This is an optimization exercise on Yosys and OpenROAD, whose aim is small area, not a production implementation.
The RTL was checked by simulation tests, not by an equivalence proof against the original design.
Some runs may be left out. An edit can pass the tests and still lose a function that they never use.
The clock cells of runs 9 and 10 come from the design's own scripts or RTL, not from TritonCTS.
The flow treats the clock pin as an ideal source. Dropping or thinning the clock tree relies on that and would not hold on a real chip.

<file path="flow/config.mk">
export PLATFORM = sky130hd
export DESIGN_NAME = baseline_c5gx
export DESIGN_NICKNAME = baseline_c5gx
export VERILOG_FILES = /design/flow/design.v
export SDC_FILE = /design/flow/constraint.sdc
export NUM_CORES = 4
export LEC_CHECK = 0
export CAP_MARGIN = 20
export CORE_MARGIN = 2
export CORE_UTILIZATION = 40
export SLEW_MARGIN = 20
</file>
<file path="flow/constraint.sdc">
create_clock -name core_clock -period 20.0 [get_ports {CLOCK_50_B7A}]
set_input_delay 4.0000 -clock core_clock [delete_from_list [all_inputs] [get_ports {CLOCK_50_B7A}]]
set_output_delay 4.0000 -clock core_clock [all_outputs]
set_load 0.01 [all_outputs]
</file>
<file path="flow/design.v">
module falling_edge_detect (
  input  wire clk,
  input  wire in,
  output wire pulse
);
	reg a; 
	assign pulse = !a&&!in;	
	always @(posedge clk)
	begin
		if(!in)
			a<=1;
		else
			a<=0;
	end
endmodule
module toggle (
  input  wire clk,
  input  wire in,
  input  wire reset,
  output reg enable
);
	always @(posedge clk)
	begin
		if(reset)begin
			enable <= 0;
		end else if(in) begin
			enable <= ~enable;
		end
	end
endmodule
module counter_modulo #(
  parameter N = 10
) (
  input wire clk,
  input wire reset,
  input wire ce,
  input wire enable,
  output reg  [31:0] cnt,
  output reg         tick,
  output wire        wrap
);
	assign wrap = ce && enable && !(N-1>cnt);
	always @(posedge clk, posedge reset) begin
		if(reset) begin
			cnt <= 32'h00000000;
			tick <= 0;		
		end else if (ce) begin
			if (enable && N-1>cnt) begin
				tick <= 0;			
				cnt <= cnt + 1;
			end else if(enable) begin
				cnt <= 0;
				tick <= 1;
			end else
				tick <=0;		
		end
	end
endmodule
module clockDivider #(
	parameter [24:0] RELOAD = 25'b0011111010111100001000000
) (
	input wire clk,
	input wire reset,
	output reg second,
	output wire secondRise
);
	reg [24:0] counter;
	reg [24:0] nextCounter;
	assign secondRise = (counter == 25'h1ffffff) && !second;
	always @(posedge clk, posedge reset)
		begin : clockDivider
			if (reset) begin
				counter <= RELOAD;
				second <= 0;
			end else begin
				nextCounter = counter + 1;
				if (nextCounter == 0) begin
					counter <= RELOAD;
					second <= ~second;
				end	
				else
					counter <= nextCounter;
			end
		end
endmodule
module uiLedBehavior(
	input wire [5:0] sec,  
	input wire [3:0] button,
	input wire [9:0] sw,
	output wire on,  
	output wire set,  
	output wire minOrSec,  
	output wire [1:0] sourceSelect, 
	output wire enableDisplay,
	output wire [1:0] sethms,  
	output wire [1:0] upDown,  
	output wire [9:0] ledr,
	output wire [7:0] ledg
);
	assign ledr = sw;
	assign ledg[7:6] = 0;
	assign ledg[5:0] = sec;
	assign on = sw[8];
	assign enableDisplay = sw[9];
	assign set = sw[2];
	assign minOrSec = sw[7];
	assign sourceSelect[1:0] = sw[4:3];
	assign sethms[1:0] = sw[1:0];
	assign upDown[1:0] = button[1:0];
endmodule
module clock(
	input wire clk,
	input wire reset,
	input wire oneSecTick,
	input wire on,
	input wire set,
	input wire [1:0] sethms,
	input wire [1:0] upDown,
	output reg [4:0] hour,
	output reg [5:0] min,
	output reg [5:0] sec
);
	reg [5:0] nextSec;
	reg [5:0] nextMin;
	reg [4:0] nextHour;
	always @(posedge clk, posedge reset)
		begin : CLOCK
		if (reset) begin
			hour <= 0;
			min <= 0;
			sec <= 0;
		end
		else if (!oneSecTick) begin
		end
		else if(set) 
		begin
 			case (sethms)
				2'b00: begin 
					if(upDown == 2'b01) begin
						if(hour >= 23)
							hour <= 5'b00000;
						else
							hour <= hour + 1;
					end		
					else if(upDown == 2'b10) begin
						if(hour == 0)
							hour <= 5'b10111;
						else
						hour <= hour - 1;
					end
				end 
				2'b01: begin 
					if(upDown == 2'b01) begin 
						if(min >= 59)
							min <= 6'b000000;
						else
							min <= min + 1;
					end		
					else if(upDown == 2'b10) begin
						if(min == 0)
							min <= 6'b111011;
						else
						min <= min - 1;
					end	
				end  
				2'b10: begin 
					if(upDown == 2'b01) 
						sec <= 6'b000000;
					else if(upDown == 2'b10)
						sec <= 6'b000000;
				end
			endcase
		end
		else if (on) begin
				nextSec = sec + 1;
				nextMin = min;
				nextHour = hour;
				if(nextSec == 60) begin
					nextSec = 0;
					nextMin = min + 1;
					if(nextMin == 60) begin
						nextMin = 0;
						nextHour = hour + 1;
						if(nextHour == 24) begin
							nextHour = 0;
						end
					end
				end
				sec <= nextSec;
				min <= nextMin;
				hour <= nextHour;
			end
		end
endmodule
module timeToNumber(
	input wire [4:0] hour,
	input wire [5:0] min,
	input wire [5:0] sec,
	input wire minOrSec,
	output reg [3:0] hhour,
	output reg [3:0] lhour,
	output reg [3:0] hminsec,
	output reg [3:0] lminsec
);
	always @(*)
		begin : CONVERT
			if(minOrSec) begin
				hhour = 0;
				lhour = 0;
				hminsec = sec/10;
				lminsec = sec%10;
			end
			else begin
				hhour = hour/10;
				lhour = hour%10;
				hminsec = min/10;
				lminsec = min%10;
			end
		end
endmodule	
module source_selector(
	input wire clk,
	input wire enable,
	input wire [3:0] stopwatchsech,
	input wire [3:0] stopwatchsecl,
	input wire [3:0] stopwatchmsech,
	input wire [3:0] stopwatchmsecl,
	input wire [3:0] hourh,
	input wire [3:0] hourl,
	input wire [3:0] minh,
	input wire [3:0] minl,
	input wire [3:0] sech,
	input wire [3:0] secl,
	input wire [1:0] select,
	output reg [3:0] hex,
	output reg [3:0] hex3,	
	output reg [3:0] hex2,
	output reg [3:0] hex1,
	output reg [3:0] hex0
);
	always @(posedge clk)
	begin : selector
		if(enable) begin
			case (select)
				2'b00: begin 
					hex <= 4'hf;
					hex3 <= hourh;
					hex2 <= hourl;
					hex1 <= minh;
					hex0 <= minl;
				end 
				2'b01: begin 
					hex <= 4'h3;
					hex3 <= 4'h0;
					hex2 <= 4'h0;
					hex1 <= sech;
					hex0 <= secl;
				end  
				2'b10: begin 
					hex <= 4'hf;
					hex3 <= stopwatchsech;
					hex2 <= stopwatchsecl;
					hex1 <= stopwatchmsech;
					hex0 <= stopwatchmsecl;				
				end
				2'b11: begin
					hex <=4'h0;
					hex3 <= 4'h0;
					hex2 <= 4'h0;
					hex1 <= 4'h0;
					hex0 <= 4'h0;
				end
			endcase
		end else begin
			hex <=4'h0;
		end
	end
endmodule
module sevenSegDisplay(
	input wire enable,
	input wire [3:0] number,
	output reg [6:0] pattern
);
	always @(*)
		begin : DISPLAY
			if (enable) begin
				case(number)
				0: pattern = 	7'b1000000;
				1: pattern = 	7'b1111001;  
				2: pattern = 	7'b0100100;  
				3: pattern = 	7'b0110000;  
				4: pattern = 	7'b0011001;  
				5: pattern = 	7'b0010010;  
				6: pattern = 	7'b0000010;  
				7: pattern = 	7'b1111000;  
				8: pattern = 	7'b0000000;
				9: pattern = 	7'b0010000;  
				10: pattern =	7'b0100000;  
				11: pattern =	7'b0000011;  
				12: pattern =	7'b1000110;  
				13: pattern =	7'b0100001;  
				14: pattern =	7'b0000110;  
				15: pattern =	7'b0001110;  
				default:
					pattern = 7'b1111111;
				endcase
			end
			else begin
				pattern = 7'b1111111;
			end
		end
endmodule
module baseline_c5gx(
      input              CLOCK_50_B7A,
      input              CPU_RESET_n,
      output      [6:0]  HEX0,
      output      [6:0]  HEX1,
      output      [6:0]  HEX2,
      output      [6:0]  HEX3,
      input       [3:0]  KEY,
      output      [7:0]  LEDG,
      output      [9:0]  LEDR,
      input       [9:0]  SW
);
		wire clk; 
		wire on;  
		wire enableDisplay;  
		wire set;  
		wire minOrSec;  
		wire toggleEnable;
		wire pulse_from_key3;
		wire tick10ms;
		wire tick0;
		wire tick1;
		wire tick2;
		wire tick3;
		wire wrap10ms;
		wire wrap0;
		wire wrap1;
		wire wrap2;
		wire wrap3;
		wire [31:0] stopwatch0;  
		wire [31:0] stopwatch1;  
		wire [31:0] stopwatch2;  
		wire [31:0] stopwatch3;  
		wire [1:0] sethms;
		wire [1:0] upDown;
		wire [5:0] sec;
		wire [5:0] min;
		wire [4:0] hour;
		wire [3:0] hhour;
		wire [3:0] lhour;
		wire [3:0] hminsec;
		wire [3:0] lminsec;
		wire [1:0] sourceSelect;
		wire [3:0] toHex;
		wire [3:0] toHex3;  
		wire [3:0] toHex2;  
		wire [3:0] toHex1;  
		wire [3:0] toHex0;  
		wire secondRise;
		falling_edge_detect falling_edge_detect_inst3(
				.clk (CLOCK_50_B7A),
				.in (KEY[3]),
				.pulse (pulse_from_key3)
		);
		toggle toggle_inst(
				.clk (CLOCK_50_B7A),
				.in (pulse_from_key3),
				.reset (!CPU_RESET_n),
				.enable (toggleEnable)				
		);
		counter_modulo #(.N(8)) counter_modulo10ms(
				 .clk (CLOCK_50_B7A),
				 .reset (!CPU_RESET_n),
				 .ce (1'b1),
				 .enable (toggleEnable),
				 .cnt (),
				 .tick (tick10ms),
				 .wrap (wrap10ms)
		);
		counter_modulo counter_modulo0(
				 .clk (CLOCK_50_B7A),
				 .reset (!CPU_RESET_n),
				 .ce (wrap10ms),
				 .enable (toggleEnable),
				 .cnt (stopwatch0),
				 .tick (tick0),
				 .wrap (wrap0)
		);
		counter_modulo counter_modulo1(
				 .clk (CLOCK_50_B7A),
				 .reset (!CPU_RESET_n),
				 .ce (wrap0),
				 .enable (toggleEnable),
				 .cnt (stopwatch1),
				 .tick (tick1),
				 .wrap (wrap1)
		);
		counter_modulo counter_modulo2(
				 .clk (CLOCK_50_B7A),
				 .reset (!CPU_RESET_n),
				 .ce (wrap1),
				 .enable (toggleEnable),
				 .cnt (stopwatch2),
				 .tick (tick2),
				 .wrap (wrap2)
		);
		counter_modulo counter_modulo3(
				 .clk (CLOCK_50_B7A),
				 .reset (!CPU_RESET_n),
				 .ce (wrap2),
				 .enable (toggleEnable),
				 .cnt (stopwatch3),
				 .tick (tick3),
				 .wrap (wrap3)
		);
		clockDivider #(.RELOAD(25'h1fffff8)) clockDivider_inst(
				.clk (CLOCK_50_B7A),
				.reset (!CPU_RESET_n),
				.second (clk),
				.secondRise (secondRise)
		);
		uiLedBehavior uiLedBehavior_instance (
				.sec (sec),  
				.button (KEY),
				.sw (SW),
				.on (on),  
				.enableDisplay (enableDisplay),
				.set (set),  
				.minOrSec (minOrSec),  
				.sourceSelect (sourceSelect),  
				.sethms (sethms),  
				.upDown (upDown),  
				.ledr (LEDR),
				.ledg (LEDG)
		);
		clock clock_inst (
				.clk (CLOCK_50_B7A),
				.reset (!CPU_RESET_n),
				.oneSecTick (secondRise),
				.on (on),
				.set (set),
				.sethms (sethms),
				.upDown (upDown),
				.hour (hour),
				.min (min),
				.sec (sec)
		);
		timeToNumber timeToNumber_instance (
				.hour (hour),
				.min (min),
				.sec (sec),
				.minOrSec (minOrSec),
				.hhour (hhour),
				.lhour (lhour),
				.hminsec (hminsec),
				.lminsec (lminsec)
		);
		source_selector source_selector_insance(
				.clk (CLOCK_50_B7A),
				.enable (enableDisplay),
				.stopwatchsech (stopwatch3[3:0]),
				.stopwatchsecl (stopwatch2[3:0]),
				.stopwatchmsech (stopwatch1[3:0]),
				.stopwatchmsecl (stopwatch0[3:0]),
				.hourh (hhour),
				.hourl (lhour),
				.minh (hminsec),  
				.minl (lminsec),
				.sech (hminsec),
				.secl (lminsec),
				.select (sourceSelect),
				.hex (toHex),
				.hex3 (toHex3),	
				.hex2 (toHex2),
				.hex1 (toHex1),
				.hex0 (toHex0)
		);
		sevenSegDisplay sevenSegDisplay_inst0 (
				.enable (toHex[3]),
				.number (toHex3),
				.pattern (HEX3)
		);
		sevenSegDisplay sevenSegDisplay_inst1 (
				.enable (toHex[2]),
				.number (toHex2),
				.pattern (HEX2)
		);
		sevenSegDisplay sevenSegDisplay_inst2 (
				.enable (toHex[1]),
				.number (toHex1),
				.pattern (HEX1)
		);
		sevenSegDisplay sevenSegDisplay_inst3 (
				.enable (toHex[0]),
				.number (toHex0),
				.pattern (HEX0)
		);
endmodule
</file>
<file path="flow/run.sh">
#!/bin/bash
# synth_recipe.tcl (not shown) runs the flow's synth.tcl, then flattens the netlist and writes it again
# the make line also repeats each setting of config.mk as NAME=value (left out here)
make -C /OpenROAD-flow-scripts/flow DESIGN_CONFIG=/design/flow/config.mk WORK_HOME=/design/flow/orfs CLKGATE_MAP_FILE= SYNTH_SCRIPT=/design/flow/synth_recipe.tcl finish
</file>
Figure 1. Register map, names as in the netlist (run 1).
Drawn at 2 px/um. Other sequential cells in the stronger gray, the rest of the logic in the fainter gray.
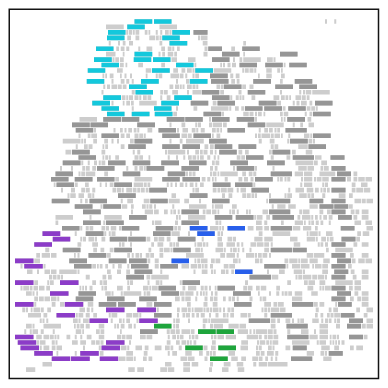
Blue marks clock_inst.hour, sequential cells 5, where center. Green marks clock_inst.sec, sequential cells 6, where south. Purple marks clockDivider_inst.counter, sequential cells 25, where south-west. Cyan marks counter_modulo10ms.cnt, sequential cells 32.
Another 183 sequential cells are not colored.
end-of-flow core utilization: 46.2%
fraction of standard cell area that is sequential: 42.5%
Seq. cell area: 6230 um^2

Figure 2. Clock tree after CTS (run 1).
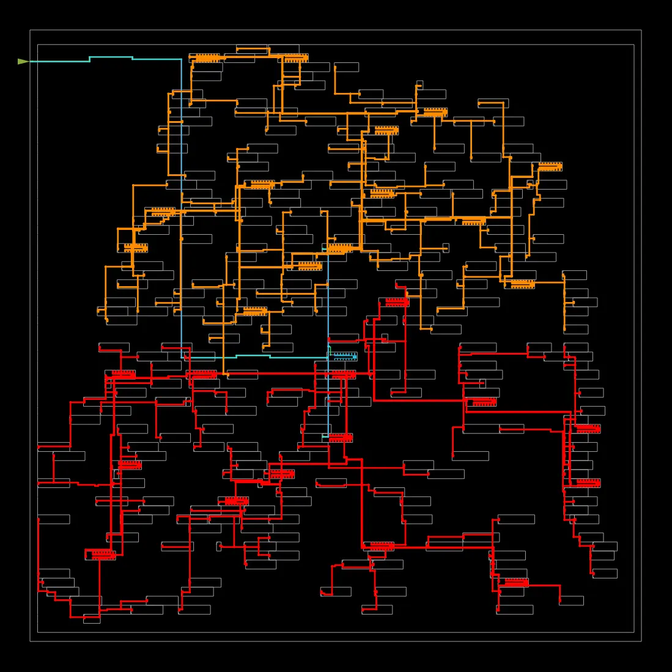
root buffer selected by CTS: sky130_fd_sc_hd__clkbuf_16
Num Clock Sinks: 251
number of CTS-inserted buffers: 29

Figure 3. Gate families picked out (run 1).
Drawn at 2 px/um.
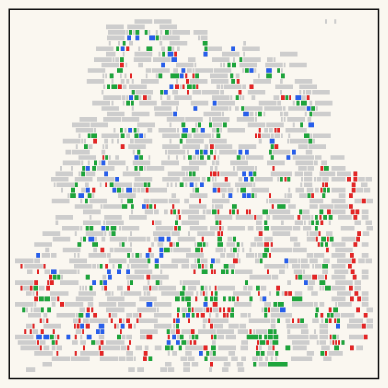
Red marks nand cells, cells 230. Blue marks and/or cells, cells 93. Green marks aoi and oai cells, cells 263, where widely spread.
Layout Cells excl Fill: 1837
commonest non-fill, non-tap cell in the layout: sky130_fd_sc_hd__nor2_1
multi-input gate share of the layout cell area: 43.0%

==> report_table.html, run 1 <==
<table>
<tr><th>Metric</th><th>Value</th></tr>
<tr><th colspan="2">Routing</th></tr>
<tr><td>Sum of met2 wire segment lengths after detailed routing</td><td>11.8 mm</td></tr>
<tr><td>Post-Route WL</td><td>26.4 mm</td></tr>
<tr><td>Initial drt markers</td><td>673</td></tr>
<tr><td>Met3 Wirelength</td><td>944 um</td></tr>
<tr><td>Drt pass-1 iters</td><td>5</td></tr>
<tr><td>Met1 wire length</td><td>13.1 mm</td></tr>
<tr><td>Highest Signal Layer</td><td>met4</td></tr>
<tr><td>DR vias</td><td>10100</td></tr>
<tr><td>Remaining antenna violation count after routing</td><td>0</td></tr>
<tr><td>Via/cell ratio</td><td>5.48</td></tr>
<tr><td>Post-route DRC</td><td>0</td></tr>
<tr><th colspan="2">Floorplan</th></tr>
<tr><td>Width of the chip</td><td>184 um</td></tr>
<tr><td>Die Y-Extent</td><td>184 um</td></tr>
<tr><td>Core outline area</td><td>31700 um^2</td></tr>
<tr><td>Initial Utilization</td><td>40.8%</td></tr>
<tr><td>Number of standard-cell rows in the floorplan</td><td>65</td></tr>
<tr><th colspan="2">Global route</th></tr>
<tr><td>Initial antenna violation count</td><td>0</td></tr>
<tr><td>Grt peak-use layer</td><td>met2</td></tr>
<tr><td>First-pass GRT wire length</td><td>45.5 mm</td></tr>
<tr><td>Gr usage total</td><td>15.8%</td></tr>
<tr><td>Met1 track demand over resource</td><td>22.6%</td></tr>
<tr><td>Met3 Usage GRT</td><td>2.18%</td></tr>
<tr><td>Vias in the first global route</td><td>9454</td></tr>
<tr><td>Total overflow reported by the global router</td><td>0</td></tr>
<tr><td>Pin count of the biggest net entering global routing</td><td>77</td></tr>
<tr><th colspan="2">CTS</th></tr>
<tr><td>Number of gates resized after cts</td><td>0</td></tr>
<tr><td>Setup bufs post-CTS</td><td>0</td></tr>
<tr><td>Number of hold buffers added after CTS</td><td>0</td></tr>
<tr><td>Clock transition time at the flip-flop clock pins of the worst setup and hold paths</td><td>60 ps</td></tr>
<tr><td>H-Tree Depth</td><td>1</td></tr>
<tr><td>CTS tree</td><td>built</td></tr>
<tr><th colspan="2">Worst hold path</th></tr>
<tr><td>Hold Path Class</td><td>flip-flop to flip-flop</td></tr>
<tr><th colspan="2">Timing</th></tr>
<tr><td>Endpoints failing hold</td><td>0</td></tr>
<tr><td>Tcrit/Tclk final</td><td>47.9%</td></tr>
<tr><td>Max-slew violation count</td><td>0</td></tr>
<tr><td>RSZ-0062 raised after global routing</td><td>false</td></tr>
<tr><td>Relative slew slack</td><td>32.9%</td></tr>
<tr><td>Worst Clk Skew</td><td>22.1 ps</td></tr>
<tr><td>Max Fclk</td><td>0.104 GHz</td></tr>
<tr><td>WHS</td><td>463 ps</td></tr>
<tr><td>Actual transition at the worst max-transition pin</td><td>1010 ps</td></tr>
<tr><td>Final setup viols</td><td>0</td></tr>
<tr><td>Setup TNS</td><td>0 ps</td></tr>
<tr><th colspan="2">Placed design</th></tr>
<tr><td>Weighted congestion at the end of routability-driven global placement</td><td>0.783</td></tr>
<tr><td>Post-DP HPWL</td><td>17.6 mm</td></tr>
<tr><td>Number of buffers added on ports</td><td>54</td></tr>
<tr><th colspan="2">Run status</th></tr>
<tr><td>Outcome</td><td>timing/DRC/antenna clean</td></tr>
<tr><th colspan="2">Synth</th></tr>
<tr><td>Number of distinct library cells after synthesis</td><td>78</td></tr>
<tr><td>Dominant cell by count in the synthesized netlist</td><td>sky130_fd_sc_hd__nor2_1</td></tr>
<tr><td>Number of synthesized flops with an enable pin</td><td>16</td></tr>
<tr><td>Syn_area_per_cell</td><td>9.34 um^2</td></tr>
<tr><td>Post-synthesis sequential area ratio</td><td>48.1%</td></tr>
<tr><td>Ranking of synthesized cells by area</td><td>sky130_fd_sc_hd__dfrtp_1, sky130_fd_sc_hd__nor2_1, sky130_fd_sc_hd__dfxtp_1</td></tr>
<tr><td>Warnings from Yosys</td><td>9</td></tr>
<tr><td>Mux share of post-synthesis cell area</td><td>3.12%</td></tr>
<tr><td>Synth top area share</td><td>35.0%</td></tr>
<tr><td>Post-synth top flop</td><td>sky130_fd_sc_hd__dfrtp_1</td></tr>
<tr><td>Register bit total from synthesis</td><td>251</td></tr>
<tr><td>XOR/XNOR share of the synthesized area</td><td>2.50%</td></tr>
<tr><td>Adder and majority cell fraction of the synthesized area</td><td>4.06%</td></tr>
<tr><td>Post-Syn Instances</td><td>1386</td></tr>
<tr><td>Main combinational cell family by area after synthesis</td><td>simple AND/OR/NAND/NOR gates</td></tr>
<tr><td>Commonest cells post-synth</td><td>sky130_fd_sc_hd__nor2_1, sky130_fd_sc_hd__dfrtp_1, sky130_fd_sc_hd__nand2_1, sky130_fd_sc_hd__a21oi_1, sky130_fd_sc_hd__o21ai_0</td></tr>
<tr><td>Post-synth top area cell</td><td>sky130_fd_sc_hd__dfrtp_1</td></tr>
<tr><td>Synth Area in Simple Gates</td><td>23.9%</td></tr>
<tr><td>Complex-gate fraction of the synthesized area</td><td>14.9%</td></tr>
<tr><th colspan="2">Setup path</th></tr>
<tr><td>Worst endpoint data arrival time</td><td>5570 ps</td></tr>
<tr><td>Cell repeated most along the worst path</td><td>sky130_fd_sc_hd__clkdlybuf4s50_1</td></tr>
<tr><td>Critical path buffers and inverters</td><td>2</td></tr>
<tr><td>Category of the worst setup path capture point</td><td>primary output</td></tr>
<tr><td>R2R setup slack</td><td>16310 ps</td></tr>
<tr><td>Slowest stage cell on the critical path</td><td>sky130_fd_sc_hd__clkdlybuf4s50_1</td></tr>
<tr><td>Cell type group with the largest total delay on the critical path</td><td>buffers and inverters</td></tr>
<tr><td>Critical-path cell list</td><td>clkdlybuf4s50_1 &gt; clkdlybuf4s50_1</td></tr>
<tr><td>Kind of start point of the critical path</td><td>input port</td></tr>
<tr><td>Startpoint-to-endpoint class of the critical path</td><td>input port to primary output</td></tr>
<tr><td>CP peak stage delay</td><td>900 ps</td></tr>
<tr><th colspan="2">Layout</th></tr>
<tr><td>Number of nets in the layout</td><td>1472</td></tr>
<tr><td>Share of post-route cells with drive strength above 1</td><td>7.53%</td></tr>
<tr><td>Most frequent cells in the layout</td><td>sky130_fd_sc_hd__nor2_1, sky130_fd_sc_hd__dfrtp_1, sky130_fd_sc_hd__nand2_1, sky130_fd_sc_hd__a21oi_1, sky130_fd_sc_hd__o21ai_0</td></tr>
<tr><td>Syn-to-layout area delta</td><td>13.2%</td></tr>
<tr><td>Number of fill cells</td><td>3040</td></tr>
<tr><td>Antenna diode instance count</td><td>0</td></tr>
<tr><th colspan="2">Flow run</th></tr>
<tr><td>Number of max-cap violations</td><td>0</td></tr>
</table>
## run 1: layout make-up
cell class	count	share of cell area [%]
clock buffer	43	5.79
inverter	31	0.845
timing repair buffer	63	4.14
sequential	251	42.5
tap	402	3.43
clock inverter	9	0.333
multi-input combinational	1038	43.0
## run 1: path summary, 6_finish.rpt
check / from / to / cells past startpoint
max in group asynchronous: CPU_RESET_n / counter_modulo10ms.cnt[5] / 2
max reg2reg: clock_inst.min[3] / flip-flop / 15
min: clockDivider_inst.second / clockDivider_inst.second / 1
min reg2reg: clockDivider_inst.second / clockDivider_inst.second / 1
min in group asynchronous: CPU_RESET_n / clockDivider_inst.second / 1
max: SW[2] / LEDR[2] / 2
## run 1: metrics by stage
stage	std cells	setup WS, ps	instance area, um^2
3_5_place_dp	1785	10430	13800
3_3_place_gp	1785	10420	13800
4_1_cts	1837	10430	14600
6_report	1837	10430	14700
5_1_grt	1837	10350	14700
2_1_floorplan	1387	11880	13000
Figure 4. Clock routing (run 1).
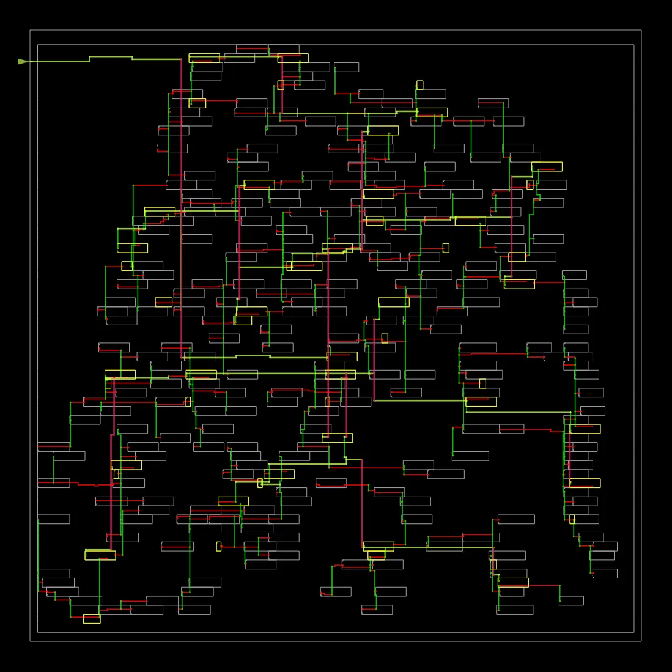

==> run 2: a larger rewrite; changed files in full <==
==> flow/design.v <==
module baseline_c5gx(
      input              CLOCK_50_B7A,
      input              CPU_RESET_n,
      output      [6:0]  HEX0,
      output      [6:0]  HEX1,
      output      [6:0]  HEX2,
      output      [6:0]  HEX3,
      input       [3:0]  KEY,
      output      [7:0]  LEDG,
      output      [9:0]  LEDR,
      input       [9:0]  SW
);
	wire clk = CLOCK_50_B7A;
	wire rst = !CPU_RESET_n;
	localparam [2:0] OP_CLR  = 3'd0,
	                 OP_NONE = 3'd1,
	                 OP_HUP  = 3'd4,
	                 OP_HDN  = 3'd5,
	                 OP_MUP  = 3'd6,
	                 OP_MDN  = 3'd7,
	                 OP_SCLR = 3'd3,
	                 OP_ADV  = 3'd2;
	reg key3_low;
	always @(posedge clk) key3_low <= !KEY[3];
	wire pulse = !key3_low && !KEY[3];
	reg run;
	always @(posedge clk) run <= !rst && (run ^ pulse);
	reg [2:0] step;
	always @(posedge clk, posedge rst)
		if (rst) step <= 3'd0;
		else if (run) step <= step + 3'd1;
	reg [3:0] div;
	always @(posedge clk, posedge rst)
		if (rst) div <= 4'd0;
		else div <= div + 4'd1;
	wire tick = (div == 4'd7);
	reg [2:0] op;
	reg       sw_inc;
	reg [2:0] op_next;
	always @(*) begin
		op_next = OP_NONE;
		if (tick) begin
			if (SW[2]) begin
				case (SW[1:0])
					2'b00: if (KEY[1:0] == 2'b01) op_next = OP_HUP;
					       else if (KEY[1:0] == 2'b10) op_next = OP_HDN;
					2'b01: if (KEY[1:0] == 2'b01) op_next = OP_MUP;
					       else if (KEY[1:0] == 2'b10) op_next = OP_MDN;
					2'b10: if (KEY[1] != KEY[0]) op_next = OP_SCLR;
					default: ;
				endcase
			end else if (SW[8])
				op_next = OP_ADV;
		end
	end
	always @(posedge clk, posedge rst)
		if (rst) op <= OP_CLR;
		else op <= op_next;
	always @(posedge clk) sw_inc <= run && (step == 3'd7);
	wire clr = (op == OP_CLR);
	wire adv = (op == OP_ADV);
	reg [4:0] t_h;
	reg [5:0] t_m;
	reg [5:0] t_s;
	wire s_last = t_s[5] & t_s[4] & t_s[3] & t_s[1] & t_s[0];
	wire m_last = t_m[5] & t_m[4] & t_m[3] & t_m[1] & t_m[0];
	wire h_last = t_h[4] & t_h[2] & t_h[1] & t_h[0];
	wire m_zero = (t_m == 6'd0);
	wire h_zero = (t_h == 5'd0);
	wire s_clr = clr | (op == OP_SCLR);
	wire m_up = (op == OP_MUP) | adv & s_last;
	wire m_dn = (op == OP_MDN);
	wire h_up = (op == OP_HUP) | adv & s_last & m_last;
	wire h_dn = (op == OP_HDN);
	wire [5:0] s_t;
	assign s_t[0] = adv;
	assign s_t[1] = adv & t_s[0];
	assign s_t[2] = adv & t_s[0] & t_s[1] & !s_last;
	assign s_t[3] = adv & (t_s[0] & t_s[1] & t_s[2] | s_last);
	assign s_t[4] = adv & (t_s[0] & t_s[1] & t_s[2] & t_s[3] | s_last);
	assign s_t[5] = adv & (t_s[0] & t_s[1] & t_s[2] & t_s[3] & t_s[4] | s_last);
	wire [5:0] c_s = s_clr ? 6'd0 : t_s ^ s_t;
	wire [5:0] md = t_m ^ {6{m_dn}};
	wire m_en = m_up | m_dn;
	wire m_wrap = m_up & m_last | m_dn & m_zero;
	wire [5:0] m_t;
	assign m_t[0] = m_en;
	assign m_t[1] = m_en & md[0];
	assign m_t[2] = m_en & md[0] & md[1] & !m_wrap;
	assign m_t[3] = m_en & md[0] & md[1] & md[2] | m_up & m_last;
	assign m_t[4] = m_en & md[0] & md[1] & md[2] & md[3] | m_up & m_last;
	assign m_t[5] = m_en & md[0] & md[1] & md[2] & md[3] & md[4] | m_up & m_last;
	wire [5:0] c_m = clr ? 6'd0 : t_m ^ m_t;
	wire [4:0] hd = t_h ^ {5{h_dn}};
	wire h_en = h_up | h_dn;
	wire [4:0] h_t;
	assign h_t[0] = h_en;
	assign h_t[1] = h_en & hd[0];
	assign h_t[2] = h_en & hd[0] & hd[1];
	assign h_t[3] = h_en & hd[0] & hd[1] & hd[2] & !(h_up & h_last | h_dn & h_zero);
	assign h_t[4] = h_en & hd[0] & hd[1] & hd[2] & hd[3] | h_up & h_last;
	wire [4:0] c_h = clr ? 5'd0 : t_h ^ h_t;
	always @(posedge clk) begin
		t_h <= c_h;
		t_m <= c_m;
		t_s <= c_s;
	end
	reg [3:0] d0, d1, d2, d3;
	function [3:0] dnext(input [3:0] d, input inc, input clr);
	begin
		dnext[0] = !clr & (d[0] ^ inc);
		dnext[1] = !clr & (d[1] ^ (inc & d[0] & !d[3]));
		dnext[2] = !clr & (d[2] ^ (inc & d[0] & d[1]));
		dnext[3] = !clr & (d[3] ^ (inc & d[0] & (d[3] | d[1] & d[2])));
	end
	endfunction
	wire i1 = sw_inc & d0[0] & d0[3];
	wire i2 = i1 & d1[0] & d1[3];
	wire i3 = i2 & d2[0] & d2[3];
	always @(posedge clk) begin
		d0 <= dnext(d0, sw_inc, clr);
		d1 <= dnext(d1, i1, clr);
		d2 <= dnext(d2, i2, clr);
		d3 <= dnext(d3, i3, clr);
	end
	reg [1:0] dsp_mode;
	reg       dsp_sec;
	always @(posedge clk) begin
		dsp_mode <= SW[9] ? SW[4:3] : 2'b11;
		dsp_sec  <= SW[7];
	end
	function [6:0] seg(input [3:0] n);
	begin
		seg[0] = (n[0] & !n[1] & !n[2] & !n[3]) | (n[2] & n[3]) | (!n[0] & !n[1] & n[2]);
		seg[1] = !((!n[0] & !n[1]) | (n[0] & n[1] & !n[3]) | (!n[2]));
		seg[2] = (n[1] & n[3]) | (!n[0] & n[1] & !n[2]);
		seg[3] = (!n[0] & !n[1] & n[2]) | (n[0] & !n[1] & !n[2] & !n[3]) | (n[0] & n[1] & n[2]);
		seg[4] = (!n[1] & n[2]) | (n[0]);
		seg[5] = (n[1] & !n[2]) | (n[0] & !n[2] & !n[3]) | (n[0] & n[1]);
		seg[6] = (!n[1] & !n[2] & !n[3]) | (n[0] & n[1] & n[2]);
	end
	endfunction
	function [6:0] bcd60(input [5:0] v);
	begin
		bcd60[0] = (v[0]);
		bcd60[1] = !((v[1] & v[3] & !v[4] & !v[5]) | (v[1] & !v[2] & !v[3] & v[4]) | (!v[1] & !v[2] & v[3] & !v[5]) | (v[2] & v[3] & v[4]) | (!v[1] & !v[2] & !v[4] & !v[5]) | (v[1] & v[4] & v[5]) | (!v[1] & v[3] & !v[4] & v[5]) | (v[1] & !v[3] & v[5]) | (!v[2] & !v[3] & v[4] & v[5]) | (!v[1] & v[2] & !v[3] & !v[5]));
		bcd60[2] = !((v[1] & v[2] & !v[3] & !v[4] & v[5]) | (!v[1] & !v[3] & v[4] & v[5]) | (v[1] & !v[2] & !v[3] & v[4]) | (!v[1] & v[2] & v[3] & !v[5]) | (v[2] & v[4] & !v[5]) | (!v[1] & !v[2] & !v[4]) | (v[1] & !v[2] & v[3] & v[5]) | (!v[2] & !v[4] & !v[5]));
		bcd60[3] = (v[1] & v[2] & !v[3] & !v[4] & v[5]) | (!v[1] & v[2] & v[3] & v[4]) | (v[1] & v[3] & v[4] & v[5]) | (v[1] & !v[2] & !v[3] & v[4] & !v[5]) | (!v[1] & !v[2] & !v[3] & v[4] & v[5]) | (!v[1] & !v[2] & v[3] & !v[4] & !v[5]);
		bcd60[4] = !((!v[1] & v[2] & v[3] & v[4]) | (!v[3] & !v[4] & !v[5]) | (!v[1] & !v[2] & !v[3] & v[4] & v[5]) | (!v[1] & !v[2] & v[3] & !v[4]) | (v[3] & !v[4] & v[5]) | (v[2] & !v[3] & !v[5]) | (!v[2] & v[3] & v[4] & !v[5]));
		bcd60[5] = (v[2] & v[4] & !v[5]) | (!v[3] & !v[4] & v[5]) | (v[3] & v[4] & !v[5]);
		bcd60[6] = !((!v[5]) | (!v[3] & !v[4]));
	end
	endfunction
	function [5:0] bcd24(input [4:0] v);
	begin
		bcd24[0] = (v[0]);
		bcd24[1] = !((v[1] & !v[2] & v[4]) | (v[1] & v[3]) | (!v[1] & v[2] & !v[3]) | (!v[1] & !v[2] & !v[4]));
		bcd24[2] = !((v[2] & v[4]) | (v[1] & !v[2]) | (!v[1] & v[3]) | (!v[2] & !v[4]));
		bcd24[3] = !((!v[1] & !v[3]) | (v[2]) | (v[1] & !v[4]));
		bcd24[4] = (v[1] & v[3]) | (!v[2] & v[4]) | (v[2] & v[3]);
		bcd24[5] = (v[2] & v[4]);
	end
	endfunction
	wire [5:0] x  = dsp_sec ? t_s : t_m;
	wire [6:0] xb = bcd60(x);
	wire [5:0] hb = bcd24(t_h);
	wire [3:0] n3 = dsp_mode == 2'b00 ? (dsp_sec ? 4'd0 : {2'b00, hb[5:4]}) :
	                dsp_mode == 2'b10 ? d3 : 4'hf;
	wire [3:0] n2 = dsp_mode == 2'b00 ? (dsp_sec ? 4'd0 : hb[3:0]) :
	                dsp_mode == 2'b10 ? d2 : 4'hf;
	wire [3:0] n1 = !dsp_mode[1] ? {1'b0, xb[6:4]} : dsp_mode[0] ? 4'hf : d1;
	wire [3:0] n0 = !dsp_mode[1] ? xb[3:0] : dsp_mode[0] ? 4'hf : d0;
	assign HEX3 = seg(n3);
	assign HEX2 = seg(n2);
	assign HEX1 = seg(n1);
	assign HEX0 = seg(n0);
	assign LEDR = SW;
	assign LEDG = {2'b00, c_s};
endmodule
Figure 5. Clock routing (run 2).
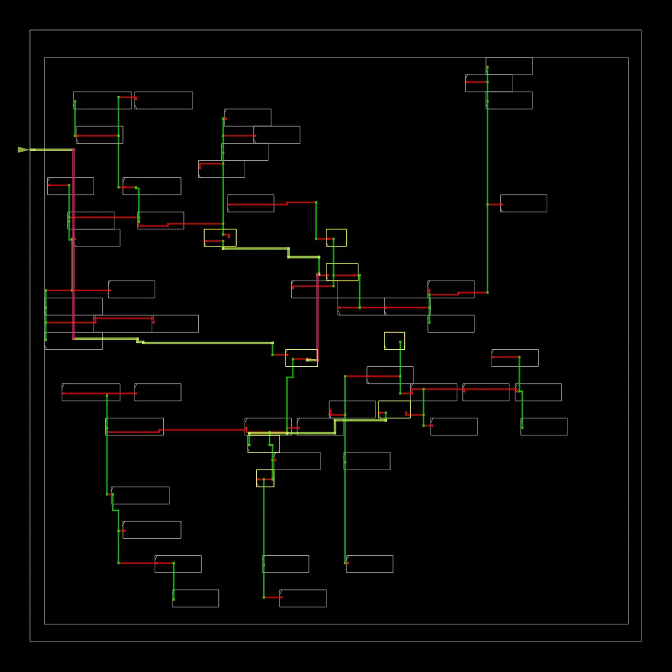
number of CTS-inserted buffers: 5
clock buffers: 5

Figure 6. Wiring by layer (run 2).
Drawn at 8 px/um.
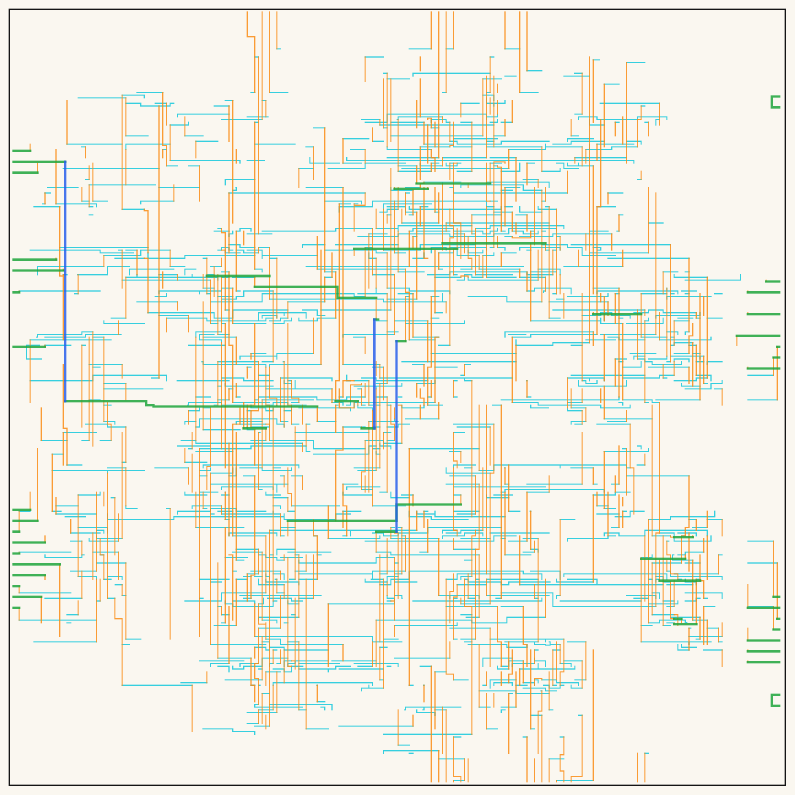
Blue marks M4, wire length 67.3 um. Orange marks M2, wire length 3440 um. Green marks M3, wire length 249 um. Cyan marks M1, wire length 3710 um.
detailed-route wire length per cell: 13.3 um
DR vias: 3111
Post-Route WL: 7.46 mm

==> report_table.html, run 2 <==
<table>
<tr><th>Metric</th><th>Value</th></tr>
<tr><th colspan="2">Placed design</th></tr>
<tr><td>Pre-CTS worst setup slack</td><td>10890 ps</td></tr>
<tr><td>Weighted congestion at the end of routability-driven global placement</td><td>0.840</td></tr>
<tr><td>Number of buffers added on ports</td><td>54</td></tr>
<tr><td>Post-Place Cell Area</td><td>3950 um^2</td></tr>
<tr><th colspan="2">Synth</th></tr>
<tr><td>Post-synth top flop</td><td>sky130_fd_sc_hd__dfxtp_1</td></tr>
<tr><td>Post-synthesis sequential area ratio</td><td>29.9%</td></tr>
<tr><td>Post-Syn Instances</td><td>425</td></tr>
<tr><td>Ranking of synthesized cells by area</td><td>sky130_fd_sc_hd__dfxtp_1, sky130_fd_sc_hd__dfrtp_1, sky130_fd_sc_hd__nor2_1</td></tr>
<tr><td>Synth Area in Simple Gates</td><td>24.6%</td></tr>
<tr><td>Complex-gate fraction of the synthesized area</td><td>22.8%</td></tr>
<tr><td>Register bit total from synthesis</td><td>49</td></tr>
<tr><td>Number of synthesized flops with an enable pin</td><td>0</td></tr>
<tr><td>Syn_area_per_cell</td><td>8.11 um^2</td></tr>
<tr><td>Mux share of post-synthesis cell area</td><td>7.08%</td></tr>
<tr><td>Main combinational cell family by area after synthesis</td><td>simple AND/OR/NAND/NOR gates</td></tr>
<tr><td>Warnings from Yosys</td><td>1</td></tr>
<tr><th colspan="2">Timing</th></tr>
<tr><td>Worst Clk Skew</td><td>8.57 ps</td></tr>
<tr><td>Max Fclk</td><td>0.110 GHz</td></tr>
<tr><td>Setup slack after layout</td><td>10890 ps</td></tr>
<tr><td>Max-slew violation count</td><td>0</td></tr>
<tr><td>Final setup viols</td><td>0</td></tr>
<tr><td>WHS</td><td>473 ps</td></tr>
<tr><td>Setup TNS</td><td>0 ps</td></tr>
<tr><th colspan="2">Routing</th></tr>
<tr><td>Highest Signal Layer</td><td>met4</td></tr>
<tr><td>Via/cell ratio</td><td>5.53</td></tr>
<tr><td>Drt pass-1 iters</td><td>4</td></tr>
<tr><td>Post-route DRC</td><td>0</td></tr>
<tr><td>Sum of met2 wire segment lengths after detailed routing</td><td>3.44 mm</td></tr>
<tr><th colspan="2">Global route</th></tr>
<tr><td>Initial antenna violation count</td><td>0</td></tr>
<tr><td>Grt peak-use layer</td><td>met2</td></tr>
<tr><td>Total overflow reported by the global router</td><td>0</td></tr>
<tr><td>Gr usage total</td><td>15.9%</td></tr>
<tr><th colspan="2">Floorplan</th></tr>
<tr><td>Width of the chip</td><td>96.8 um</td></tr>
<tr><td>Number of standard-cell rows in the floorplan</td><td>33</td></tr>
<tr><td>Initial Utilization</td><td>41.5%</td></tr>
<tr><th colspan="2">Setup path</th></tr>
<tr><td>Category of the worst setup path capture point</td><td>primary output</td></tr>
<tr><td>First element of the critical path</td><td>SW[2]</td></tr>
<tr><td>Cell repeated most along the worst path</td><td>sky130_fd_sc_hd__clkdlybuf4s50_1</td></tr>
<tr><td>Worst R2R Start</td><td>op[1]</td></tr>
<tr><td>Total stage count of the critical path</td><td>2</td></tr>
<tr><td>Kind of start point of the critical path</td><td>input port</td></tr>
<tr><td>CP peak stage delay</td><td>570 ps</td></tr>
<tr><td>Slowest stage cell on the critical path</td><td>sky130_fd_sc_hd__clkdlybuf4s50_1</td></tr>
<tr><td>Critical-path cell list</td><td>clkdlybuf4s50_1 &gt; clkdlybuf4s50_1</td></tr>
<tr><td>Worst endpoint data arrival time</td><td>5110 ps</td></tr>
<tr><td>Worst flop-to-flop path endpoint</td><td>t_h[3]</td></tr>
<tr><td>Critical path buffers and inverters</td><td>2</td></tr>
<tr><th colspan="2">Flow run</th></tr>
<tr><td>Number of max-cap violations</td><td>0</td></tr>
<tr><th colspan="2">CTS</th></tr>
<tr><td>Clock transition time at the flip-flop clock pins of the worst setup and hold paths</td><td>100 ps</td></tr>
<tr><td>Number of hold buffers added after CTS</td><td>0</td></tr>
<tr><td>Root buffer selected by CTS</td><td>sky130_fd_sc_hd__clkbuf_8</td></tr>
<tr><td>Num Clock Sinks</td><td>49</td></tr>
<tr><td>Number of gates resized after cts</td><td>0</td></tr>
<tr><th colspan="2">Layout</th></tr>
<tr><td>Share of post-route cells with drive strength above 1</td><td>7.86%</td></tr>
<tr><td>Most frequent cells in the layout</td><td>sky130_fd_sc_hd__clkdlybuf4s50_1, sky130_fd_sc_hd__nor2_1, sky130_fd_sc_hd__dfxtp_1, sky130_fd_sc_hd__o21ai_0, sky130_fd_sc_hd__nand2_1</td></tr>
<tr><td>Syn-to-layout area delta</td><td>17.2%</td></tr>
<tr><td>Number of fill cells</td><td>816</td></tr>
<tr><td>Antenna diode instance count</td><td>0</td></tr>
<tr><td>Commonest non-fill, non-tap cell in the layout</td><td>sky130_fd_sc_hd__clkdlybuf4s50_1</td></tr>
<tr><th colspan="2">Worst hold path</th></tr>
<tr><td>Hold Crit Depth</td><td>1</td></tr>
<tr><th colspan="2">Run status</th></tr>
<tr><td>Outcome</td><td>timing/DRC/antenna clean</td></tr>
</table>
Figure 7. Register map, names as in the netlist (run 2).
Drawn at 4 px/um. Other sequential cells in the stronger gray, the rest of the logic in the fainter gray.
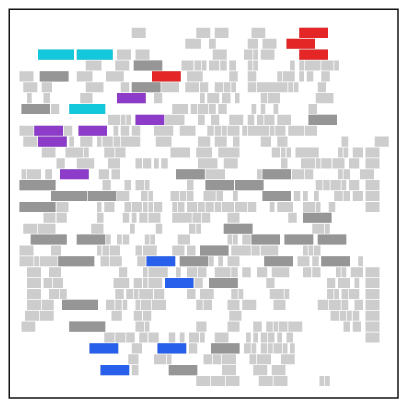
Cyan marks step, sequential cells 3. Red marks d0, sequential cells 4, where north-east. Blue marks t_h, sequential cells 5, where south. Purple marks t_s, sequential cells 6.
fraction of standard cell area that is sequential: 25.5%
end-of-flow core utilization: 48.7%
Seq. cell area: 1030 um^2

-- run 2: changes by cell type in the layout (fill, tap and decap cells not counted), sizes merged, moves of 40 or more --
| cell | before | now |
|---|---|---|
| dfrtp | 181 | 10 |
| a31oi | 59 | 8 |
| nor2 | 206 | 53 |
| and3 | 42 | 2 |
| a21oi | 72 | 15 |
| nand2 | 120 | 28 |
-- run 2: final cells by class --
class | instances | area, um^2 | area share (%)
Sequential cell | 49 | 1030 | 25.5
Inverter | 10 | 37.5 | 0.929
Tap cell | 105 | 131 | 3.25
Multi-Input combinational cell | 337 | 2210 | 54.6
Timing Repair Buffer | 54 | 541 | 13.4
Clock buffer | 5 | 68.8 | 1.70
Clock inverter | 3 | 25.0 | 0.619
-- run 2: worst min path at each step --
stage | startpoint | slack [ps] | end
floorplan | div[0] | 420 | div[0]
global placement | div[0] | 440 | div[0]
detailed placement | div[0] | 460 | div[0]
CTS | div[0] | 470 | div[0]
global route | div[0] | 490 | div[0]
finish | div[0] | 470 | div[0]
Figure 8. Floorplan with the power grid (run 2).
Drawn at 4 px/um. Pins as bars on the die edge. Tap cells in gray.
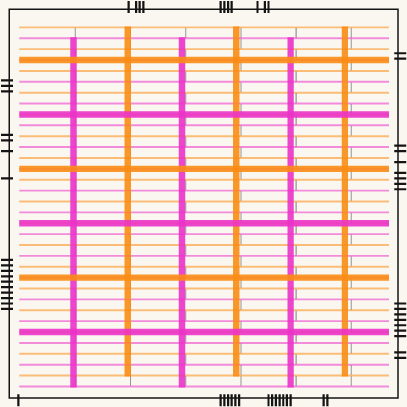

## Run 3: what changed since run 2
==> flow/flow/run.sh (new file) <==
#!/bin/bash
# Standard synthesis, then the combinational gates re-optimised with a stronger
# ABC script (flip-flops untouched), then the standard layout from floorplan on.
set -euo pipefail
W=$PWD
F=$W/flow
R=$W/orfs/results/$FLOW_PLATFORM/baseline_c5gx/base
YOSYS=$(command -v yosys || echo /OpenROAD-flow-scripts/tools/install/yosys/bin/yosys)

bash standard.sh synth > $W/std_synth.log 2>&1

cp $R/1_2_yosys.v $W/std_netlist.v
printf 'set_driving_cell sky130_fd_sc_hd__buf_1\nset_load 5\n' > $W/abc.constr
PERIOD_PS=$(python3 -c "print(int(float('$FLOW_PERIOD_NS')*1000))")
RS_LIB=$FLOW_HOME/platforms/$FLOW_PLATFORM/lib/sky130_fd_sc_hd__tt_025C_1v80.lib \
RS_TOP=$FLOW_TOP RS_IN=$W/std_netlist.v RS_OUT=$W/resynth_netlist.v \
RS_SCRIPT=$F/abc.script RS_CONSTR=$W/abc.constr RS_PERIOD_PS=$PERIOD_PS \
  $YOSYS -c $F/resynth.tcl > $W/resynth.log 2>&1

cp $W/resynth_netlist.v $R/1_2_yosys.v
rm -f $R/1_synth.odb $R/1_synth.sdc
bash standard.sh > $W/std_layout.log 2>&1
==> flow/flow/abc.script (new file) <==
strash
&get -n
&deepsyn -T 10
&nf -R 1000
&put
topo
stime -c
upsize -c
dnsize -c
==> flow/flow/resynth.tcl (new file) <==
# Re-optimises the combinational logic of the standard synthesis netlist with a
# stronger ABC script. Every flip-flop (and tie cell) stays the same instance,
# with the same name and cell type; only the gates between them change.
yosys -import
set lib $::env(RS_LIB)
set top $::env(RS_TOP)
read_liberty -overwrite -ignore_miss_func -ignore_miss_dir $lib
read_verilog -overwrite $::env(RS_IN)
hierarchy -top $top
setattr -mod -set keep_hierarchy 1 {sky130_fd_sc_hd__df*} {sky130_fd_sc_hd__edf*} {sky130_fd_sc_hd__conb*}
flatten
opt_clean -purge
techmap
opt -fast
abc -script $::env(RS_SCRIPT) -liberty $lib -dont_use *lpflow* -dont_use *probe* -constr $::env(RS_CONSTR) -D $::env(RS_PERIOD_PS)
opt_clean -purge
hilomap -singleton -hicell sky130_fd_sc_hd__conb_1 HI -locell sky130_fd_sc_hd__conb_1 LO
splitnets
opt_clean -purge
select -module $top
tee -o $::env(RS_OUT).stat stat -liberty $lib
write_verilog -noattr -nohex -nodec -selected $::env(RS_OUT)
==> flow/standard.sh (new file) <==
#!/bin/bash
# synth_recipe.tcl (not shown) runs the flow's synth.tcl, then flattens the netlist and writes it again
# the make line also repeats each setting of config.mk as NAME=value (left out here)
make -C /OpenROAD-flow-scripts/flow DESIGN_CONFIG=/design/flow/config.mk WORK_HOME=/design/flow/orfs CLKGATE_MAP_FILE= SYNTH_SCRIPT=/design/flow/synth_recipe.tcl "${@:-finish}"
removed: flow/run.sh
Figure 9. Floorplan with the power grid (run 3).
Drawn at 4 px/um. Pins as bars on the die edge. Tap cells in gray.
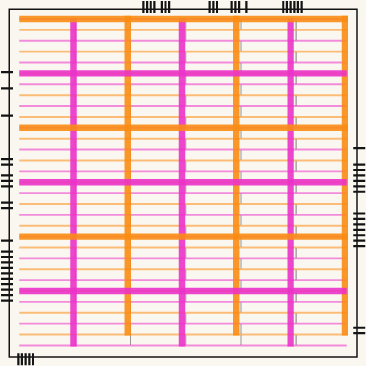
Orange marks VDD. Magenta marks VSS.
80 tap cells. 6 straps on met4.
Die Y-Extent: 86.6 um
core outline area: 6680 um^2
width of the chip: 86.6 um

Figure 10. Clock routing (run 3).
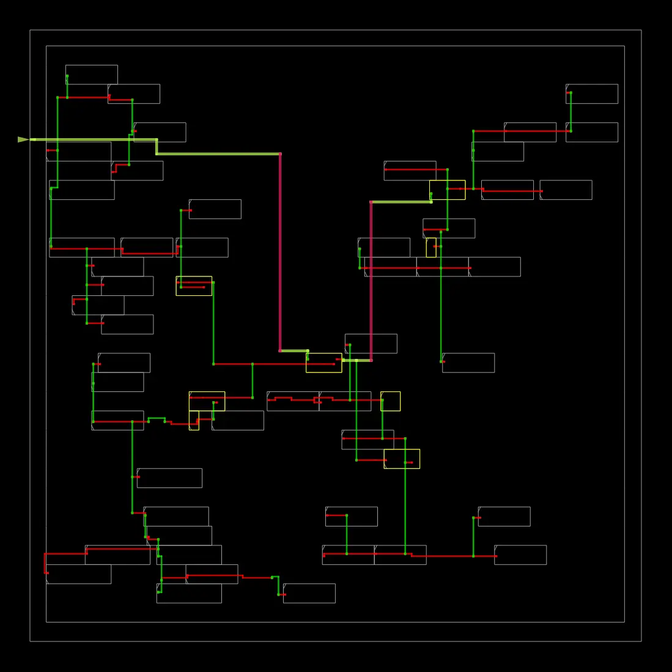
Worst Clk Skew: 2.58 ps
clock buffers: 7
Num Clock Sinks: 49

Figure 11. Gate families picked out (run 3).
Drawn at 6 px/um.
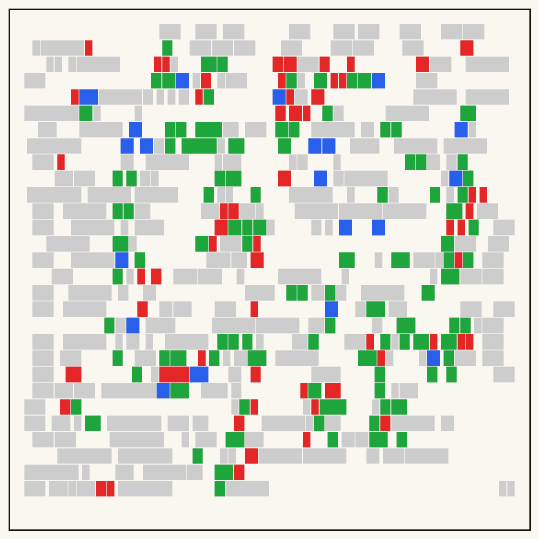
Red marks nand cells, cells 59, where widely spread. Green marks aoi and oai cells, cells 102. Blue marks and/or cells, cells 20.
multi-input gate share of the layout cell area: 47.9%
commonest non-fill, non-tap cell in the layout: sky130_fd_sc_hd__clkdlybuf4s50_1

==> report_table.html, run 3 <==
<table>
<tr><th>Metric</th><th>Value</th></tr>
<tr><th colspan="2">Layout</th></tr>
<tr><td>Antenna diode instance count</td><td>0</td></tr>
<tr><td>Number of nets in the layout</td><td>425</td></tr>
<tr><td>Syn-to-layout area delta</td><td>27.0%</td></tr>
<tr><td>Share of post-route cells with drive strength above 1</td><td>5.12%</td></tr>
<tr><td>Leading registers by flop count</td><td>t_m: 6 flops, t_s: 6 flops, t_h: 5 flops</td></tr>
<tr><td>Most frequent cells in the layout</td><td>sky130_fd_sc_hd__clkdlybuf4s50_1, sky130_fd_sc_hd__nor2_1, sky130_fd_sc_hd__dfxtp_1, sky130_fd_sc_hd__nand2_1, sky130_fd_sc_hd__a21oi_1</td></tr>
<tr><td>Layout Cells excl Fill</td><td>490</td></tr>
<tr><th colspan="2">CTS</th></tr>
<tr><td>CTS tree</td><td>built</td></tr>
<tr><td>Clock Tree Buf Depth</td><td>2</td></tr>
<tr><td>Clock latency at the later pin of the worst-skew pair</td><td>300 ps</td></tr>
<tr><td>Setup bufs post-CTS</td><td>0</td></tr>
<tr><td>Root buffer selected by CTS</td><td>sky130_fd_sc_hd__clkbuf_8</td></tr>
<tr><td>H-Tree Depth</td><td>2</td></tr>
<tr><td>Number of hold buffers added after CTS</td><td>0</td></tr>
<tr><td>Number of CTS-inserted buffers</td><td>5</td></tr>
<tr><td>Number of gates resized after cts</td><td>0</td></tr>
<tr><td>Clock transition time at the flip-flop clock pins of the worst setup and hold paths</td><td>80 ps</td></tr>
<tr><th colspan="2">Worst hold path</th></tr>
<tr><td>Hold Path Class</td><td>flip-flop to flip-flop</td></tr>
<tr><td>Min-Delay Endpoint</td><td>div[3]</td></tr>
<tr><td>Hold Crit Depth</td><td>1</td></tr>
<tr><td>Start point of the worst min-delay path</td><td>div[3]</td></tr>
<tr><th colspan="2">Setup path</th></tr>
<tr><td>Worst endpoint data arrival time</td><td>5070 ps</td></tr>
<tr><td>Kind of start point of the critical path</td><td>input port</td></tr>
<tr><td>CP peak stage delay</td><td>550 ps</td></tr>
<tr><td>Worst R2R Start</td><td>op[0]</td></tr>
<tr><td>Capturing instance or port of the critical path</td><td>LEDR[1]</td></tr>
<tr><td>Cell type group with the largest total delay on the critical path</td><td>buffers and inverters</td></tr>
<tr><td>Total stage count of the critical path</td><td>2</td></tr>
<tr><td>R2R setup slack</td><td>16830 ps</td></tr>
<tr><td>Worst flop-to-flop path endpoint</td><td>t_h[4]</td></tr>
<tr><td>Critical path buffers and inverters</td><td>2</td></tr>
<tr><td>Cell repeated most along the worst path</td><td>sky130_fd_sc_hd__clkdlybuf4s50_1</td></tr>
<tr><td>First element of the critical path</td><td>SW[1]</td></tr>
<tr><td>Crit Path Max Fanout</td><td>3</td></tr>
<tr><td>Category of the worst setup path capture point</td><td>primary output</td></tr>
<tr><td>Startpoint-to-endpoint class of the critical path</td><td>input port to primary output</td></tr>
<tr><td>Path depth of the worst reg2reg path</td><td>16</td></tr>
<tr><td>Required time at the endpoint of the critical path</td><td>16000 ps</td></tr>
<tr><td>Critical-path cell list</td><td>clkdlybuf4s50_1 &gt; clkdlybuf4s50_1</td></tr>
<tr><td>Slowest stage cell on the critical path</td><td>sky130_fd_sc_hd__clkdlybuf4s50_1</td></tr>
<tr><th colspan="2">Global route</th></tr>
<tr><td>Pin count of the biggest net entering global routing</td><td>31</td></tr>
<tr><td>Gr usage total</td><td>17.1%</td></tr>
<tr><td>First-pass GRT wire length</td><td>10.4 mm</td></tr>
<tr><td>Initial antenna violation count</td><td>0</td></tr>
<tr><td>Vias in the first global route</td><td>2430</td></tr>
<tr><td>Total overflow reported by the global router</td><td>0</td></tr>
<tr><th colspan="2">Routing</th></tr>
<tr><td>Detailed-route wire length per cell</td><td>12.5 um</td></tr>
<tr><td>Drt pass-1 iters</td><td>4</td></tr>
<tr><td>Post-Route WL</td><td>6.10 mm</td></tr>
<tr><td>Remaining antenna violation count after routing</td><td>0</td></tr>
<tr><td>Initial drt markers</td><td>104</td></tr>
<tr><td>Via/cell ratio</td><td>5.53</td></tr>
<tr><td>DR vias</td><td>2709</td></tr>
<tr><td>Post-route DRC</td><td>0</td></tr>
<tr><th colspan="2">Synth</th></tr>
<tr><td>Syn_area_per_cell</td><td>7.88 um^2</td></tr>
<tr><td>Warnings from Yosys</td><td>1</td></tr>
<tr><td>Post-synthesis instance area</td><td>2730 um^2</td></tr>
<tr><td>Post-Syn Instances</td><td>346</td></tr>
<tr><th colspan="2">Timing</th></tr>
<tr><td>RSZ-0062 raised after global routing</td><td>false</td></tr>
<tr><td>Max-slew violation count</td><td>0</td></tr>
<tr><td>Final setup viols</td><td>0</td></tr>
<tr><td>Setup TNS</td><td>0 ps</td></tr>
<tr><td>Final worst path period need</td><td>9070 ps</td></tr>
<tr><td>Endpoints failing hold</td><td>0</td></tr>
<tr><td>Tcrit/Tclk final</td><td>45.3%</td></tr>
<tr><td>Relative slew slack</td><td>34.5%</td></tr>
<tr><td>Actual transition at the worst max-transition pin</td><td>982 ps</td></tr>
<tr><td>Max Fclk</td><td>0.110 GHz</td></tr>
<tr><th colspan="2">Floorplan</th></tr>
<tr><td>Number of primary I/O pins</td><td>62</td></tr>
<tr><td>Floorplan die area</td><td>7500 um^2</td></tr>
<tr><td>Initial Utilization</td><td>40.8%</td></tr>
<tr><td>Number of standard-cell rows in the floorplan</td><td>30</td></tr>
<tr><th colspan="2">Placed design</th></tr>
<tr><td>Number of buffers added on ports</td><td>54</td></tr>
<tr><td>Post-DP HPWL</td><td>4.59 mm</td></tr>
<tr><td>Weighted congestion at the end of routability-driven global placement</td><td>0.803</td></tr>
<tr><td>Total instance count after detailed placement</td><td>482</td></tr>
<tr><th colspan="2">Run status</th></tr>
<tr><td>Outcome</td><td>timing/DRC/antenna clean</td></tr>
<tr><th colspan="2">Flow run</th></tr>
<tr><td>Number of max-cap violations</td><td>0</td></tr>
</table>
-- run 3: changes by cell type in the layout (fill, tap and decap cells not counted), sizes merged, moves of 8 or more --
cell	before	now
inv	12	3
mux2	12	3
nor3	10	18
a21oi	15	33
xor2	12	4
nor2	53	42
ha	10	0
clkinv	0	8
-- run 3: area by class of cell --
class	count	area [um^2]
flip-flops and latches	49	1030
repair buffers	55	548
well taps	80	100
multi-input cells	287	1660
clock inverters	1	7.51
clock buffers	7	76.3
inverters	11	41.3
fillers	683	3220
-- run 3: stage by stage --
step	setup slack, ps	instance area (um^2)	utilization [%]	hold slack, ps
6_report	10930	3460	51.8	476
3_5_place_dp	10940	3380	50.6	464
4_1_cts	10930	3460	51.8	480
5_1_grt	10910	3460	51.8	505
3_3_place_gp	10930	3380	50.6	461
2_1_floorplan	12000	2730	-	445
-- run 3: layer usage --
metal	GRT usage [%]	routed length (um)
met5	0	0
met4	6.82	50
met3	3.33	226
met2	28.5	2830
met1	21.8	3000
Figure 12. Wiring by layer (run 3).
Drawn at 10 px/um.
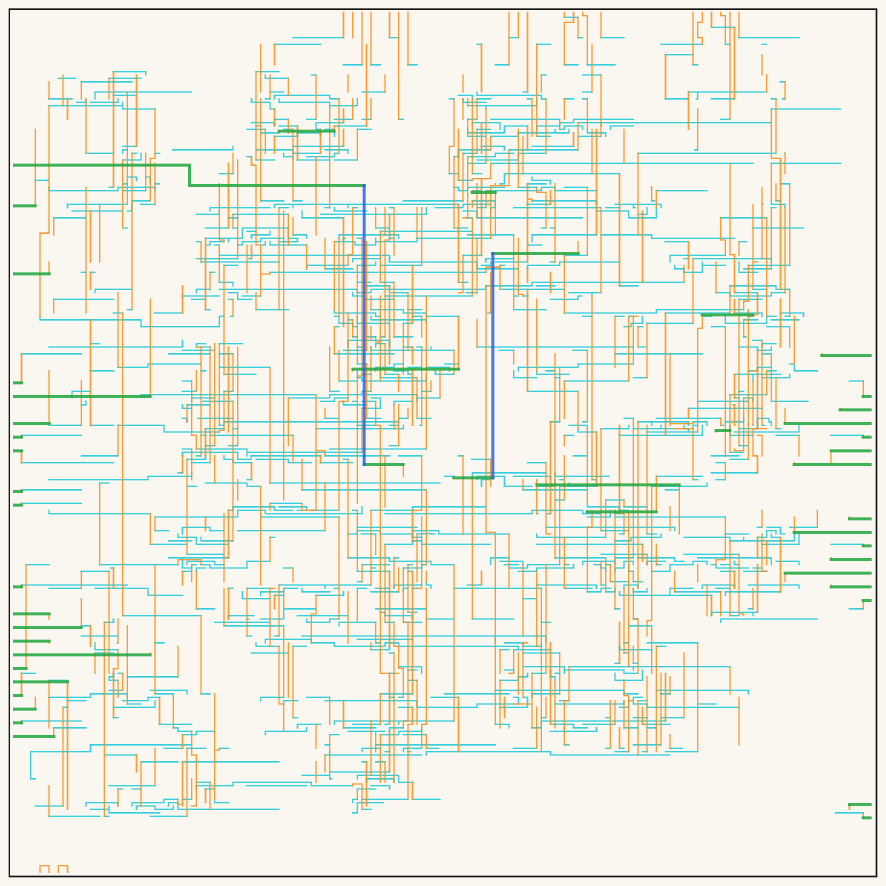

## Run 4: what changed since run 3
--- a/flow/flow/run.sh
+++ b/flow/flow/run.sh
@@ -6,6 +6,8 @@
 F=$W/flow
 R=$W/orfs/results/$FLOW_PLATFORM/baseline_c5gx/base
 YOSYS=$(command -v yosys || echo /OpenROAD-flow-scripts/tools/install/yosys/bin/yosys)
+
+export BUFFER_PORTS_ARGS="-buffer_cell sky130_fd_sc_hd__buf_1"
 
 bash standard.sh synth > $W/std_synth.log 2>&1
 
==> flow/flow/abc.script (replaced) <==
strash
&get -n
&deepsyn -I 4 -J 200
&nf -R 1000 -p -F 10 -A 5 -a
&put
topo
dnsize -c
--- a/flow/config.mk
+++ b/flow/config.mk
@@ -7,5 +7,5 @@
 export LEC_CHECK = 0
 export CAP_MARGIN = 20
 export CORE_MARGIN = 2
-export CORE_UTILIZATION = 40
+export CORE_UTILIZATION = 70
 export SLEW_MARGIN = 20
Figure 13. Wiring by layer (run 4).
Drawn at 12 px/um.
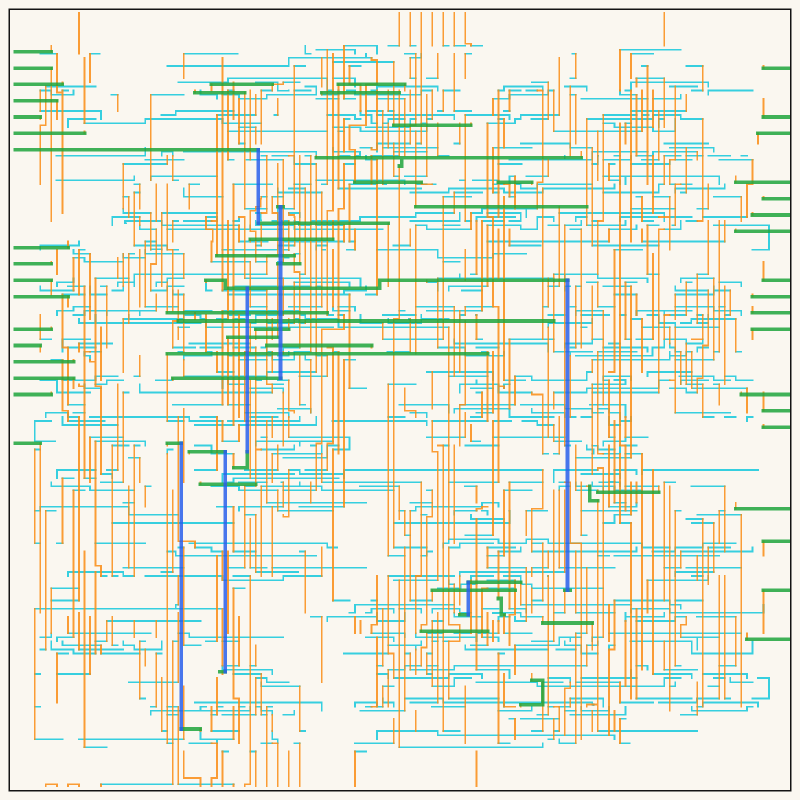
Orange marks M2, wire length 2800 um. Cyan marks M1, wire length 2560 um. Blue marks M4, wire length 105 um. Green marks M3, wire length 403 um.
gr usage total: 29.3%
detailed-route wire length per cell: 13.3 um
DR vias: 2661

Figure 14. Clock tree after CTS (run 4).
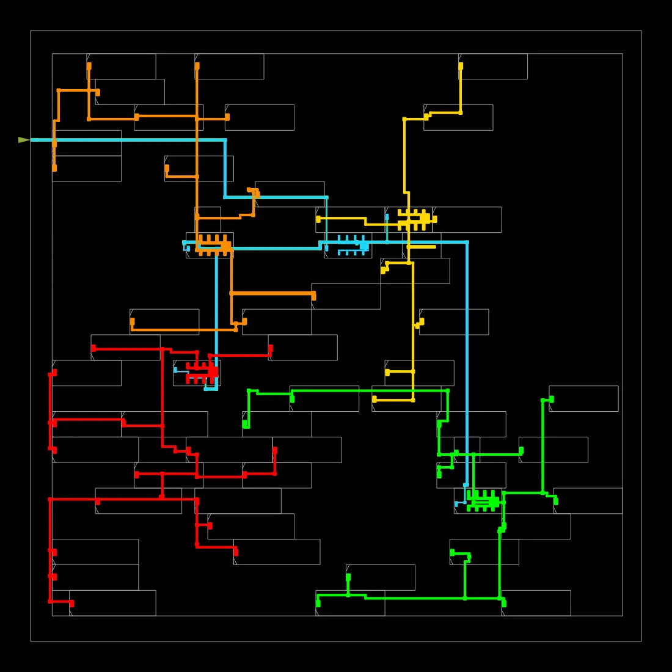
H-Tree Depth: 2
total number of sequential cells: 49

Figure 15. Gate families picked out (run 4).
Drawn at 8 px/um.
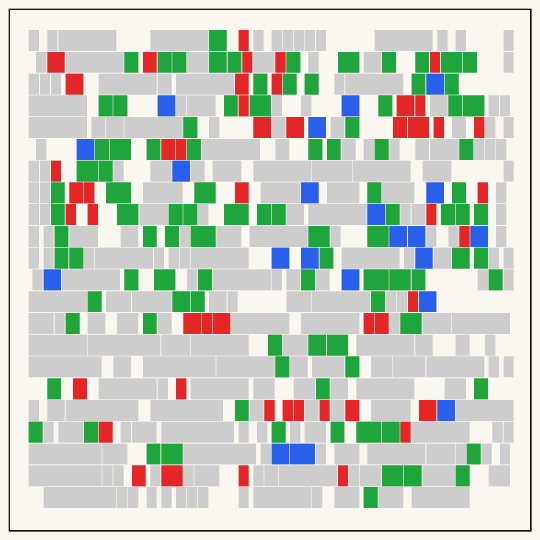
Red marks nand cells, cells 49, where widely spread. Green marks aoi and oai cells, cells 100, where widely spread. Blue marks and/or cells, cells 21.
multi-input gate share of the layout cell area: 51.6%
commonest non-fill, non-tap cell in the layout: sky130_fd_sc_hd__buf_1

==> report_table.html, run 4 <==
<table>
<tr><th>Metric</th><th>Value</th></tr>
<tr><th colspan="2">Setup path</th></tr>
<tr><td>CP peak stage delay</td><td>170 ps</td></tr>
<tr><td>Critical-path cell list</td><td>buf_1 &gt; buf_1</td></tr>
<tr><td>Worst endpoint data arrival time</td><td>4340 ps</td></tr>
<tr><td>Kind of start point of the critical path</td><td>input port</td></tr>
<tr><td>Capturing instance or port of the critical path</td><td>LEDR[1]</td></tr>
<tr><td>Cell type group with the largest total delay on the critical path</td><td>buffers and inverters</td></tr>
<tr><td>Required time at the endpoint of the critical path</td><td>16000 ps</td></tr>
<tr><td>Crit Path Max Fanout</td><td>3</td></tr>
<tr><td>Worst R2R Start</td><td>op[1]</td></tr>
<tr><td>R2R setup slack</td><td>17260 ps</td></tr>
<tr><td>Path depth of the worst reg2reg path</td><td>11</td></tr>
<tr><td>Slowest stage cell on the critical path</td><td>sky130_fd_sc_hd__buf_1</td></tr>
<tr><td>Total stage count of the critical path</td><td>2</td></tr>
<tr><td>First element of the critical path</td><td>SW[1]</td></tr>
<tr><td>Startpoint-to-endpoint class of the critical path</td><td>input port to primary output</td></tr>
<tr><td>Worst flop-to-flop path endpoint</td><td>t_h[4]</td></tr>
<tr><td>Category of the worst setup path capture point</td><td>primary output</td></tr>
<tr><td>Critical path buffers and inverters</td><td>2</td></tr>
<tr><td>Cell repeated most along the worst path</td><td>sky130_fd_sc_hd__buf_1</td></tr>
<tr><th colspan="2">Layout</th></tr>
<tr><td>Syn-to-layout area delta</td><td>14.2%</td></tr>
<tr><td>Layout Cells excl Fill</td><td>442</td></tr>
<tr><td>Multi-input gate count</td><td>270</td></tr>
<tr><td>Most frequent cells in the layout</td><td>sky130_fd_sc_hd__buf_1, sky130_fd_sc_hd__dfxtp_1, sky130_fd_sc_hd__a21oi_1, sky130_fd_sc_hd__o21ai_0, sky130_fd_sc_hd__nor2_1</td></tr>
<tr><td>Number of nets in the layout</td><td>409</td></tr>
<tr><td>Area used by multi-input combinational logic</td><td>1530 um^2</td></tr>
<tr><td>Antenna diode instance count</td><td>0</td></tr>
<tr><td>Share of post-route cells with drive strength above 1</td><td>2.28%</td></tr>
<tr><td>Post-route cell area</td><td>2980 um^2</td></tr>
<tr><td>Layout buffer count excluding clock buffers</td><td>55</td></tr>
<tr><td>Seq. cell area</td><td>1030 um^2</td></tr>
<tr><td>Clock buffers</td><td>5</td></tr>
<tr><td>Leading registers by flop count</td><td>t_m: 6 flops, t_s: 6 flops, t_h: 5 flops</td></tr>
<tr><td>Buffering overhead</td><td>7.06%</td></tr>
<tr><td>Number of fill cells</td><td>241</td></tr>
<tr><td>Fraction of standard cell area that is sequential</td><td>34.7%</td></tr>
<tr><td>Clock network area share</td><td>3.20%</td></tr>
<tr><td>Largest class</td><td>multi-input gates</td></tr>
<tr><td>Inverters, non-clock</td><td>12</td></tr>
<tr><th colspan="2">Routing</th></tr>
<tr><td>Highest Signal Layer</td><td>met4</td></tr>
<tr><td>Drt pass-1 iters</td><td>5</td></tr>
<tr><td>Sum of met2 wire segment lengths after detailed routing</td><td>2.80 mm</td></tr>
<tr><td>Post-Route WL</td><td>5.86 mm</td></tr>
<tr><td>Via/cell ratio</td><td>6.02</td></tr>
<tr><td>Remaining antenna violation count after routing</td><td>0</td></tr>
<tr><td>Met3 Wirelength</td><td>402 um</td></tr>
<tr><td>Post-route DRC</td><td>0</td></tr>
<tr><td>Initial drt markers</td><td>211</td></tr>
<tr><td>Met1 wire length</td><td>2.56 mm</td></tr>
<tr><th colspan="2">Synth</th></tr>
<tr><td>Warnings from Yosys</td><td>1</td></tr>
<tr><td>Post-Syn Instances</td><td>330</td></tr>
<tr><td>Syn_area_per_cell</td><td>7.90 um^2</td></tr>
<tr><td>Post-synthesis instance area</td><td>2610 um^2</td></tr>
<tr><th colspan="2">Flow run</th></tr>
<tr><td>Number of max-cap violations</td><td>0</td></tr>
<tr><th colspan="2">Timing</th></tr>
<tr><td>Setup TNS</td><td>0 ps</td></tr>
<tr><td>WHS</td><td>482 ps</td></tr>
<tr><td>Endpoints failing hold</td><td>0</td></tr>
<tr><td>Max-slew violation count</td><td>0</td></tr>
<tr><td>Actual transition at the worst max-transition pin</td><td>871 ps</td></tr>
<tr><td>Final worst path period need</td><td>8340 ps</td></tr>
<tr><td>Tcrit/Tclk final</td><td>41.7%</td></tr>
<tr><td>Relative slew slack</td><td>41.9%</td></tr>
<tr><td>RSZ-0062 raised after global routing</td><td>false</td></tr>
<tr><td>Max Fclk</td><td>0.120 GHz</td></tr>
<tr><td>Final setup viols</td><td>0</td></tr>
<tr><td>Worst Clk Skew</td><td>9.10 ps</td></tr>
<tr><th colspan="2">CTS</th></tr>
<tr><td>Setup bufs post-CTS</td><td>0</td></tr>
<tr><td>Num Clock Sinks</td><td>49</td></tr>
<tr><td>Clock latency at the later pin of the worst-skew pair</td><td>310 ps</td></tr>
<tr><td>Number of hold buffers added after CTS</td><td>0</td></tr>
<tr><td>Root buffer selected by CTS</td><td>sky130_fd_sc_hd__clkbuf_8</td></tr>
<tr><td>Clock Tree Buf Depth</td><td>2</td></tr>
<tr><td>CTS tree</td><td>built</td></tr>
<tr><td>Number of CTS-inserted buffers</td><td>5</td></tr>
<tr><td>Clock transition time at the flip-flop clock pins of the worst setup and hold paths</td><td>100 ps</td></tr>
<tr><td>Number of gates resized after cts</td><td>0</td></tr>
<tr><th colspan="2">Global route</th></tr>
<tr><td>Total overflow reported by the global router</td><td>0</td></tr>
<tr><td>Global routing usage on met2</td><td>52.2%</td></tr>
<tr><td>Grt peak-use layer</td><td>met2</td></tr>
<tr><td>Pin count of the biggest net entering global routing</td><td>29</td></tr>
<tr><td>First-pass GRT wire length</td><td>9.91 mm</td></tr>
<tr><td>Initial antenna violation count</td><td>0</td></tr>
<tr><td>Met1 track demand over resource</td><td>36.2%</td></tr>
<tr><td>Vias in the first global route</td><td>2288</td></tr>
<tr><td>Met3 Usage GRT</td><td>4.86%</td></tr>
<tr><th colspan="2">Placed design</th></tr>
<tr><td>Post-DP HPWL</td><td>4.08 mm</td></tr>
<tr><td>Post-Place Cell Area</td><td>2880 um^2</td></tr>
<tr><td>Number of buffers added on ports</td><td>54</td></tr>
<tr><td>Weighted congestion at the end of routability-driven global placement</td><td>0.806</td></tr>
<tr><td>Total instance count after detailed placement</td><td>434</td></tr>
<tr><th colspan="2">Worst hold path</th></tr>
<tr><td>Hold Path Class</td><td>flip-flop to flip-flop</td></tr>
<tr><th colspan="2">Floorplan</th></tr>
<tr><td>Well tap count</td><td>48</td></tr>
<tr><td>Core outline area</td><td>3630 um^2</td></tr>
<tr><td>Die Y-Extent</td><td>65.0 um</td></tr>
<tr><td>Floorplan die area</td><td>4230 um^2</td></tr>
<tr><td>Initial Utilization</td><td>71.7%</td></tr>
<tr><td>Number of primary I/O pins</td><td>62</td></tr>
<tr><td>Number of standard-cell rows in the floorplan</td><td>22</td></tr>
<tr><td>Width of the chip</td><td>65.0 um</td></tr>
<tr><th colspan="2">Run status</th></tr>
<tr><td>Outcome</td><td>timing/DRC/antenna clean</td></tr>
</table>
## run 4: worst min-delay path by stage
stage / depth (start not counted) / slack [ps] / endpoint / startpoint
after floorplan: 1 / 440 / step[2] / step[2]
after global placement: 1 / 450 / step[2] / step[2]
after detailed placement: 1 / 470 / div[3] / div[3]
after CTS: 1 / 490 / div[3] / div[3]
after global routing: 1 / 520 / step[2] / step[2]
final: 1 / 480 / div[3] / div[3]
## run 4: metrics by stage
stage / util, % / worst slack (ps)
2_1_floorplan: - / 12000
3_3_place_gp: 79.3 / 11710
3_5_place_dp: 79.3 / 11690
4_1_cts: 81.9 / 11660
5_1_grt: 81.9 / 11640
6_report: 81.9 / 11660
Figure 16. Register map, names as in the netlist (run 4).
Drawn at 6 px/um. Other sequential cells in the stronger gray, the rest of the logic in the fainter gray.
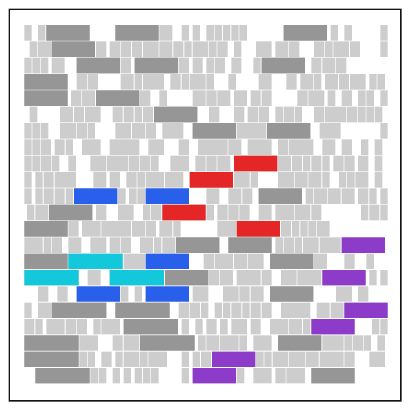

## Run 5: what changed since run 4
==> flow/flow/abc.script (replaced) <==
strash
&get -n
&deepsyn -I 4 -J 200
&nf -R 1000 -p -F 10 -A 5 -a
&put
topo
stime -c
upsize -c
dnsize -c
Figure 17. Register map, names as in the netlist (run 5).
Drawn at 6 px/um. Other sequential cells in the stronger gray, the rest of the logic in the fainter gray.
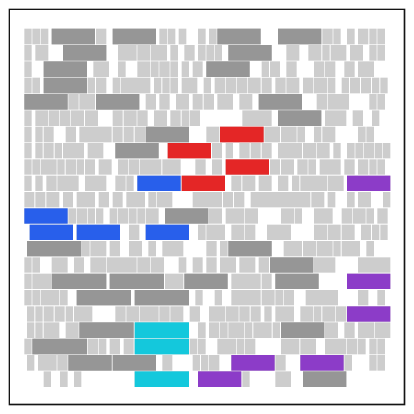
Red marks d0, sequential cells 4. Cyan marks step, sequential cells 3. Blue marks t_h, sequential cells 5, where west. Purple marks t_s, sequential cells 6, where south-east.
fraction of standard cell area that is sequential: 34.0%
end-of-flow core utilization: 82.7%

Figure 18. Clock tree after CTS (run 5).
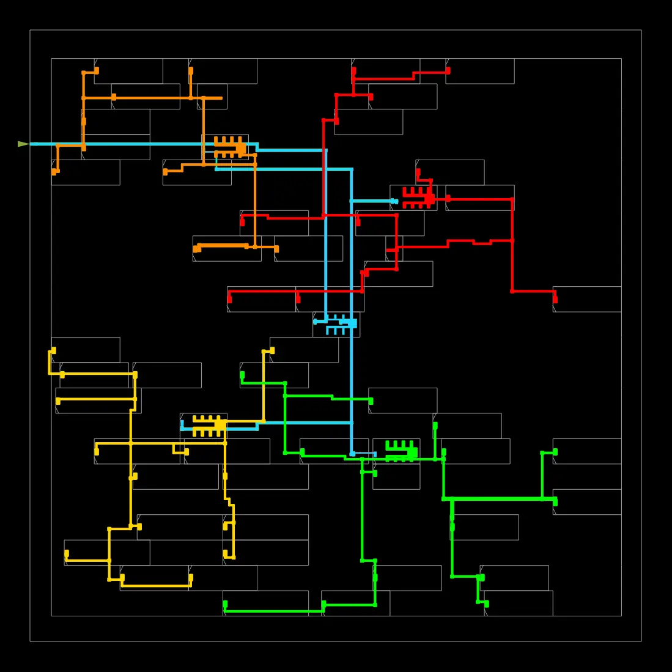
root buffer selected by CTS: sky130_fd_sc_hd__clkbuf_8

Figure 19. Gate families picked out (run 5).
Drawn at 8 px/um.
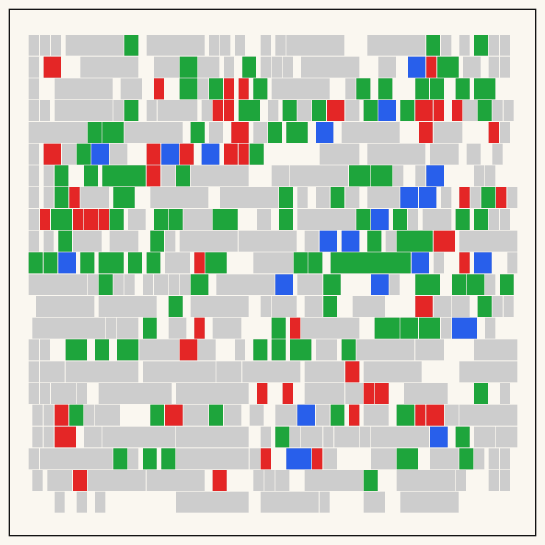
Blue marks and/or cells, cells 21. Red marks nand cells, cells 49. Green marks aoi and oai cells, cells 100, where widely spread.
Layout Cells excl Fill: 442
multi-input gate share of the layout cell area: 52.4%

==> report_table.html, run 5 <==
<table>
<tr><th>Metric</th><th>Value</th></tr>
<tr><th colspan="2">Run status</th></tr>
<tr><td>Outcome</td><td>timing/DRC/antenna clean</td></tr>
<tr><th colspan="2">Setup path</th></tr>
<tr><td>Worst flop-to-flop path endpoint</td><td>t_h[4]</td></tr>
<tr><td>Total stage count of the critical path</td><td>2</td></tr>
<tr><td>Cell repeated most along the worst path</td><td>sky130_fd_sc_hd__buf_1</td></tr>
<tr><td>Worst R2R Start</td><td>op[1]</td></tr>
<tr><td>Worst endpoint data arrival time</td><td>4300 ps</td></tr>
<tr><td>Cell type group with the largest total delay on the critical path</td><td>buffers and inverters</td></tr>
<tr><td>R2R setup slack</td><td>17220 ps</td></tr>
<tr><td>Critical path buffers and inverters</td><td>2</td></tr>
<tr><td>CP peak stage delay</td><td>170 ps</td></tr>
<tr><td>Kind of start point of the critical path</td><td>input port</td></tr>
<tr><td>Category of the worst setup path capture point</td><td>primary output</td></tr>
<tr><td>Crit Path Max Fanout</td><td>3</td></tr>
<tr><td>Path depth of the worst reg2reg path</td><td>11</td></tr>
<tr><td>Critical-path cell list</td><td>buf_1 &gt; buf_1</td></tr>
<tr><td>Slowest stage cell on the critical path</td><td>sky130_fd_sc_hd__buf_1</td></tr>
<tr><td>Capturing instance or port of the critical path</td><td>LEDR[1]</td></tr>
<tr><td>First element of the critical path</td><td>SW[1]</td></tr>
<tr><td>Required time at the endpoint of the critical path</td><td>16000 ps</td></tr>
<tr><th colspan="2">Layout</th></tr>
<tr><td>Share of post-route cells with drive strength above 1</td><td>4.57%</td></tr>
<tr><td>Most frequent cells in the layout</td><td>sky130_fd_sc_hd__buf_1, sky130_fd_sc_hd__dfxtp_1, sky130_fd_sc_hd__a21oi_1, sky130_fd_sc_hd__nor2_1, sky130_fd_sc_hd__o21ai_0</td></tr>
<tr><td>Commonest non-fill, non-tap cell in the layout</td><td>sky130_fd_sc_hd__buf_1</td></tr>
<tr><td>Antenna diode instance count</td><td>0</td></tr>
<tr><td>Leading registers by flop count</td><td>t_m: 6 flops, t_s: 6 flops, t_h: 5 flops</td></tr>
<tr><td>Post-route cell area</td><td>3030 um^2</td></tr>
<tr><td>Syn-to-layout area delta</td><td>13.9%</td></tr>
<tr><th colspan="2">Routing</th></tr>
<tr><td>Post-Route WL</td><td>6.01 mm</td></tr>
<tr><td>DR vias</td><td>2679</td></tr>
<tr><td>Initial drt markers</td><td>170</td></tr>
<tr><td>Remaining antenna violation count after routing</td><td>0</td></tr>
<tr><td>Via/cell ratio</td><td>6.06</td></tr>
<tr><td>Detailed-route wire length per cell</td><td>13.6 um</td></tr>
<tr><td>Drt pass-1 iters</td><td>4</td></tr>
<tr><th colspan="2">CTS</th></tr>
<tr><td>H-Tree Depth</td><td>2</td></tr>
<tr><td>Number of hold buffers added after CTS</td><td>0</td></tr>
<tr><td>Setup bufs post-CTS</td><td>0</td></tr>
<tr><td>Clock Tree Buf Depth</td><td>2</td></tr>
<tr><td>Num Clock Sinks</td><td>49</td></tr>
<tr><td>Number of CTS-inserted buffers</td><td>5</td></tr>
<tr><td>Clock transition time at the flip-flop clock pins of the worst setup and hold paths</td><td>90 ps</td></tr>
<tr><td>CTS tree</td><td>built</td></tr>
<tr><td>Number of gates resized after cts</td><td>0</td></tr>
<tr><th colspan="2">Timing</th></tr>
<tr><td>Max-slew violation count</td><td>0</td></tr>
<tr><td>Relative slew slack</td><td>36.7%</td></tr>
<tr><td>Setup slack after layout</td><td>11700 ps</td></tr>
<tr><td>Worst Clk Skew</td><td>13.0 ps</td></tr>
<tr><td>WHS</td><td>477 ps</td></tr>
<tr><td>Max Fclk</td><td>0.120 GHz</td></tr>
<tr><td>Actual transition at the worst max-transition pin</td><td>949 ps</td></tr>
<tr><td>Endpoints failing hold</td><td>0</td></tr>
<tr><td>Final setup viols</td><td>0</td></tr>
<tr><td>Final worst path period need</td><td>8300 ps</td></tr>
<tr><td>Tcrit/Tclk final</td><td>41.5%</td></tr>
<tr><td>Setup TNS</td><td>0 ps</td></tr>
<tr><td>RSZ-0062 raised after global routing</td><td>false</td></tr>
<tr><th colspan="2">Global route</th></tr>
<tr><td>Total overflow reported by the global router</td><td>0</td></tr>
<tr><td>Pin count of the biggest net entering global routing</td><td>29</td></tr>
<tr><td>Initial antenna violation count</td><td>0</td></tr>
<tr><td>First-pass GRT wire length</td><td>10.2 mm</td></tr>
<tr><td>Gr usage total</td><td>30.3%</td></tr>
<tr><td>Vias in the first global route</td><td>2417</td></tr>
<tr><th colspan="2">Floorplan</th></tr>
<tr><td>Width of the chip</td><td>65.6 um</td></tr>
<tr><td>Floorplan die area</td><td>4310 um^2</td></tr>
<tr><td>Core outline area</td><td>3660 um^2</td></tr>
<tr><td>Number of standard-cell rows in the floorplan</td><td>22</td></tr>
<tr><td>Number of primary I/O pins</td><td>62</td></tr>
<tr><td>Initial Utilization</td><td>72.6%</td></tr>
<tr><td>Die Y-Extent</td><td>65.6 um</td></tr>
<tr><th colspan="2">Synth</th></tr>
<tr><td>Syn_area_per_cell</td><td>8.05 um^2</td></tr>
<tr><td>Warnings from Yosys</td><td>1</td></tr>
<tr><td>Post-Syn Instances</td><td>330</td></tr>
<tr><th colspan="2">Placed design</th></tr>
<tr><td>Post-DP HPWL</td><td>4.37 mm</td></tr>
<tr><td>Weighted congestion at the end of routability-driven global placement</td><td>0.833</td></tr>
<tr><td>Number of buffers added on ports</td><td>54</td></tr>
<tr><td>Pre-CTS worst setup slack</td><td>11700 ps</td></tr>
<tr><td>Post-Place Cell Area</td><td>2930 um^2</td></tr>
<tr><th colspan="2">Worst hold path</th></tr>
<tr><td>Min-Delay Endpoint</td><td>step[2]</td></tr>
<tr><td>Start point of the worst min-delay path</td><td>step[2]</td></tr>
<tr><td>Hold Crit Depth</td><td>1</td></tr>
</table>
-- run 5: final cells by class --
cell class / count / area [um^2]
well taps: 48 / 60.1
multi-input cells: 270 / 1590
inverters: 12 / 45.0
clock inverters: 2 / 13.8
flip-flops and latches: 49 / 1030
fillers: 247 / 633
repair buffers: 55 / 210
clock buffers: 6 / 82.6
-- run 5: stage by stage --
| stage | std cells | util [%] |
|---|---|---|
| after floorplan | 331 | - |
| after global placement | 434 | 80.1 |
| after detailed placement | 434 | 80.1 |
| after CTS | 442 | 82.7 |
| after global routing | 442 | 82.7 |
| final | 442 | 82.7 |
-- run 5: routing by layer --
layer | GRT usage (%) | up-vias | share of wire, % | wire length, um
met2 | 54.8 | 94 | 49 | 2960
li1 | - | 1327 | - | -
met4 | 10.4 | 0 | 1.5 | 93
met1 | 35.3 | 1247 | 43 | 2610
met5 | 0 | - | 0 | 0
met3 | 6.34 | 11 | 5.7 | 345
Figure 20. Floorplan with the power grid (run 5).
Drawn at 6 px/um. Pins as bars on the die edge. Tap cells in gray.
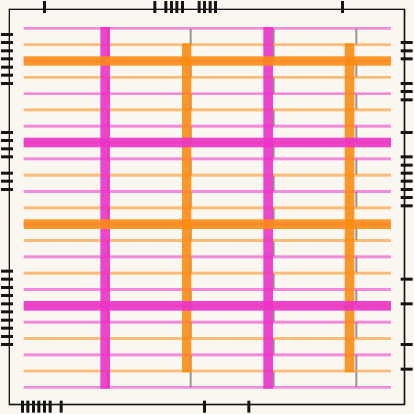

## Run 6: what changed since run 5
==> flow/flow/abc.script (replaced) <==
strash
&get -n
&deepsyn -I 4 -J 200
&nf -R 1000 -p -F 10 -A 5 -a
&put
topo
dnsize -c
--- a/flow/config.mk
+++ b/flow/config.mk
@@ -8,4 +8,7 @@
 export CAP_MARGIN = 20
 export CORE_MARGIN = 2
 export CORE_UTILIZATION = 70
+export CTS_BUF_LIST = sky130_fd_sc_hd__clkbuf_16
+export CTS_CLUSTER_DIAMETER = 200
+export CTS_CLUSTER_SIZE = 64
 export SLEW_MARGIN = 20
Figure 21. Floorplan with the power grid (run 6).
Drawn at 6 px/um. Pins as bars on the die edge. Tap cells in gray.
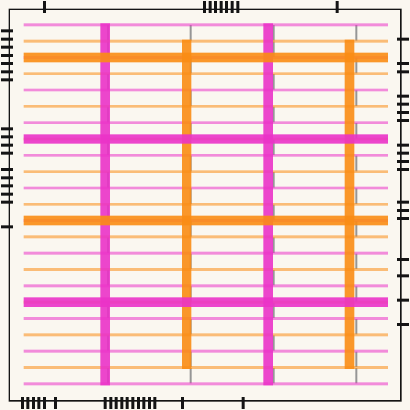
Orange marks VDD. Magenta marks VSS.
4 straps on met5. 23 met1 rails follow the rows. 4 straps on met4.
Die Y-Extent: 65.0 um

Figure 22. Register map, names as in the netlist (run 6).
Drawn at 6 px/um. Other sequential cells in the stronger gray, the rest of the logic in the fainter gray.
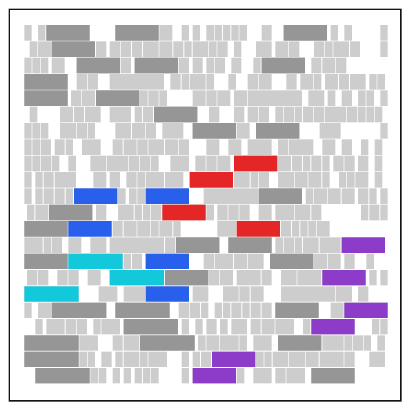
Purple marks t_s, sequential cells 6, where south-east. Red marks d0, sequential cells 4, where center. Cyan marks step, sequential cells 3. Blue marks t_h, sequential cells 5, where center.
end-of-flow core utilization: 83.4%
fraction of standard cell area that is sequential: 34.0%

==> report_table.html, run 6 <==
<table>
<tr><th>Metric</th><th>Value</th></tr>
<tr><th colspan="2">Run status</th></tr>
<tr><td>Outcome</td><td>timing/DRC/antenna clean</td></tr>
<tr><th colspan="2">Timing</th></tr>
<tr><td>Final setup viols</td><td>0</td></tr>
<tr><td>Tcrit/Tclk final</td><td>41.6%</td></tr>
<tr><td>RSZ-0062 raised after global routing</td><td>false</td></tr>
<tr><td>Max Fclk</td><td>0.120 GHz</td></tr>
<tr><td>Worst Clk Skew</td><td>5.52 ps</td></tr>
<tr><td>Relative slew slack</td><td>41.8%</td></tr>
<tr><td>WHS</td><td>478 ps</td></tr>
<tr><td>Setup TNS</td><td>0 ps</td></tr>
<tr><td>Setup slack after layout</td><td>11690 ps</td></tr>
<tr><td>Actual transition at the worst max-transition pin</td><td>872 ps</td></tr>
<tr><td>Final worst path period need</td><td>8310 ps</td></tr>
<tr><td>Endpoints failing hold</td><td>0</td></tr>
<tr><td>Max-slew violation count</td><td>0</td></tr>
<tr><th colspan="2">Placed design</th></tr>
<tr><td>Weighted congestion at the end of routability-driven global placement</td><td>0.806</td></tr>
<tr><td>Post-Place Cell Area</td><td>2880 um^2</td></tr>
<tr><td>Total instance count after detailed placement</td><td>434</td></tr>
<tr><td>Pre-CTS worst setup slack</td><td>11690 ps</td></tr>
<tr><td>Post-DP HPWL</td><td>4.08 mm</td></tr>
<tr><td>Number of buffers added on ports</td><td>54</td></tr>
<tr><th colspan="2">Routing</th></tr>
<tr><td>DR vias</td><td>2670</td></tr>
<tr><td>Drt pass-1 iters</td><td>4</td></tr>
<tr><td>Remaining antenna violation count after routing</td><td>0</td></tr>
<tr><td>Met3 Wirelength</td><td>375 um</td></tr>
<tr><td>Post-route DRC</td><td>0</td></tr>
<tr><td>Initial drt markers</td><td>206</td></tr>
<tr><td>Via/cell ratio</td><td>6.04</td></tr>
<tr><td>Highest Signal Layer</td><td>met4</td></tr>
<tr><td>Sum of met2 wire segment lengths after detailed routing</td><td>2.84 mm</td></tr>
<tr><td>Post-Route WL</td><td>5.92 mm</td></tr>
<tr><td>Met1 wire length</td><td>2.58 mm</td></tr>
<tr><td>Detailed-route wire length per cell</td><td>13.4 um</td></tr>
<tr><th colspan="2">Worst hold path</th></tr>
<tr><td>Hold Path Class</td><td>flip-flop to flip-flop</td></tr>
<tr><td>Hold Crit Depth</td><td>1</td></tr>
<tr><td>Start point of the worst min-delay path</td><td>div[3]</td></tr>
<tr><td>Min-Delay Endpoint</td><td>div[3]</td></tr>
<tr><th colspan="2">Layout</th></tr>
<tr><td>Syn-to-layout area delta</td><td>16.3%</td></tr>
<tr><td>Antenna diode instance count</td><td>0</td></tr>
<tr><td>Post-route cell area</td><td>3030 um^2</td></tr>
<tr><td>Number of nets in the layout</td><td>409</td></tr>
<tr><td>Layout Cells excl Fill</td><td>442</td></tr>
<tr><td>Number of fill cells</td><td>224</td></tr>
<tr><td>Most frequent cells in the layout</td><td>sky130_fd_sc_hd__buf_1, sky130_fd_sc_hd__dfxtp_1, sky130_fd_sc_hd__a21oi_1, sky130_fd_sc_hd__o21ai_0, sky130_fd_sc_hd__nor2_1</td></tr>
<tr><td>Share of post-route cells with drive strength above 1</td><td>2.28%</td></tr>
<tr><td>Commonest non-fill, non-tap cell in the layout</td><td>sky130_fd_sc_hd__buf_1</td></tr>
<tr><td>Leading registers by flop count</td><td>t_m: 6 flops, t_s: 6 flops, t_h: 5 flops</td></tr>
<tr><th colspan="2">Synth</th></tr>
<tr><td>Warnings from Yosys</td><td>1</td></tr>
<tr><td>Post-Syn Instances</td><td>330</td></tr>
<tr><td>Post-synthesis instance area</td><td>2610 um^2</td></tr>
<tr><td>Syn_area_per_cell</td><td>7.90 um^2</td></tr>
<tr><th colspan="2">Setup path</th></tr>
<tr><td>Required time at the endpoint of the critical path</td><td>16000 ps</td></tr>
<tr><td>Critical-path cell list</td><td>buf_1 &gt; buf_1</td></tr>
<tr><td>Crit Path Max Fanout</td><td>3</td></tr>
<tr><td>Worst R2R Start</td><td>op[1]</td></tr>
<tr><td>Cell repeated most along the worst path</td><td>sky130_fd_sc_hd__buf_1</td></tr>
<tr><td>Startpoint-to-endpoint class of the critical path</td><td>input port to primary output</td></tr>
<tr><td>Kind of start point of the critical path</td><td>input port</td></tr>
<tr><td>R2R setup slack</td><td>17340 ps</td></tr>
<tr><td>Worst flop-to-flop path endpoint</td><td>t_h[4]</td></tr>
<tr><td>Path depth of the worst reg2reg path</td><td>11</td></tr>
<tr><td>Slowest stage cell on the critical path</td><td>sky130_fd_sc_hd__buf_1</td></tr>
<tr><td>Worst endpoint data arrival time</td><td>4310 ps</td></tr>
<tr><td>Category of the worst setup path capture point</td><td>primary output</td></tr>
<tr><td>Critical path buffers and inverters</td><td>2</td></tr>
<tr><td>CP peak stage delay</td><td>170 ps</td></tr>
<tr><td>Cell type group with the largest total delay on the critical path</td><td>buffers and inverters</td></tr>
<tr><th colspan="2">CTS</th></tr>
<tr><td>Number of hold buffers added after CTS</td><td>0</td></tr>
<tr><td>H-Tree Depth</td><td>2</td></tr>
<tr><td>Number of gates resized after cts</td><td>0</td></tr>
<tr><td>Setup bufs post-CTS</td><td>0</td></tr>
<tr><td>Clock Tree Buf Depth</td><td>2</td></tr>
<tr><td>Number of CTS-inserted buffers</td><td>5</td></tr>
<tr><td>Num Clock Sinks</td><td>49</td></tr>
<tr><td>Clock latency at the later pin of the worst-skew pair</td><td>300 ps</td></tr>
<tr><td>Clock transition time at the flip-flop clock pins of the worst setup and hold paths</td><td>70 ps</td></tr>
<tr><td>CTS tree</td><td>built</td></tr>
<tr><th colspan="2">Floorplan</th></tr>
<tr><td>Floorplan die area</td><td>4230 um^2</td></tr>
<tr><td>Initial Utilization</td><td>71.7%</td></tr>
<tr><td>Width of the chip</td><td>65.0 um</td></tr>
<tr><td>Number of primary I/O pins</td><td>62</td></tr>
<tr><td>Number of standard-cell rows in the floorplan</td><td>22</td></tr>
<tr><td>Core outline area</td><td>3630 um^2</td></tr>
<tr><th colspan="2">Flow run</th></tr>
<tr><td>Number of max-cap violations</td><td>0</td></tr>
<tr><th colspan="2">Global route</th></tr>
<tr><td>Global routing usage on met2</td><td>53.7%</td></tr>
<tr><td>Met1 track demand over resource</td><td>36.2%</td></tr>
<tr><td>Gr usage total</td><td>30.0%</td></tr>
<tr><td>Met3 Usage GRT</td><td>6.25%</td></tr>
<tr><td>Grt peak-use layer</td><td>met2</td></tr>
<tr><td>First-pass GRT wire length</td><td>10.0 mm</td></tr>
<tr><td>Initial antenna violation count</td><td>0</td></tr>
<tr><td>Total overflow reported by the global router</td><td>0</td></tr>
<tr><td>Pin count of the biggest net entering global routing</td><td>29</td></tr>
<tr><td>Vias in the first global route</td><td>2330</td></tr>
</table>
Figure 23. Clock tree after CTS (run 6).
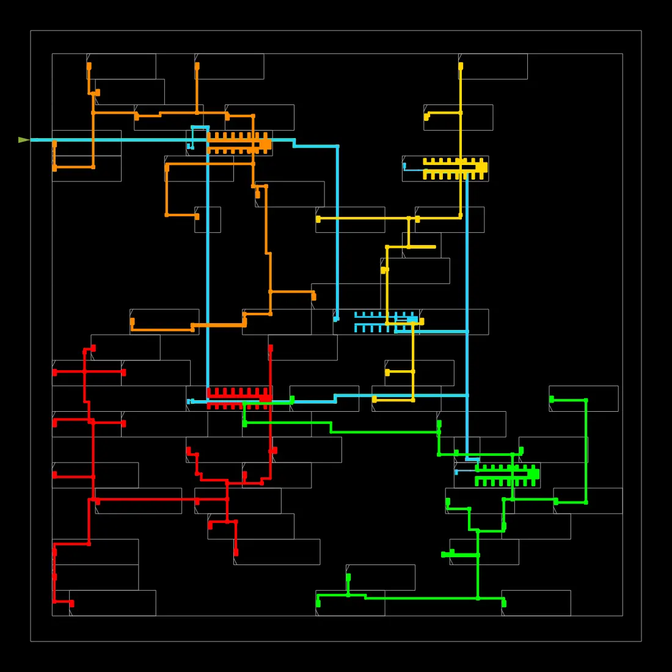
root buffer selected by CTS: sky130_fd_sc_hd__clkbuf_16

==> run 6: worst max path at each step <==
stage	start	to	slack, ps	cells after the start
6_report	SW[1]	LEDR[1]	11690	2
3_3_place_gp	SW[1]	LEDR[1]	11710	2
5_1_grt	SW[2]	LEDR[2]	11650	2
2_1_floorplan	SW[0]	LEDR[0]	12000	0
4_1_cts	SW[1]	LEDR[1]	11690	2
3_5_place_dp	SW[1]	LEDR[1]	11690	2
==> run 6: cell type report <==
class / instances / area, um^2 / area share (%)
Clock inverter: 3 / 26.3 / 0.867
Multi-Input combinational cell: 270 / 1530 / 50.6
Clock buffer: 5 / 125 / 4.13
Sequential cell: 49 / 1030 / 34.0
Tap cell: 48 / 60.1 / 1.98
Timing Repair Buffer: 55 / 210 / 6.93
Inverter: 12 / 45.0 / 1.49
## Run 7: what changed since run 6
--- a/flow/flow/run.sh
+++ b/flow/flow/run.sh
@@ -8,6 +8,8 @@
 YOSYS=$(command -v yosys || echo /OpenROAD-flow-scripts/tools/install/yosys/bin/yosys)
 
 export BUFFER_PORTS_ARGS="-buffer_cell sky130_fd_sc_hd__buf_1"
+export PRE_CTS_TCL=$F/prects.tcl
+export ROOT_CLKBUF=sky130_fd_sc_hd__clkbuf_8
 
 bash standard.sh synth > $W/std_synth.log 2>&1
 
==> flow/flow/prects.tcl (new file) <==
# Clock distribution: one clock buffer, placed at the centre of the
# flip-flops it drives, between the clock port and every clock pin (no skew
# between registers). ORFS's clock_tree_synthesis is then skipped; the rest
# of its CTS step (placement legalisation, timing repair) runs as usual.
set clk_port [get_name [lindex [get_property [lindex [all_clocks] 0] sources] 0]]
set block [ord::get_db_block]
set net [$block findNet $clk_port]
set n 0
set sx 0
set sy 0
foreach it [$net getITerms] {
  set inst [$it getInst]
  set box [$inst getBBox]
  set sx [expr {$sx + ([$box xMin] + [$box xMax]) / 2.0}]
  set sy [expr {$sy + ([$box yMin] + [$box yMax]) / 2.0}]
  incr n
}
set dbu [$block getDbUnitsPerMicron]
set x [expr {$sx / $n / $dbu}]
set y [expr {$sy / $n / $dbu}]
puts "clock root buffer $::env(ROOT_CLKBUF) for $n clock pins at ($x, $y)"
insert_buffer -buffer_cell $::env(ROOT_CLKBUF) -net $clk_port -location [list $x $y] \
  -buffer_name clkroot_buf -net_name clknet_root
foreach name [list $clk_port clknet_root] {
  [$block findNet $name] setSigType CLOCK
}
set_propagated_clock [all_clocks]
rename clock_tree_synthesis __orfs_clock_tree_synthesis
proc clock_tree_synthesis { args } {
  puts "clock_tree_synthesis skipped: the clock has its root buffer"
}
--- a/flow/config.mk
+++ b/flow/config.mk
@@ -8,7 +8,4 @@
 export CAP_MARGIN = 20
 export CORE_MARGIN = 2
 export CORE_UTILIZATION = 70
-export CTS_BUF_LIST = sky130_fd_sc_hd__clkbuf_16
-export CTS_CLUSTER_DIAMETER = 200
-export CTS_CLUSTER_SIZE = 64
 export SLEW_MARGIN = 20
==> report_table.html, run 7 <==
<table>
<tr><th>Metric</th><th>Value</th></tr>
<tr><th colspan="2">Placed design</th></tr>
<tr><td>Number of buffers added on ports</td><td>54</td></tr>
<tr><td>Weighted congestion at the end of routability-driven global placement</td><td>0.806</td></tr>
<tr><td>Total instance count after detailed placement</td><td>434</td></tr>
<tr><td>Post-DP HPWL</td><td>4.08 mm</td></tr>
<tr><td>Pre-CTS worst setup slack</td><td>11690 ps</td></tr>
<tr><th colspan="2">Run status</th></tr>
<tr><td>Log Error</td><td>Error: cts.tcl, 6 invalid command name "NULL"</td></tr>
<tr><td>Step where the flow halted</td><td>clock tree synthesis</td></tr>
<tr><td>Outcome</td><td>stopped before the end</td></tr>
<tr><th colspan="2">Synth</th></tr>
<tr><td>Post-synthesis instance area</td><td>2610 um^2</td></tr>
<tr><td>Syn_area_per_cell</td><td>7.90 um^2</td></tr>
<tr><td>Post-Syn Instances</td><td>330</td></tr>
<tr><td>Warnings from Yosys</td><td>1</td></tr>
<tr><th colspan="2">Floorplan</th></tr>
<tr><td>Number of primary I/O pins</td><td>62</td></tr>
<tr><td>Initial Utilization</td><td>71.7%</td></tr>
<tr><td>Number of standard-cell rows in the floorplan</td><td>22</td></tr>
<tr><td>Width of the chip</td><td>65.0 um</td></tr>
<tr><td>Die Y-Extent</td><td>65.0 um</td></tr>
</table>
## run 7: worst max-delay path by stage
stage | startpoint | end | slack (ps) | depth (start not counted)
detailed placement | SW[1] | LEDR[1] | 11690 | 2
global placement | SW[1] | LEDR[1] | 11710 | 2
floorplan | SW[0] | LEDR[0] | 12000 | 0
## run 7: metrics by stage
step | cell area [um^2] | util [%]
detailed placement | 2880 | 79.3
global placement | 2880 | 79.3
floorplan | 2610 | -
## Run 8: what changed since run 7
--- a/flow/flow/run.sh
+++ b/flow/flow/run.sh
@@ -9,7 +9,7 @@
 
 export BUFFER_PORTS_ARGS="-buffer_cell sky130_fd_sc_hd__buf_1"
 export PRE_CTS_TCL=$F/prects.tcl
-export ROOT_CLKBUF=sky130_fd_sc_hd__clkbuf_8
+export ROOT_CLKBUF=sky130_fd_sc_hd__clkbuf_16
 
 bash standard.sh synth > $W/std_synth.log 2>&1
 
==> report_table.html, run 8 <==
<table>
<tr><th>Metric</th><th>Value</th></tr>
<tr><th colspan="2">Floorplan</th></tr>
<tr><td>Number of standard-cell rows in the floorplan</td><td>22</td></tr>
<tr><td>Number of primary I/O pins</td><td>62</td></tr>
<tr><td>Initial Utilization</td><td>71.7%</td></tr>
<tr><td>Die Y-Extent</td><td>65.0 um</td></tr>
<tr><td>Width of the chip</td><td>65.0 um</td></tr>
<tr><th colspan="2">Run status</th></tr>
<tr><td>Step where the flow halted</td><td>clock tree synthesis</td></tr>
<tr><td>Outcome</td><td>stopped before the end</td></tr>
<tr><td>Log Error</td><td>Error: cts.tcl, 6 invalid command name "NULL"</td></tr>
<tr><th colspan="2">Placed design</th></tr>
<tr><td>Post-DP HPWL</td><td>4.08 mm</td></tr>
<tr><td>Weighted congestion at the end of routability-driven global placement</td><td>0.806</td></tr>
<tr><td>Post-Place Cell Area</td><td>2880 um^2</td></tr>
<tr><td>Number of buffers added on ports</td><td>54</td></tr>
<tr><th colspan="2">Synth</th></tr>
<tr><td>Post-synthesis instance area</td><td>2610 um^2</td></tr>
<tr><td>Warnings from Yosys</td><td>1</td></tr>
<tr><td>Syn_area_per_cell</td><td>7.90 um^2</td></tr>
<tr><td>Post-Syn Instances</td><td>330</td></tr>
</table>
-- run 8: worst max path at each step --
stage / to / from / slack (ps)
2_1_floorplan: LEDR[0] / SW[0] / 12000
3_3_place_gp: LEDR[1] / SW[1] / 11710
3_5_place_dp: LEDR[1] / SW[1] / 11690
-- run 8: per-stage QoR --
stage	hold slack [ps]	std cells	util, %	setup slack, ps
2_1_floorplan	439	331	-	12000
3_3_place_gp	454	434	79.3	11710
3_5_place_dp	473	434	79.3	11690
## Run 9: what changed since run 8
--- a/flow/flow/run.sh
+++ b/flow/flow/run.sh
@@ -9,7 +9,8 @@
 
 export BUFFER_PORTS_ARGS="-buffer_cell sky130_fd_sc_hd__buf_1"
 export PRE_CTS_TCL=$F/prects.tcl
-export ROOT_CLKBUF=sky130_fd_sc_hd__clkbuf_16
+export ROOT_CLKBUF=sky130_fd_sc_hd__clkbuf_2
+export LEAF_CLKBUF=sky130_fd_sc_hd__clkbuf_8
 
 bash standard.sh synth > $W/std_synth.log 2>&1
 
==> flow/flow/prects.tcl (replaced) <==
# Clock distribution made here instead of by clock_tree_synthesis: the clock
# pins are split into four groups by position (halves in x, then in y), each
# group is driven by a leaf clock buffer at its centre, and one root buffer
# drives the four leaves, so every register's clock passes the same two
# buffers. ORFS's clock_tree_synthesis is then skipped; the rest of its CTS
# step (placement legalisation, timing repair) runs as usual.
set clk_port [get_name [lindex [get_property [lindex [all_clocks] 0] sources] 0]]
set block [ord::get_db_block]
set dbu [$block getDbUnitsPerMicron]
set net [$block findNet $clk_port]
set sinks {}
foreach it [$net getITerms] {
  set box [[$it getInst] getBBox]
  lappend sinks [list [expr {([$box xMin] + [$box xMax]) / 2.0 / $dbu}] \
                      [expr {([$box yMin] + [$box yMax]) / 2.0 / $dbu}] \
                      "[[$it getInst] getName]/[[$it getMTerm] getName]"]
}
proc halves { items idx } {
  set s [lsort -real -index $idx $items]
  set h [expr {[llength $s] / 2}]
  return [list [lrange $s 0 [expr {$h - 1}]] [lrange $s $h end]]
}
proc centre { items } {
  set sx 0.0
  set sy 0.0
  foreach i $items {
    set sx [expr {$sx + [lindex $i 0]}]
    set sy [expr {$sy + [lindex $i 1]}]
  }
  set n [llength $items]
  return [list [expr {$sx / $n}] [expr {$sy / $n}]]
}
set groups {}
foreach half [halves $sinks 0] {
  foreach q [halves $half 1] { lappend groups $q }
}
set k 0
set leaves {}
foreach g $groups {
  set pins {}
  foreach i $g { lappend pins [get_pins [lindex $i 2]] }
  set c [centre $g]
  puts "clock leaf buffer $k: [llength $g] clock pins at $c"
  insert_buffer -buffer_cell $::env(LEAF_CLKBUF) -net $clk_port -load_pins $pins \
    -location $c -buffer_name clkleaf_$k -net_name clknet_leaf_$k
  lappend leaves [list {*}$c x]
  incr k
}
set c [centre $leaves]
puts "clock root buffer at $c"
insert_buffer -buffer_cell $::env(ROOT_CLKBUF) -net $clk_port -location $c \
  -buffer_name clkroot_buf -net_name clknet_root
foreach n [$block getNets] {
  foreach it [$n getITerms] {
    if { [$it isClocked] } { $n setSigType CLOCK; break }
  }
}
$net setSigType CLOCK
foreach it [$net getITerms] {
  set o [[$it getInst] findITerm X]
  if { $o ne "NULL" && [$o getNet] ne "NULL" } { [$o getNet] setSigType CLOCK }
}
set_propagated_clock [all_clocks]
rename clock_tree_synthesis __orfs_clock_tree_synthesis
proc clock_tree_synthesis { args } {
  puts "clock_tree_synthesis skipped: the clock has its buffers"
}
Figure 24. Clock routing (run 9).
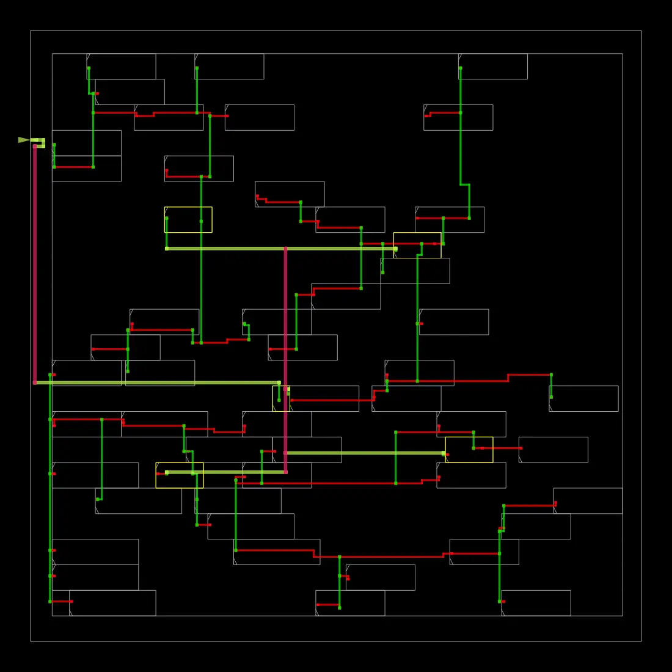
Worst Clk Skew: 15.5 ps

Figure 25. Wiring by layer (run 9).
Drawn at 12 px/um.
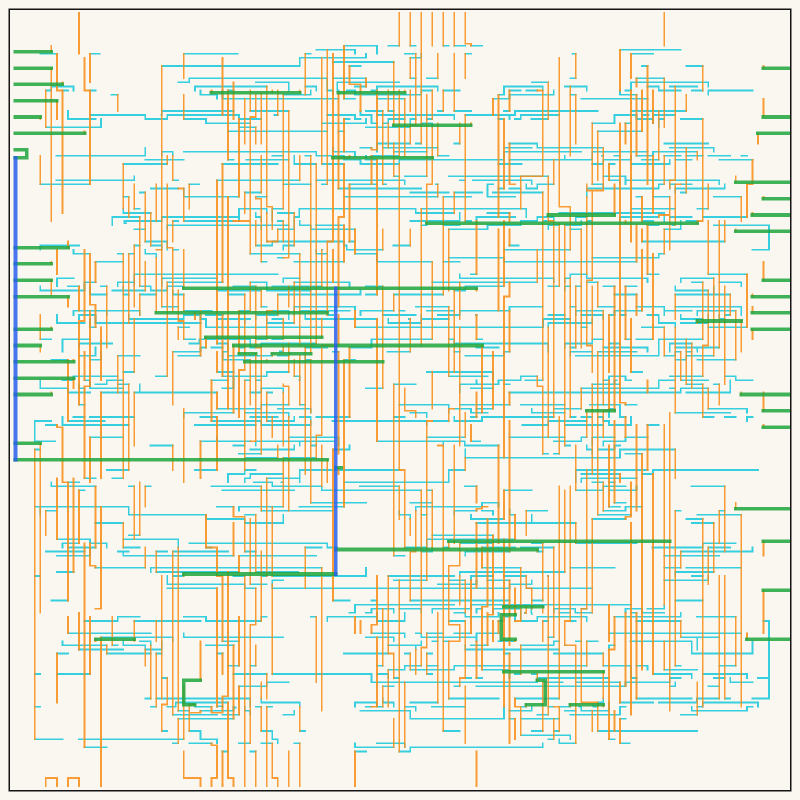
Blue marks M4, wire length 49.0 um. Orange marks M2, wire length 2730 um. Cyan marks M1, wire length 2560 um. Green marks M3, wire length 361 um.
DR vias: 2625
detailed-route wire length per cell: 13.0 um
gr usage total: 27.6%
Post-Route WL: 5.70 mm

==> report_table.html, run 9 <==
<table>
<tr><th>Metric</th><th>Value</th></tr>
<tr><th colspan="2">Run status</th></tr>
<tr><td>Outcome</td><td>timing/DRC/antenna clean</td></tr>
<tr><th colspan="2">Setup path</th></tr>
<tr><td>Cell type group with the largest total delay on the critical path</td><td>buffers and inverters</td></tr>
<tr><td>Worst endpoint data arrival time</td><td>4310 ps</td></tr>
<tr><td>CP peak stage delay</td><td>170 ps</td></tr>
<tr><td>Startpoint-to-endpoint class of the critical path</td><td>input port to primary output</td></tr>
<tr><td>Cell repeated most along the worst path</td><td>sky130_fd_sc_hd__buf_1</td></tr>
<tr><td>Crit Path Max Fanout</td><td>3</td></tr>
<tr><td>Slowest stage cell on the critical path</td><td>sky130_fd_sc_hd__buf_1</td></tr>
<tr><td>Required time at the endpoint of the critical path</td><td>16000 ps</td></tr>
<tr><td>Critical path buffers and inverters</td><td>2</td></tr>
<tr><td>Category of the worst setup path capture point</td><td>primary output</td></tr>
<tr><td>Kind of start point of the critical path</td><td>input port</td></tr>
<tr><td>Critical-path cell list</td><td>buf_1 &gt; buf_1</td></tr>
<tr><th colspan="2">Global route</th></tr>
<tr><td>Total overflow reported by the global router</td><td>0</td></tr>
<tr><td>Met1 track demand over resource</td><td>36.7%</td></tr>
<tr><td>Initial antenna violation count</td><td>0</td></tr>
<tr><td>Grt peak-use layer</td><td>met2</td></tr>
<tr><td>Global routing usage on met2</td><td>51.0%</td></tr>
<tr><td>Pin count of the biggest net entering global routing</td><td>29</td></tr>
<tr><td>Met3 Usage GRT</td><td>1.91%</td></tr>
<tr><td>Vias in the first global route</td><td>2223</td></tr>
<tr><td>First-pass GRT wire length</td><td>9.71 mm</td></tr>
<tr><th colspan="2">Synth</th></tr>
<tr><td>Warnings from Yosys</td><td>1</td></tr>
<tr><td>Syn_area_per_cell</td><td>7.90 um^2</td></tr>
<tr><td>Post-synthesis instance area</td><td>2610 um^2</td></tr>
<tr><td>Post-Syn Instances</td><td>330</td></tr>
<tr><th colspan="2">Routing</th></tr>
<tr><td>Drt pass-1 iters</td><td>4</td></tr>
<tr><td>Post-route DRC</td><td>0</td></tr>
<tr><td>Remaining antenna violation count after routing</td><td>0</td></tr>
<tr><td>Initial drt markers</td><td>182</td></tr>
<tr><td>Via/cell ratio</td><td>5.98</td></tr>
<tr><th colspan="2">Placed design</th></tr>
<tr><td>Number of buffers added on ports</td><td>54</td></tr>
<tr><td>Post-Place Cell Area</td><td>2880 um^2</td></tr>
<tr><td>Post-DP HPWL</td><td>4.08 mm</td></tr>
<tr><td>Weighted congestion at the end of routability-driven global placement</td><td>0.806</td></tr>
<tr><th colspan="2">CTS</th></tr>
<tr><td>Clock transition time at the flip-flop clock pins of the worst setup and hold paths</td><td>70 ps</td></tr>
<tr><td>Clock latency at the later pin of the worst-skew pair</td><td>390 ps</td></tr>
<tr><td>Number of hold buffers added after CTS</td><td>0</td></tr>
<tr><td>Setup bufs post-CTS</td><td>0</td></tr>
<tr><td>Number of gates resized after cts</td><td>0</td></tr>
<tr><th colspan="2">Layout</th></tr>
<tr><td>Number of nets in the layout</td><td>409</td></tr>
<tr><td>Most frequent cells in the layout</td><td>sky130_fd_sc_hd__buf_1, sky130_fd_sc_hd__dfxtp_1, sky130_fd_sc_hd__a21oi_1, sky130_fd_sc_hd__o21ai_0, sky130_fd_sc_hd__nor2_1</td></tr>
<tr><td>Post-route cell area</td><td>2940 um^2</td></tr>
<tr><td>Area used by multi-input combinational logic</td><td>1530 um^2</td></tr>
<tr><td>Number of fill cells</td><td>248</td></tr>
<tr><td>Commonest non-fill, non-tap cell in the layout</td><td>sky130_fd_sc_hd__buf_1</td></tr>
<tr><td>Seq. cell area</td><td>1030 um^2</td></tr>
<tr><td>Antenna diode instance count</td><td>0</td></tr>
<tr><td>Syn-to-layout area delta</td><td>12.8%</td></tr>
<tr><td>Share of post-route cells with drive strength above 1</td><td>1.53%</td></tr>
<tr><td>Leading registers by flop count</td><td>t_m: 6 flops, t_s: 6 flops, t_h: 5 flops</td></tr>
<tr><th colspan="2">Timing</th></tr>
<tr><td>Max-slew violation count</td><td>0</td></tr>
<tr><td>Tcrit/Tclk final</td><td>41.6%</td></tr>
<tr><td>Actual transition at the worst max-transition pin</td><td>866 ps</td></tr>
<tr><td>Final worst path period need</td><td>8310 ps</td></tr>
<tr><td>Max Fclk</td><td>0.120 GHz</td></tr>
<tr><td>WHS</td><td>480 ps</td></tr>
<tr><td>Setup TNS</td><td>0 ps</td></tr>
<tr><td>Relative slew slack</td><td>42.2%</td></tr>
<tr><td>Endpoints failing hold</td><td>0</td></tr>
<tr><td>Final setup viols</td><td>0</td></tr>
<tr><td>RSZ-0062 raised after global routing</td><td>false</td></tr>
<tr><th colspan="2">Floorplan</th></tr>
<tr><td>Floorplan die area</td><td>4230 um^2</td></tr>
<tr><td>Core outline area</td><td>3630 um^2</td></tr>
<tr><td>Number of standard-cell rows in the floorplan</td><td>22</td></tr>
<tr><td>Initial Utilization</td><td>71.7%</td></tr>
<tr><td>Width of the chip</td><td>65.0 um</td></tr>
<tr><td>Number of primary I/O pins</td><td>62</td></tr>
<tr><td>Die Y-Extent</td><td>65.0 um</td></tr>
<tr><th colspan="2">Worst hold path</th></tr>
<tr><td>Hold Path Class</td><td>flip-flop to flip-flop</td></tr>
<tr><th colspan="2">Flow run</th></tr>
<tr><td>Number of max-cap violations</td><td>0</td></tr>
</table>
Figure 26. Register map, names as in the netlist (run 9).
Drawn at 6 px/um. Other sequential cells in the stronger gray, the rest of the logic in the fainter gray.
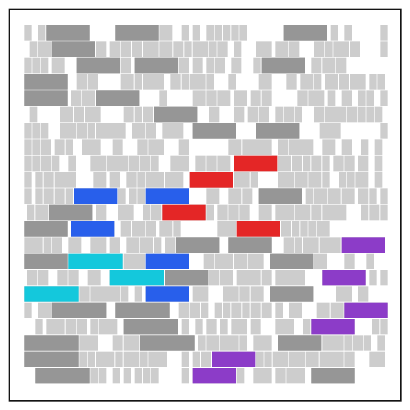
Cyan marks step, sequential cells 3. Blue marks t_h, sequential cells 5, where center. Purple marks t_s, sequential cells 6, where south-east. Red marks d0, sequential cells 4, where center.
Another 31 sequential cells are not colored.
fraction of standard cell area that is sequential: 35.1%
end-of-flow core utilization: 80.9%

==> run 9: per-layer routing <==
| metal | wire (um) | share of wire [%] |
|---|---|---|
| met5 | 0 | 0 |
| met4 | 48 | 0.84 |
| met3 | 361 | 6.3 |
| met2 | 2730 | 48 |
| met1 | 2560 | 45 |
==> run 9: through the flow <==
stage,cells,worst slack (ps)
2_1_floorplan,331,12000
3_3_place_gp,434,11710
3_5_place_dp,434,11690
4_1_cts,439,11690
5_1_grt,439,11690
6_report,439,11690
==> run 9: final timing paths <==
check	from	slack, ps	endpoint	depth (start not counted)
hold / removal	div[3]	480	div[3]	1
min in group asynchronous	CPU_RESET_n	3560	op[2]	1
setup reg to reg	op[1]	17330	t_h[4]	11
hold reg to reg	div[3]	480	div[3]	1
max in group asynchronous	CPU_RESET_n	16070	step[2]	1
setup / recovery	SW[1]	11690	LEDR[1]	2
==> run 9: final cells by class, clock buffers not listed <==
cell class                      instances  share of cell area, %
Multi-Input combinational cell        270                   52.2
Sequential cell                        49                   35.1
Timing Repair Buffer                   55                   7.15
Tap cell                               48                   2.04
Inverter                               12                   1.53
Figure 27. Gate families picked out (run 9).
Drawn at 8 px/um.
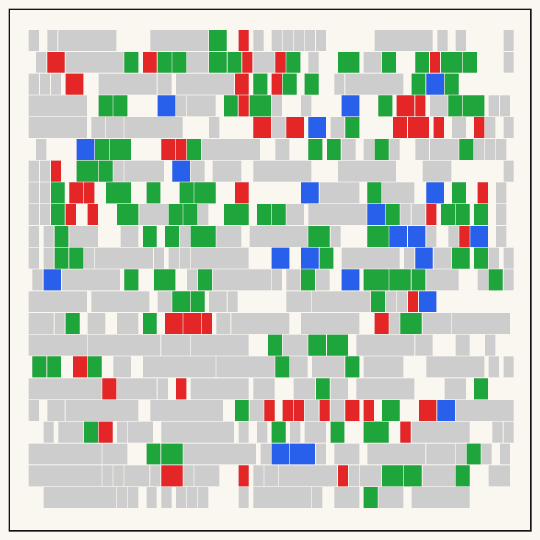

## Run 10: what changed since run 9
--- a/flow/flow/run.sh
+++ b/flow/flow/run.sh
@@ -9,7 +9,7 @@
 
 export BUFFER_PORTS_ARGS="-buffer_cell sky130_fd_sc_hd__buf_1"
 export PRE_CTS_TCL=$F/prects.tcl
-export ROOT_CLKBUF=sky130_fd_sc_hd__clkbuf_2
+export ROOT_CLKBUF=sky130_fd_sc_hd__clkbuf_4
 export LEAF_CLKBUF=sky130_fd_sc_hd__clkbuf_8
 
 bash standard.sh synth > $W/std_synth.log 2>&1
Figure 28. Gate families picked out (run 10).
Drawn at 8 px/um.
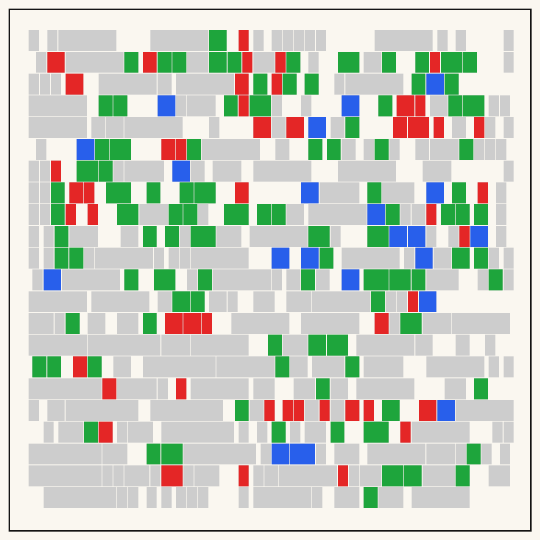
Red marks nand cells, cells 49, where widely spread. Blue marks and/or cells, cells 21. Green marks aoi and oai cells, cells 100, where widely spread.
multi-input gate share of the layout cell area: 52.1%
Layout Cells excl Fill: 439

Figure 29. Clock routing (run 10).
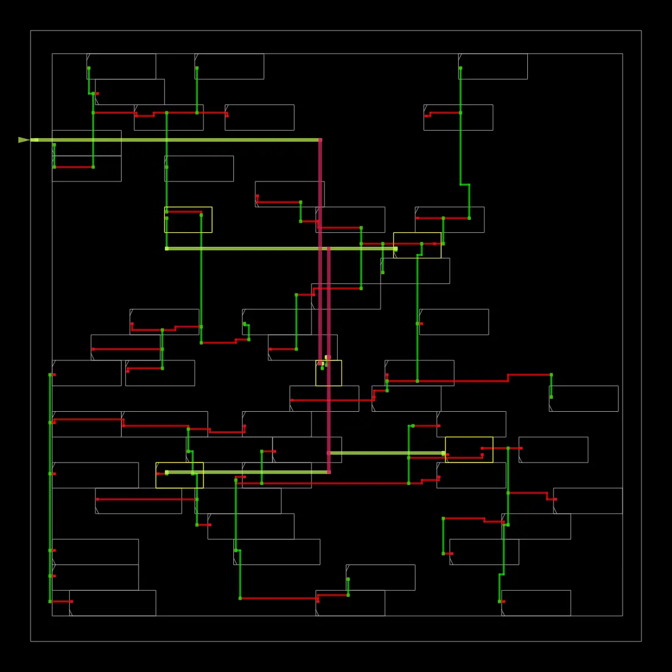
clock latency at the later pin of the worst-skew pair: 350 ps

==> report_table.html, run 10 <==
<table>
<tr><th>Metric</th><th>Value</th></tr>
<tr><th colspan="2">Run status</th></tr>
<tr><td>Outcome</td><td>timing/DRC/antenna clean</td></tr>
<tr><th colspan="2">Global route</th></tr>
<tr><td>Pin count of the biggest net entering global routing</td><td>29</td></tr>
<tr><td>Global routing usage on met2</td><td>51.0%</td></tr>
<tr><td>First-pass GRT wire length</td><td>9.71 mm</td></tr>
<tr><td>Vias in the first global route</td><td>2224</td></tr>
<tr><th colspan="2">Placed design</th></tr>
<tr><td>Number of buffers added on ports</td><td>54</td></tr>
<tr><td>Weighted congestion at the end of routability-driven global placement</td><td>0.806</td></tr>
<tr><th colspan="2">Layout</th></tr>
<tr><td>Most frequent cells in the layout</td><td>sky130_fd_sc_hd__buf_1, sky130_fd_sc_hd__dfxtp_1, sky130_fd_sc_hd__a21oi_1, sky130_fd_sc_hd__o21ai_0, sky130_fd_sc_hd__nor2_1</td></tr>
<tr><td>Leading registers by flop count</td><td>t_m: 6 flops, t_s: 6 flops, t_h: 5 flops</td></tr>
<tr><td>Antenna diode instance count</td><td>0</td></tr>
<tr><td>Commonest non-fill, non-tap cell in the layout</td><td>sky130_fd_sc_hd__buf_1</td></tr>
<tr><th colspan="2">Setup path</th></tr>
<tr><td>Path depth of the worst reg2reg path</td><td>11</td></tr>
<tr><td>Startpoint-to-endpoint class of the critical path</td><td>input port to primary output</td></tr>
<tr><td>Capturing instance or port of the critical path</td><td>LEDR[1]</td></tr>
<tr><td>Critical path buffers and inverters</td><td>2</td></tr>
<tr><td>Worst R2R Start</td><td>op[1]</td></tr>
<tr><td>Kind of start point of the critical path</td><td>input port</td></tr>
<tr><th colspan="2">Timing</th></tr>
<tr><td>Final worst path period need</td><td>8320 ps</td></tr>
<tr><td>Setup slack after layout</td><td>11680 ps</td></tr>
<tr><td>Tcrit/Tclk final</td><td>41.6%</td></tr>
<tr><th colspan="2">Floorplan</th></tr>
<tr><td>Number of standard-cell rows in the floorplan</td><td>22</td></tr>
<tr><td>Width of the chip</td><td>65.0 um</td></tr>
<tr><td>Number of primary I/O pins</td><td>62</td></tr>
<tr><td>Initial Utilization</td><td>71.7%</td></tr>
<tr><td>Core outline area</td><td>3630 um^2</td></tr>
<tr><th colspan="2">CTS</th></tr>
<tr><td>Setup bufs post-CTS</td><td>0</td></tr>
<tr><th colspan="2">Routing</th></tr>
<tr><td>Post-route DRC</td><td>0</td></tr>
<tr><td>DR vias</td><td>2626</td></tr>
<tr><th colspan="2">Worst hold path</th></tr>
<tr><td>Start point of the worst min-delay path</td><td>sw_inc</td></tr>
<tr><th colspan="2">Synth</th></tr>
<tr><td>Post-synthesis instance area</td><td>2610 um^2</td></tr>
</table>
Figure 30. Register map, names as in the netlist (run 10).
Drawn at 6 px/um. Other sequential cells in the stronger gray, the rest of the logic in the fainter gray.
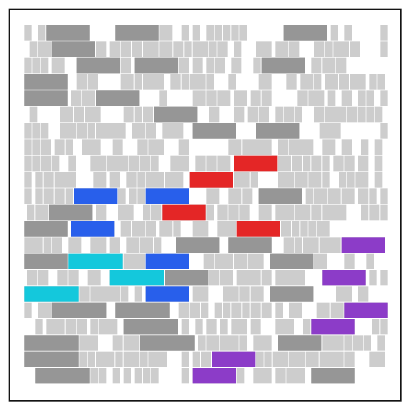
Cyan marks step, sequential cells 3. Red marks d0, sequential cells 4, where center. Blue marks t_h, sequential cells 5, where center. Purple marks t_s, sequential cells 6, where south-east.
end-of-flow core utilization: 81.0%
fraction of standard cell area that is sequential: 35.0%

[run 10: per-layer routing]
metal / share of wire (%) / wire length (um)
met4: 0.83 / 47
met2: 48 / 2760
met3: 6.2 / 351
met1: 45 / 2530
met5: 0 / 0
[run 10: through the flow]
stage / instance area [um^2] / std cells / hold slack [ps]
3_5_place_dp: 2880 / 434 / 473
5_1_grt: 2940 / 439 / 518
6_report: 2940 / 439 / 480
4_1_cts: 2940 / 439 / 481
2_1_floorplan: 2610 / 331 / 439
3_3_place_gp: 2880 / 434 / 454
[run 10: cell type report, clock buffers not listed]
type	instances	area, um^2	share of cell area (%)
multi-input cells	270	1530	52.1
flip-flops and latches	49	1030	35.0
repair buffers	55	210	7.14
well taps	48	60.1	2.04
inverters	12	45.0	1.53

separate check: timing with driven ports:
The results above use ideal ports. As a check the final layouts listed here were re-extracted and re-timed, cells and wires unchanged. Step 1, drivers: a clkbuf_16 drives CLOCK_50_B7A and a buf_2 each remaining input, both assumed. Step 2, shift: input delay + t, output delay - t, t = (earliest + latest rising clock arrival at the registers) / 2. This alone moves slack from input paths to output paths. a / b / c = no drivers / after step 1 / after step 2; a / b = the first two.
| run | t, ns | setup slack, ns | pins driven straight from the clock port |
|---|---|---|---|
| run 1 | 0.585 | 10.429 / 10.408 / 10.408 | 1 |
| run 2 | 0.335 | 10.893 / 10.870 / 10.870 | 1 |
| run 3 | 0.326 | 10.933 / 10.911 / 10.911 | 1 |
| run 4 | 0.331 | 11.661 / 11.637 / 11.637 | 1 |
| run 5 | 0.325 | 11.700 / 11.676 / 11.676 | 1 |
| run 6 | 0.325 | 11.688 / 11.647 / 11.647 | 1 |
| run 9 | 0.406 | 11.689 / 11.665 / 11.665 | 1 |
| run 10 | 0.369 | 11.684 / 11.661 / 11.661 | 1 |
After both steps every run listed still meets setup and hold. The setup slack of run 6, which loses most, moves by -0.041 ns with the drivers and by -0.041 ns with both steps.
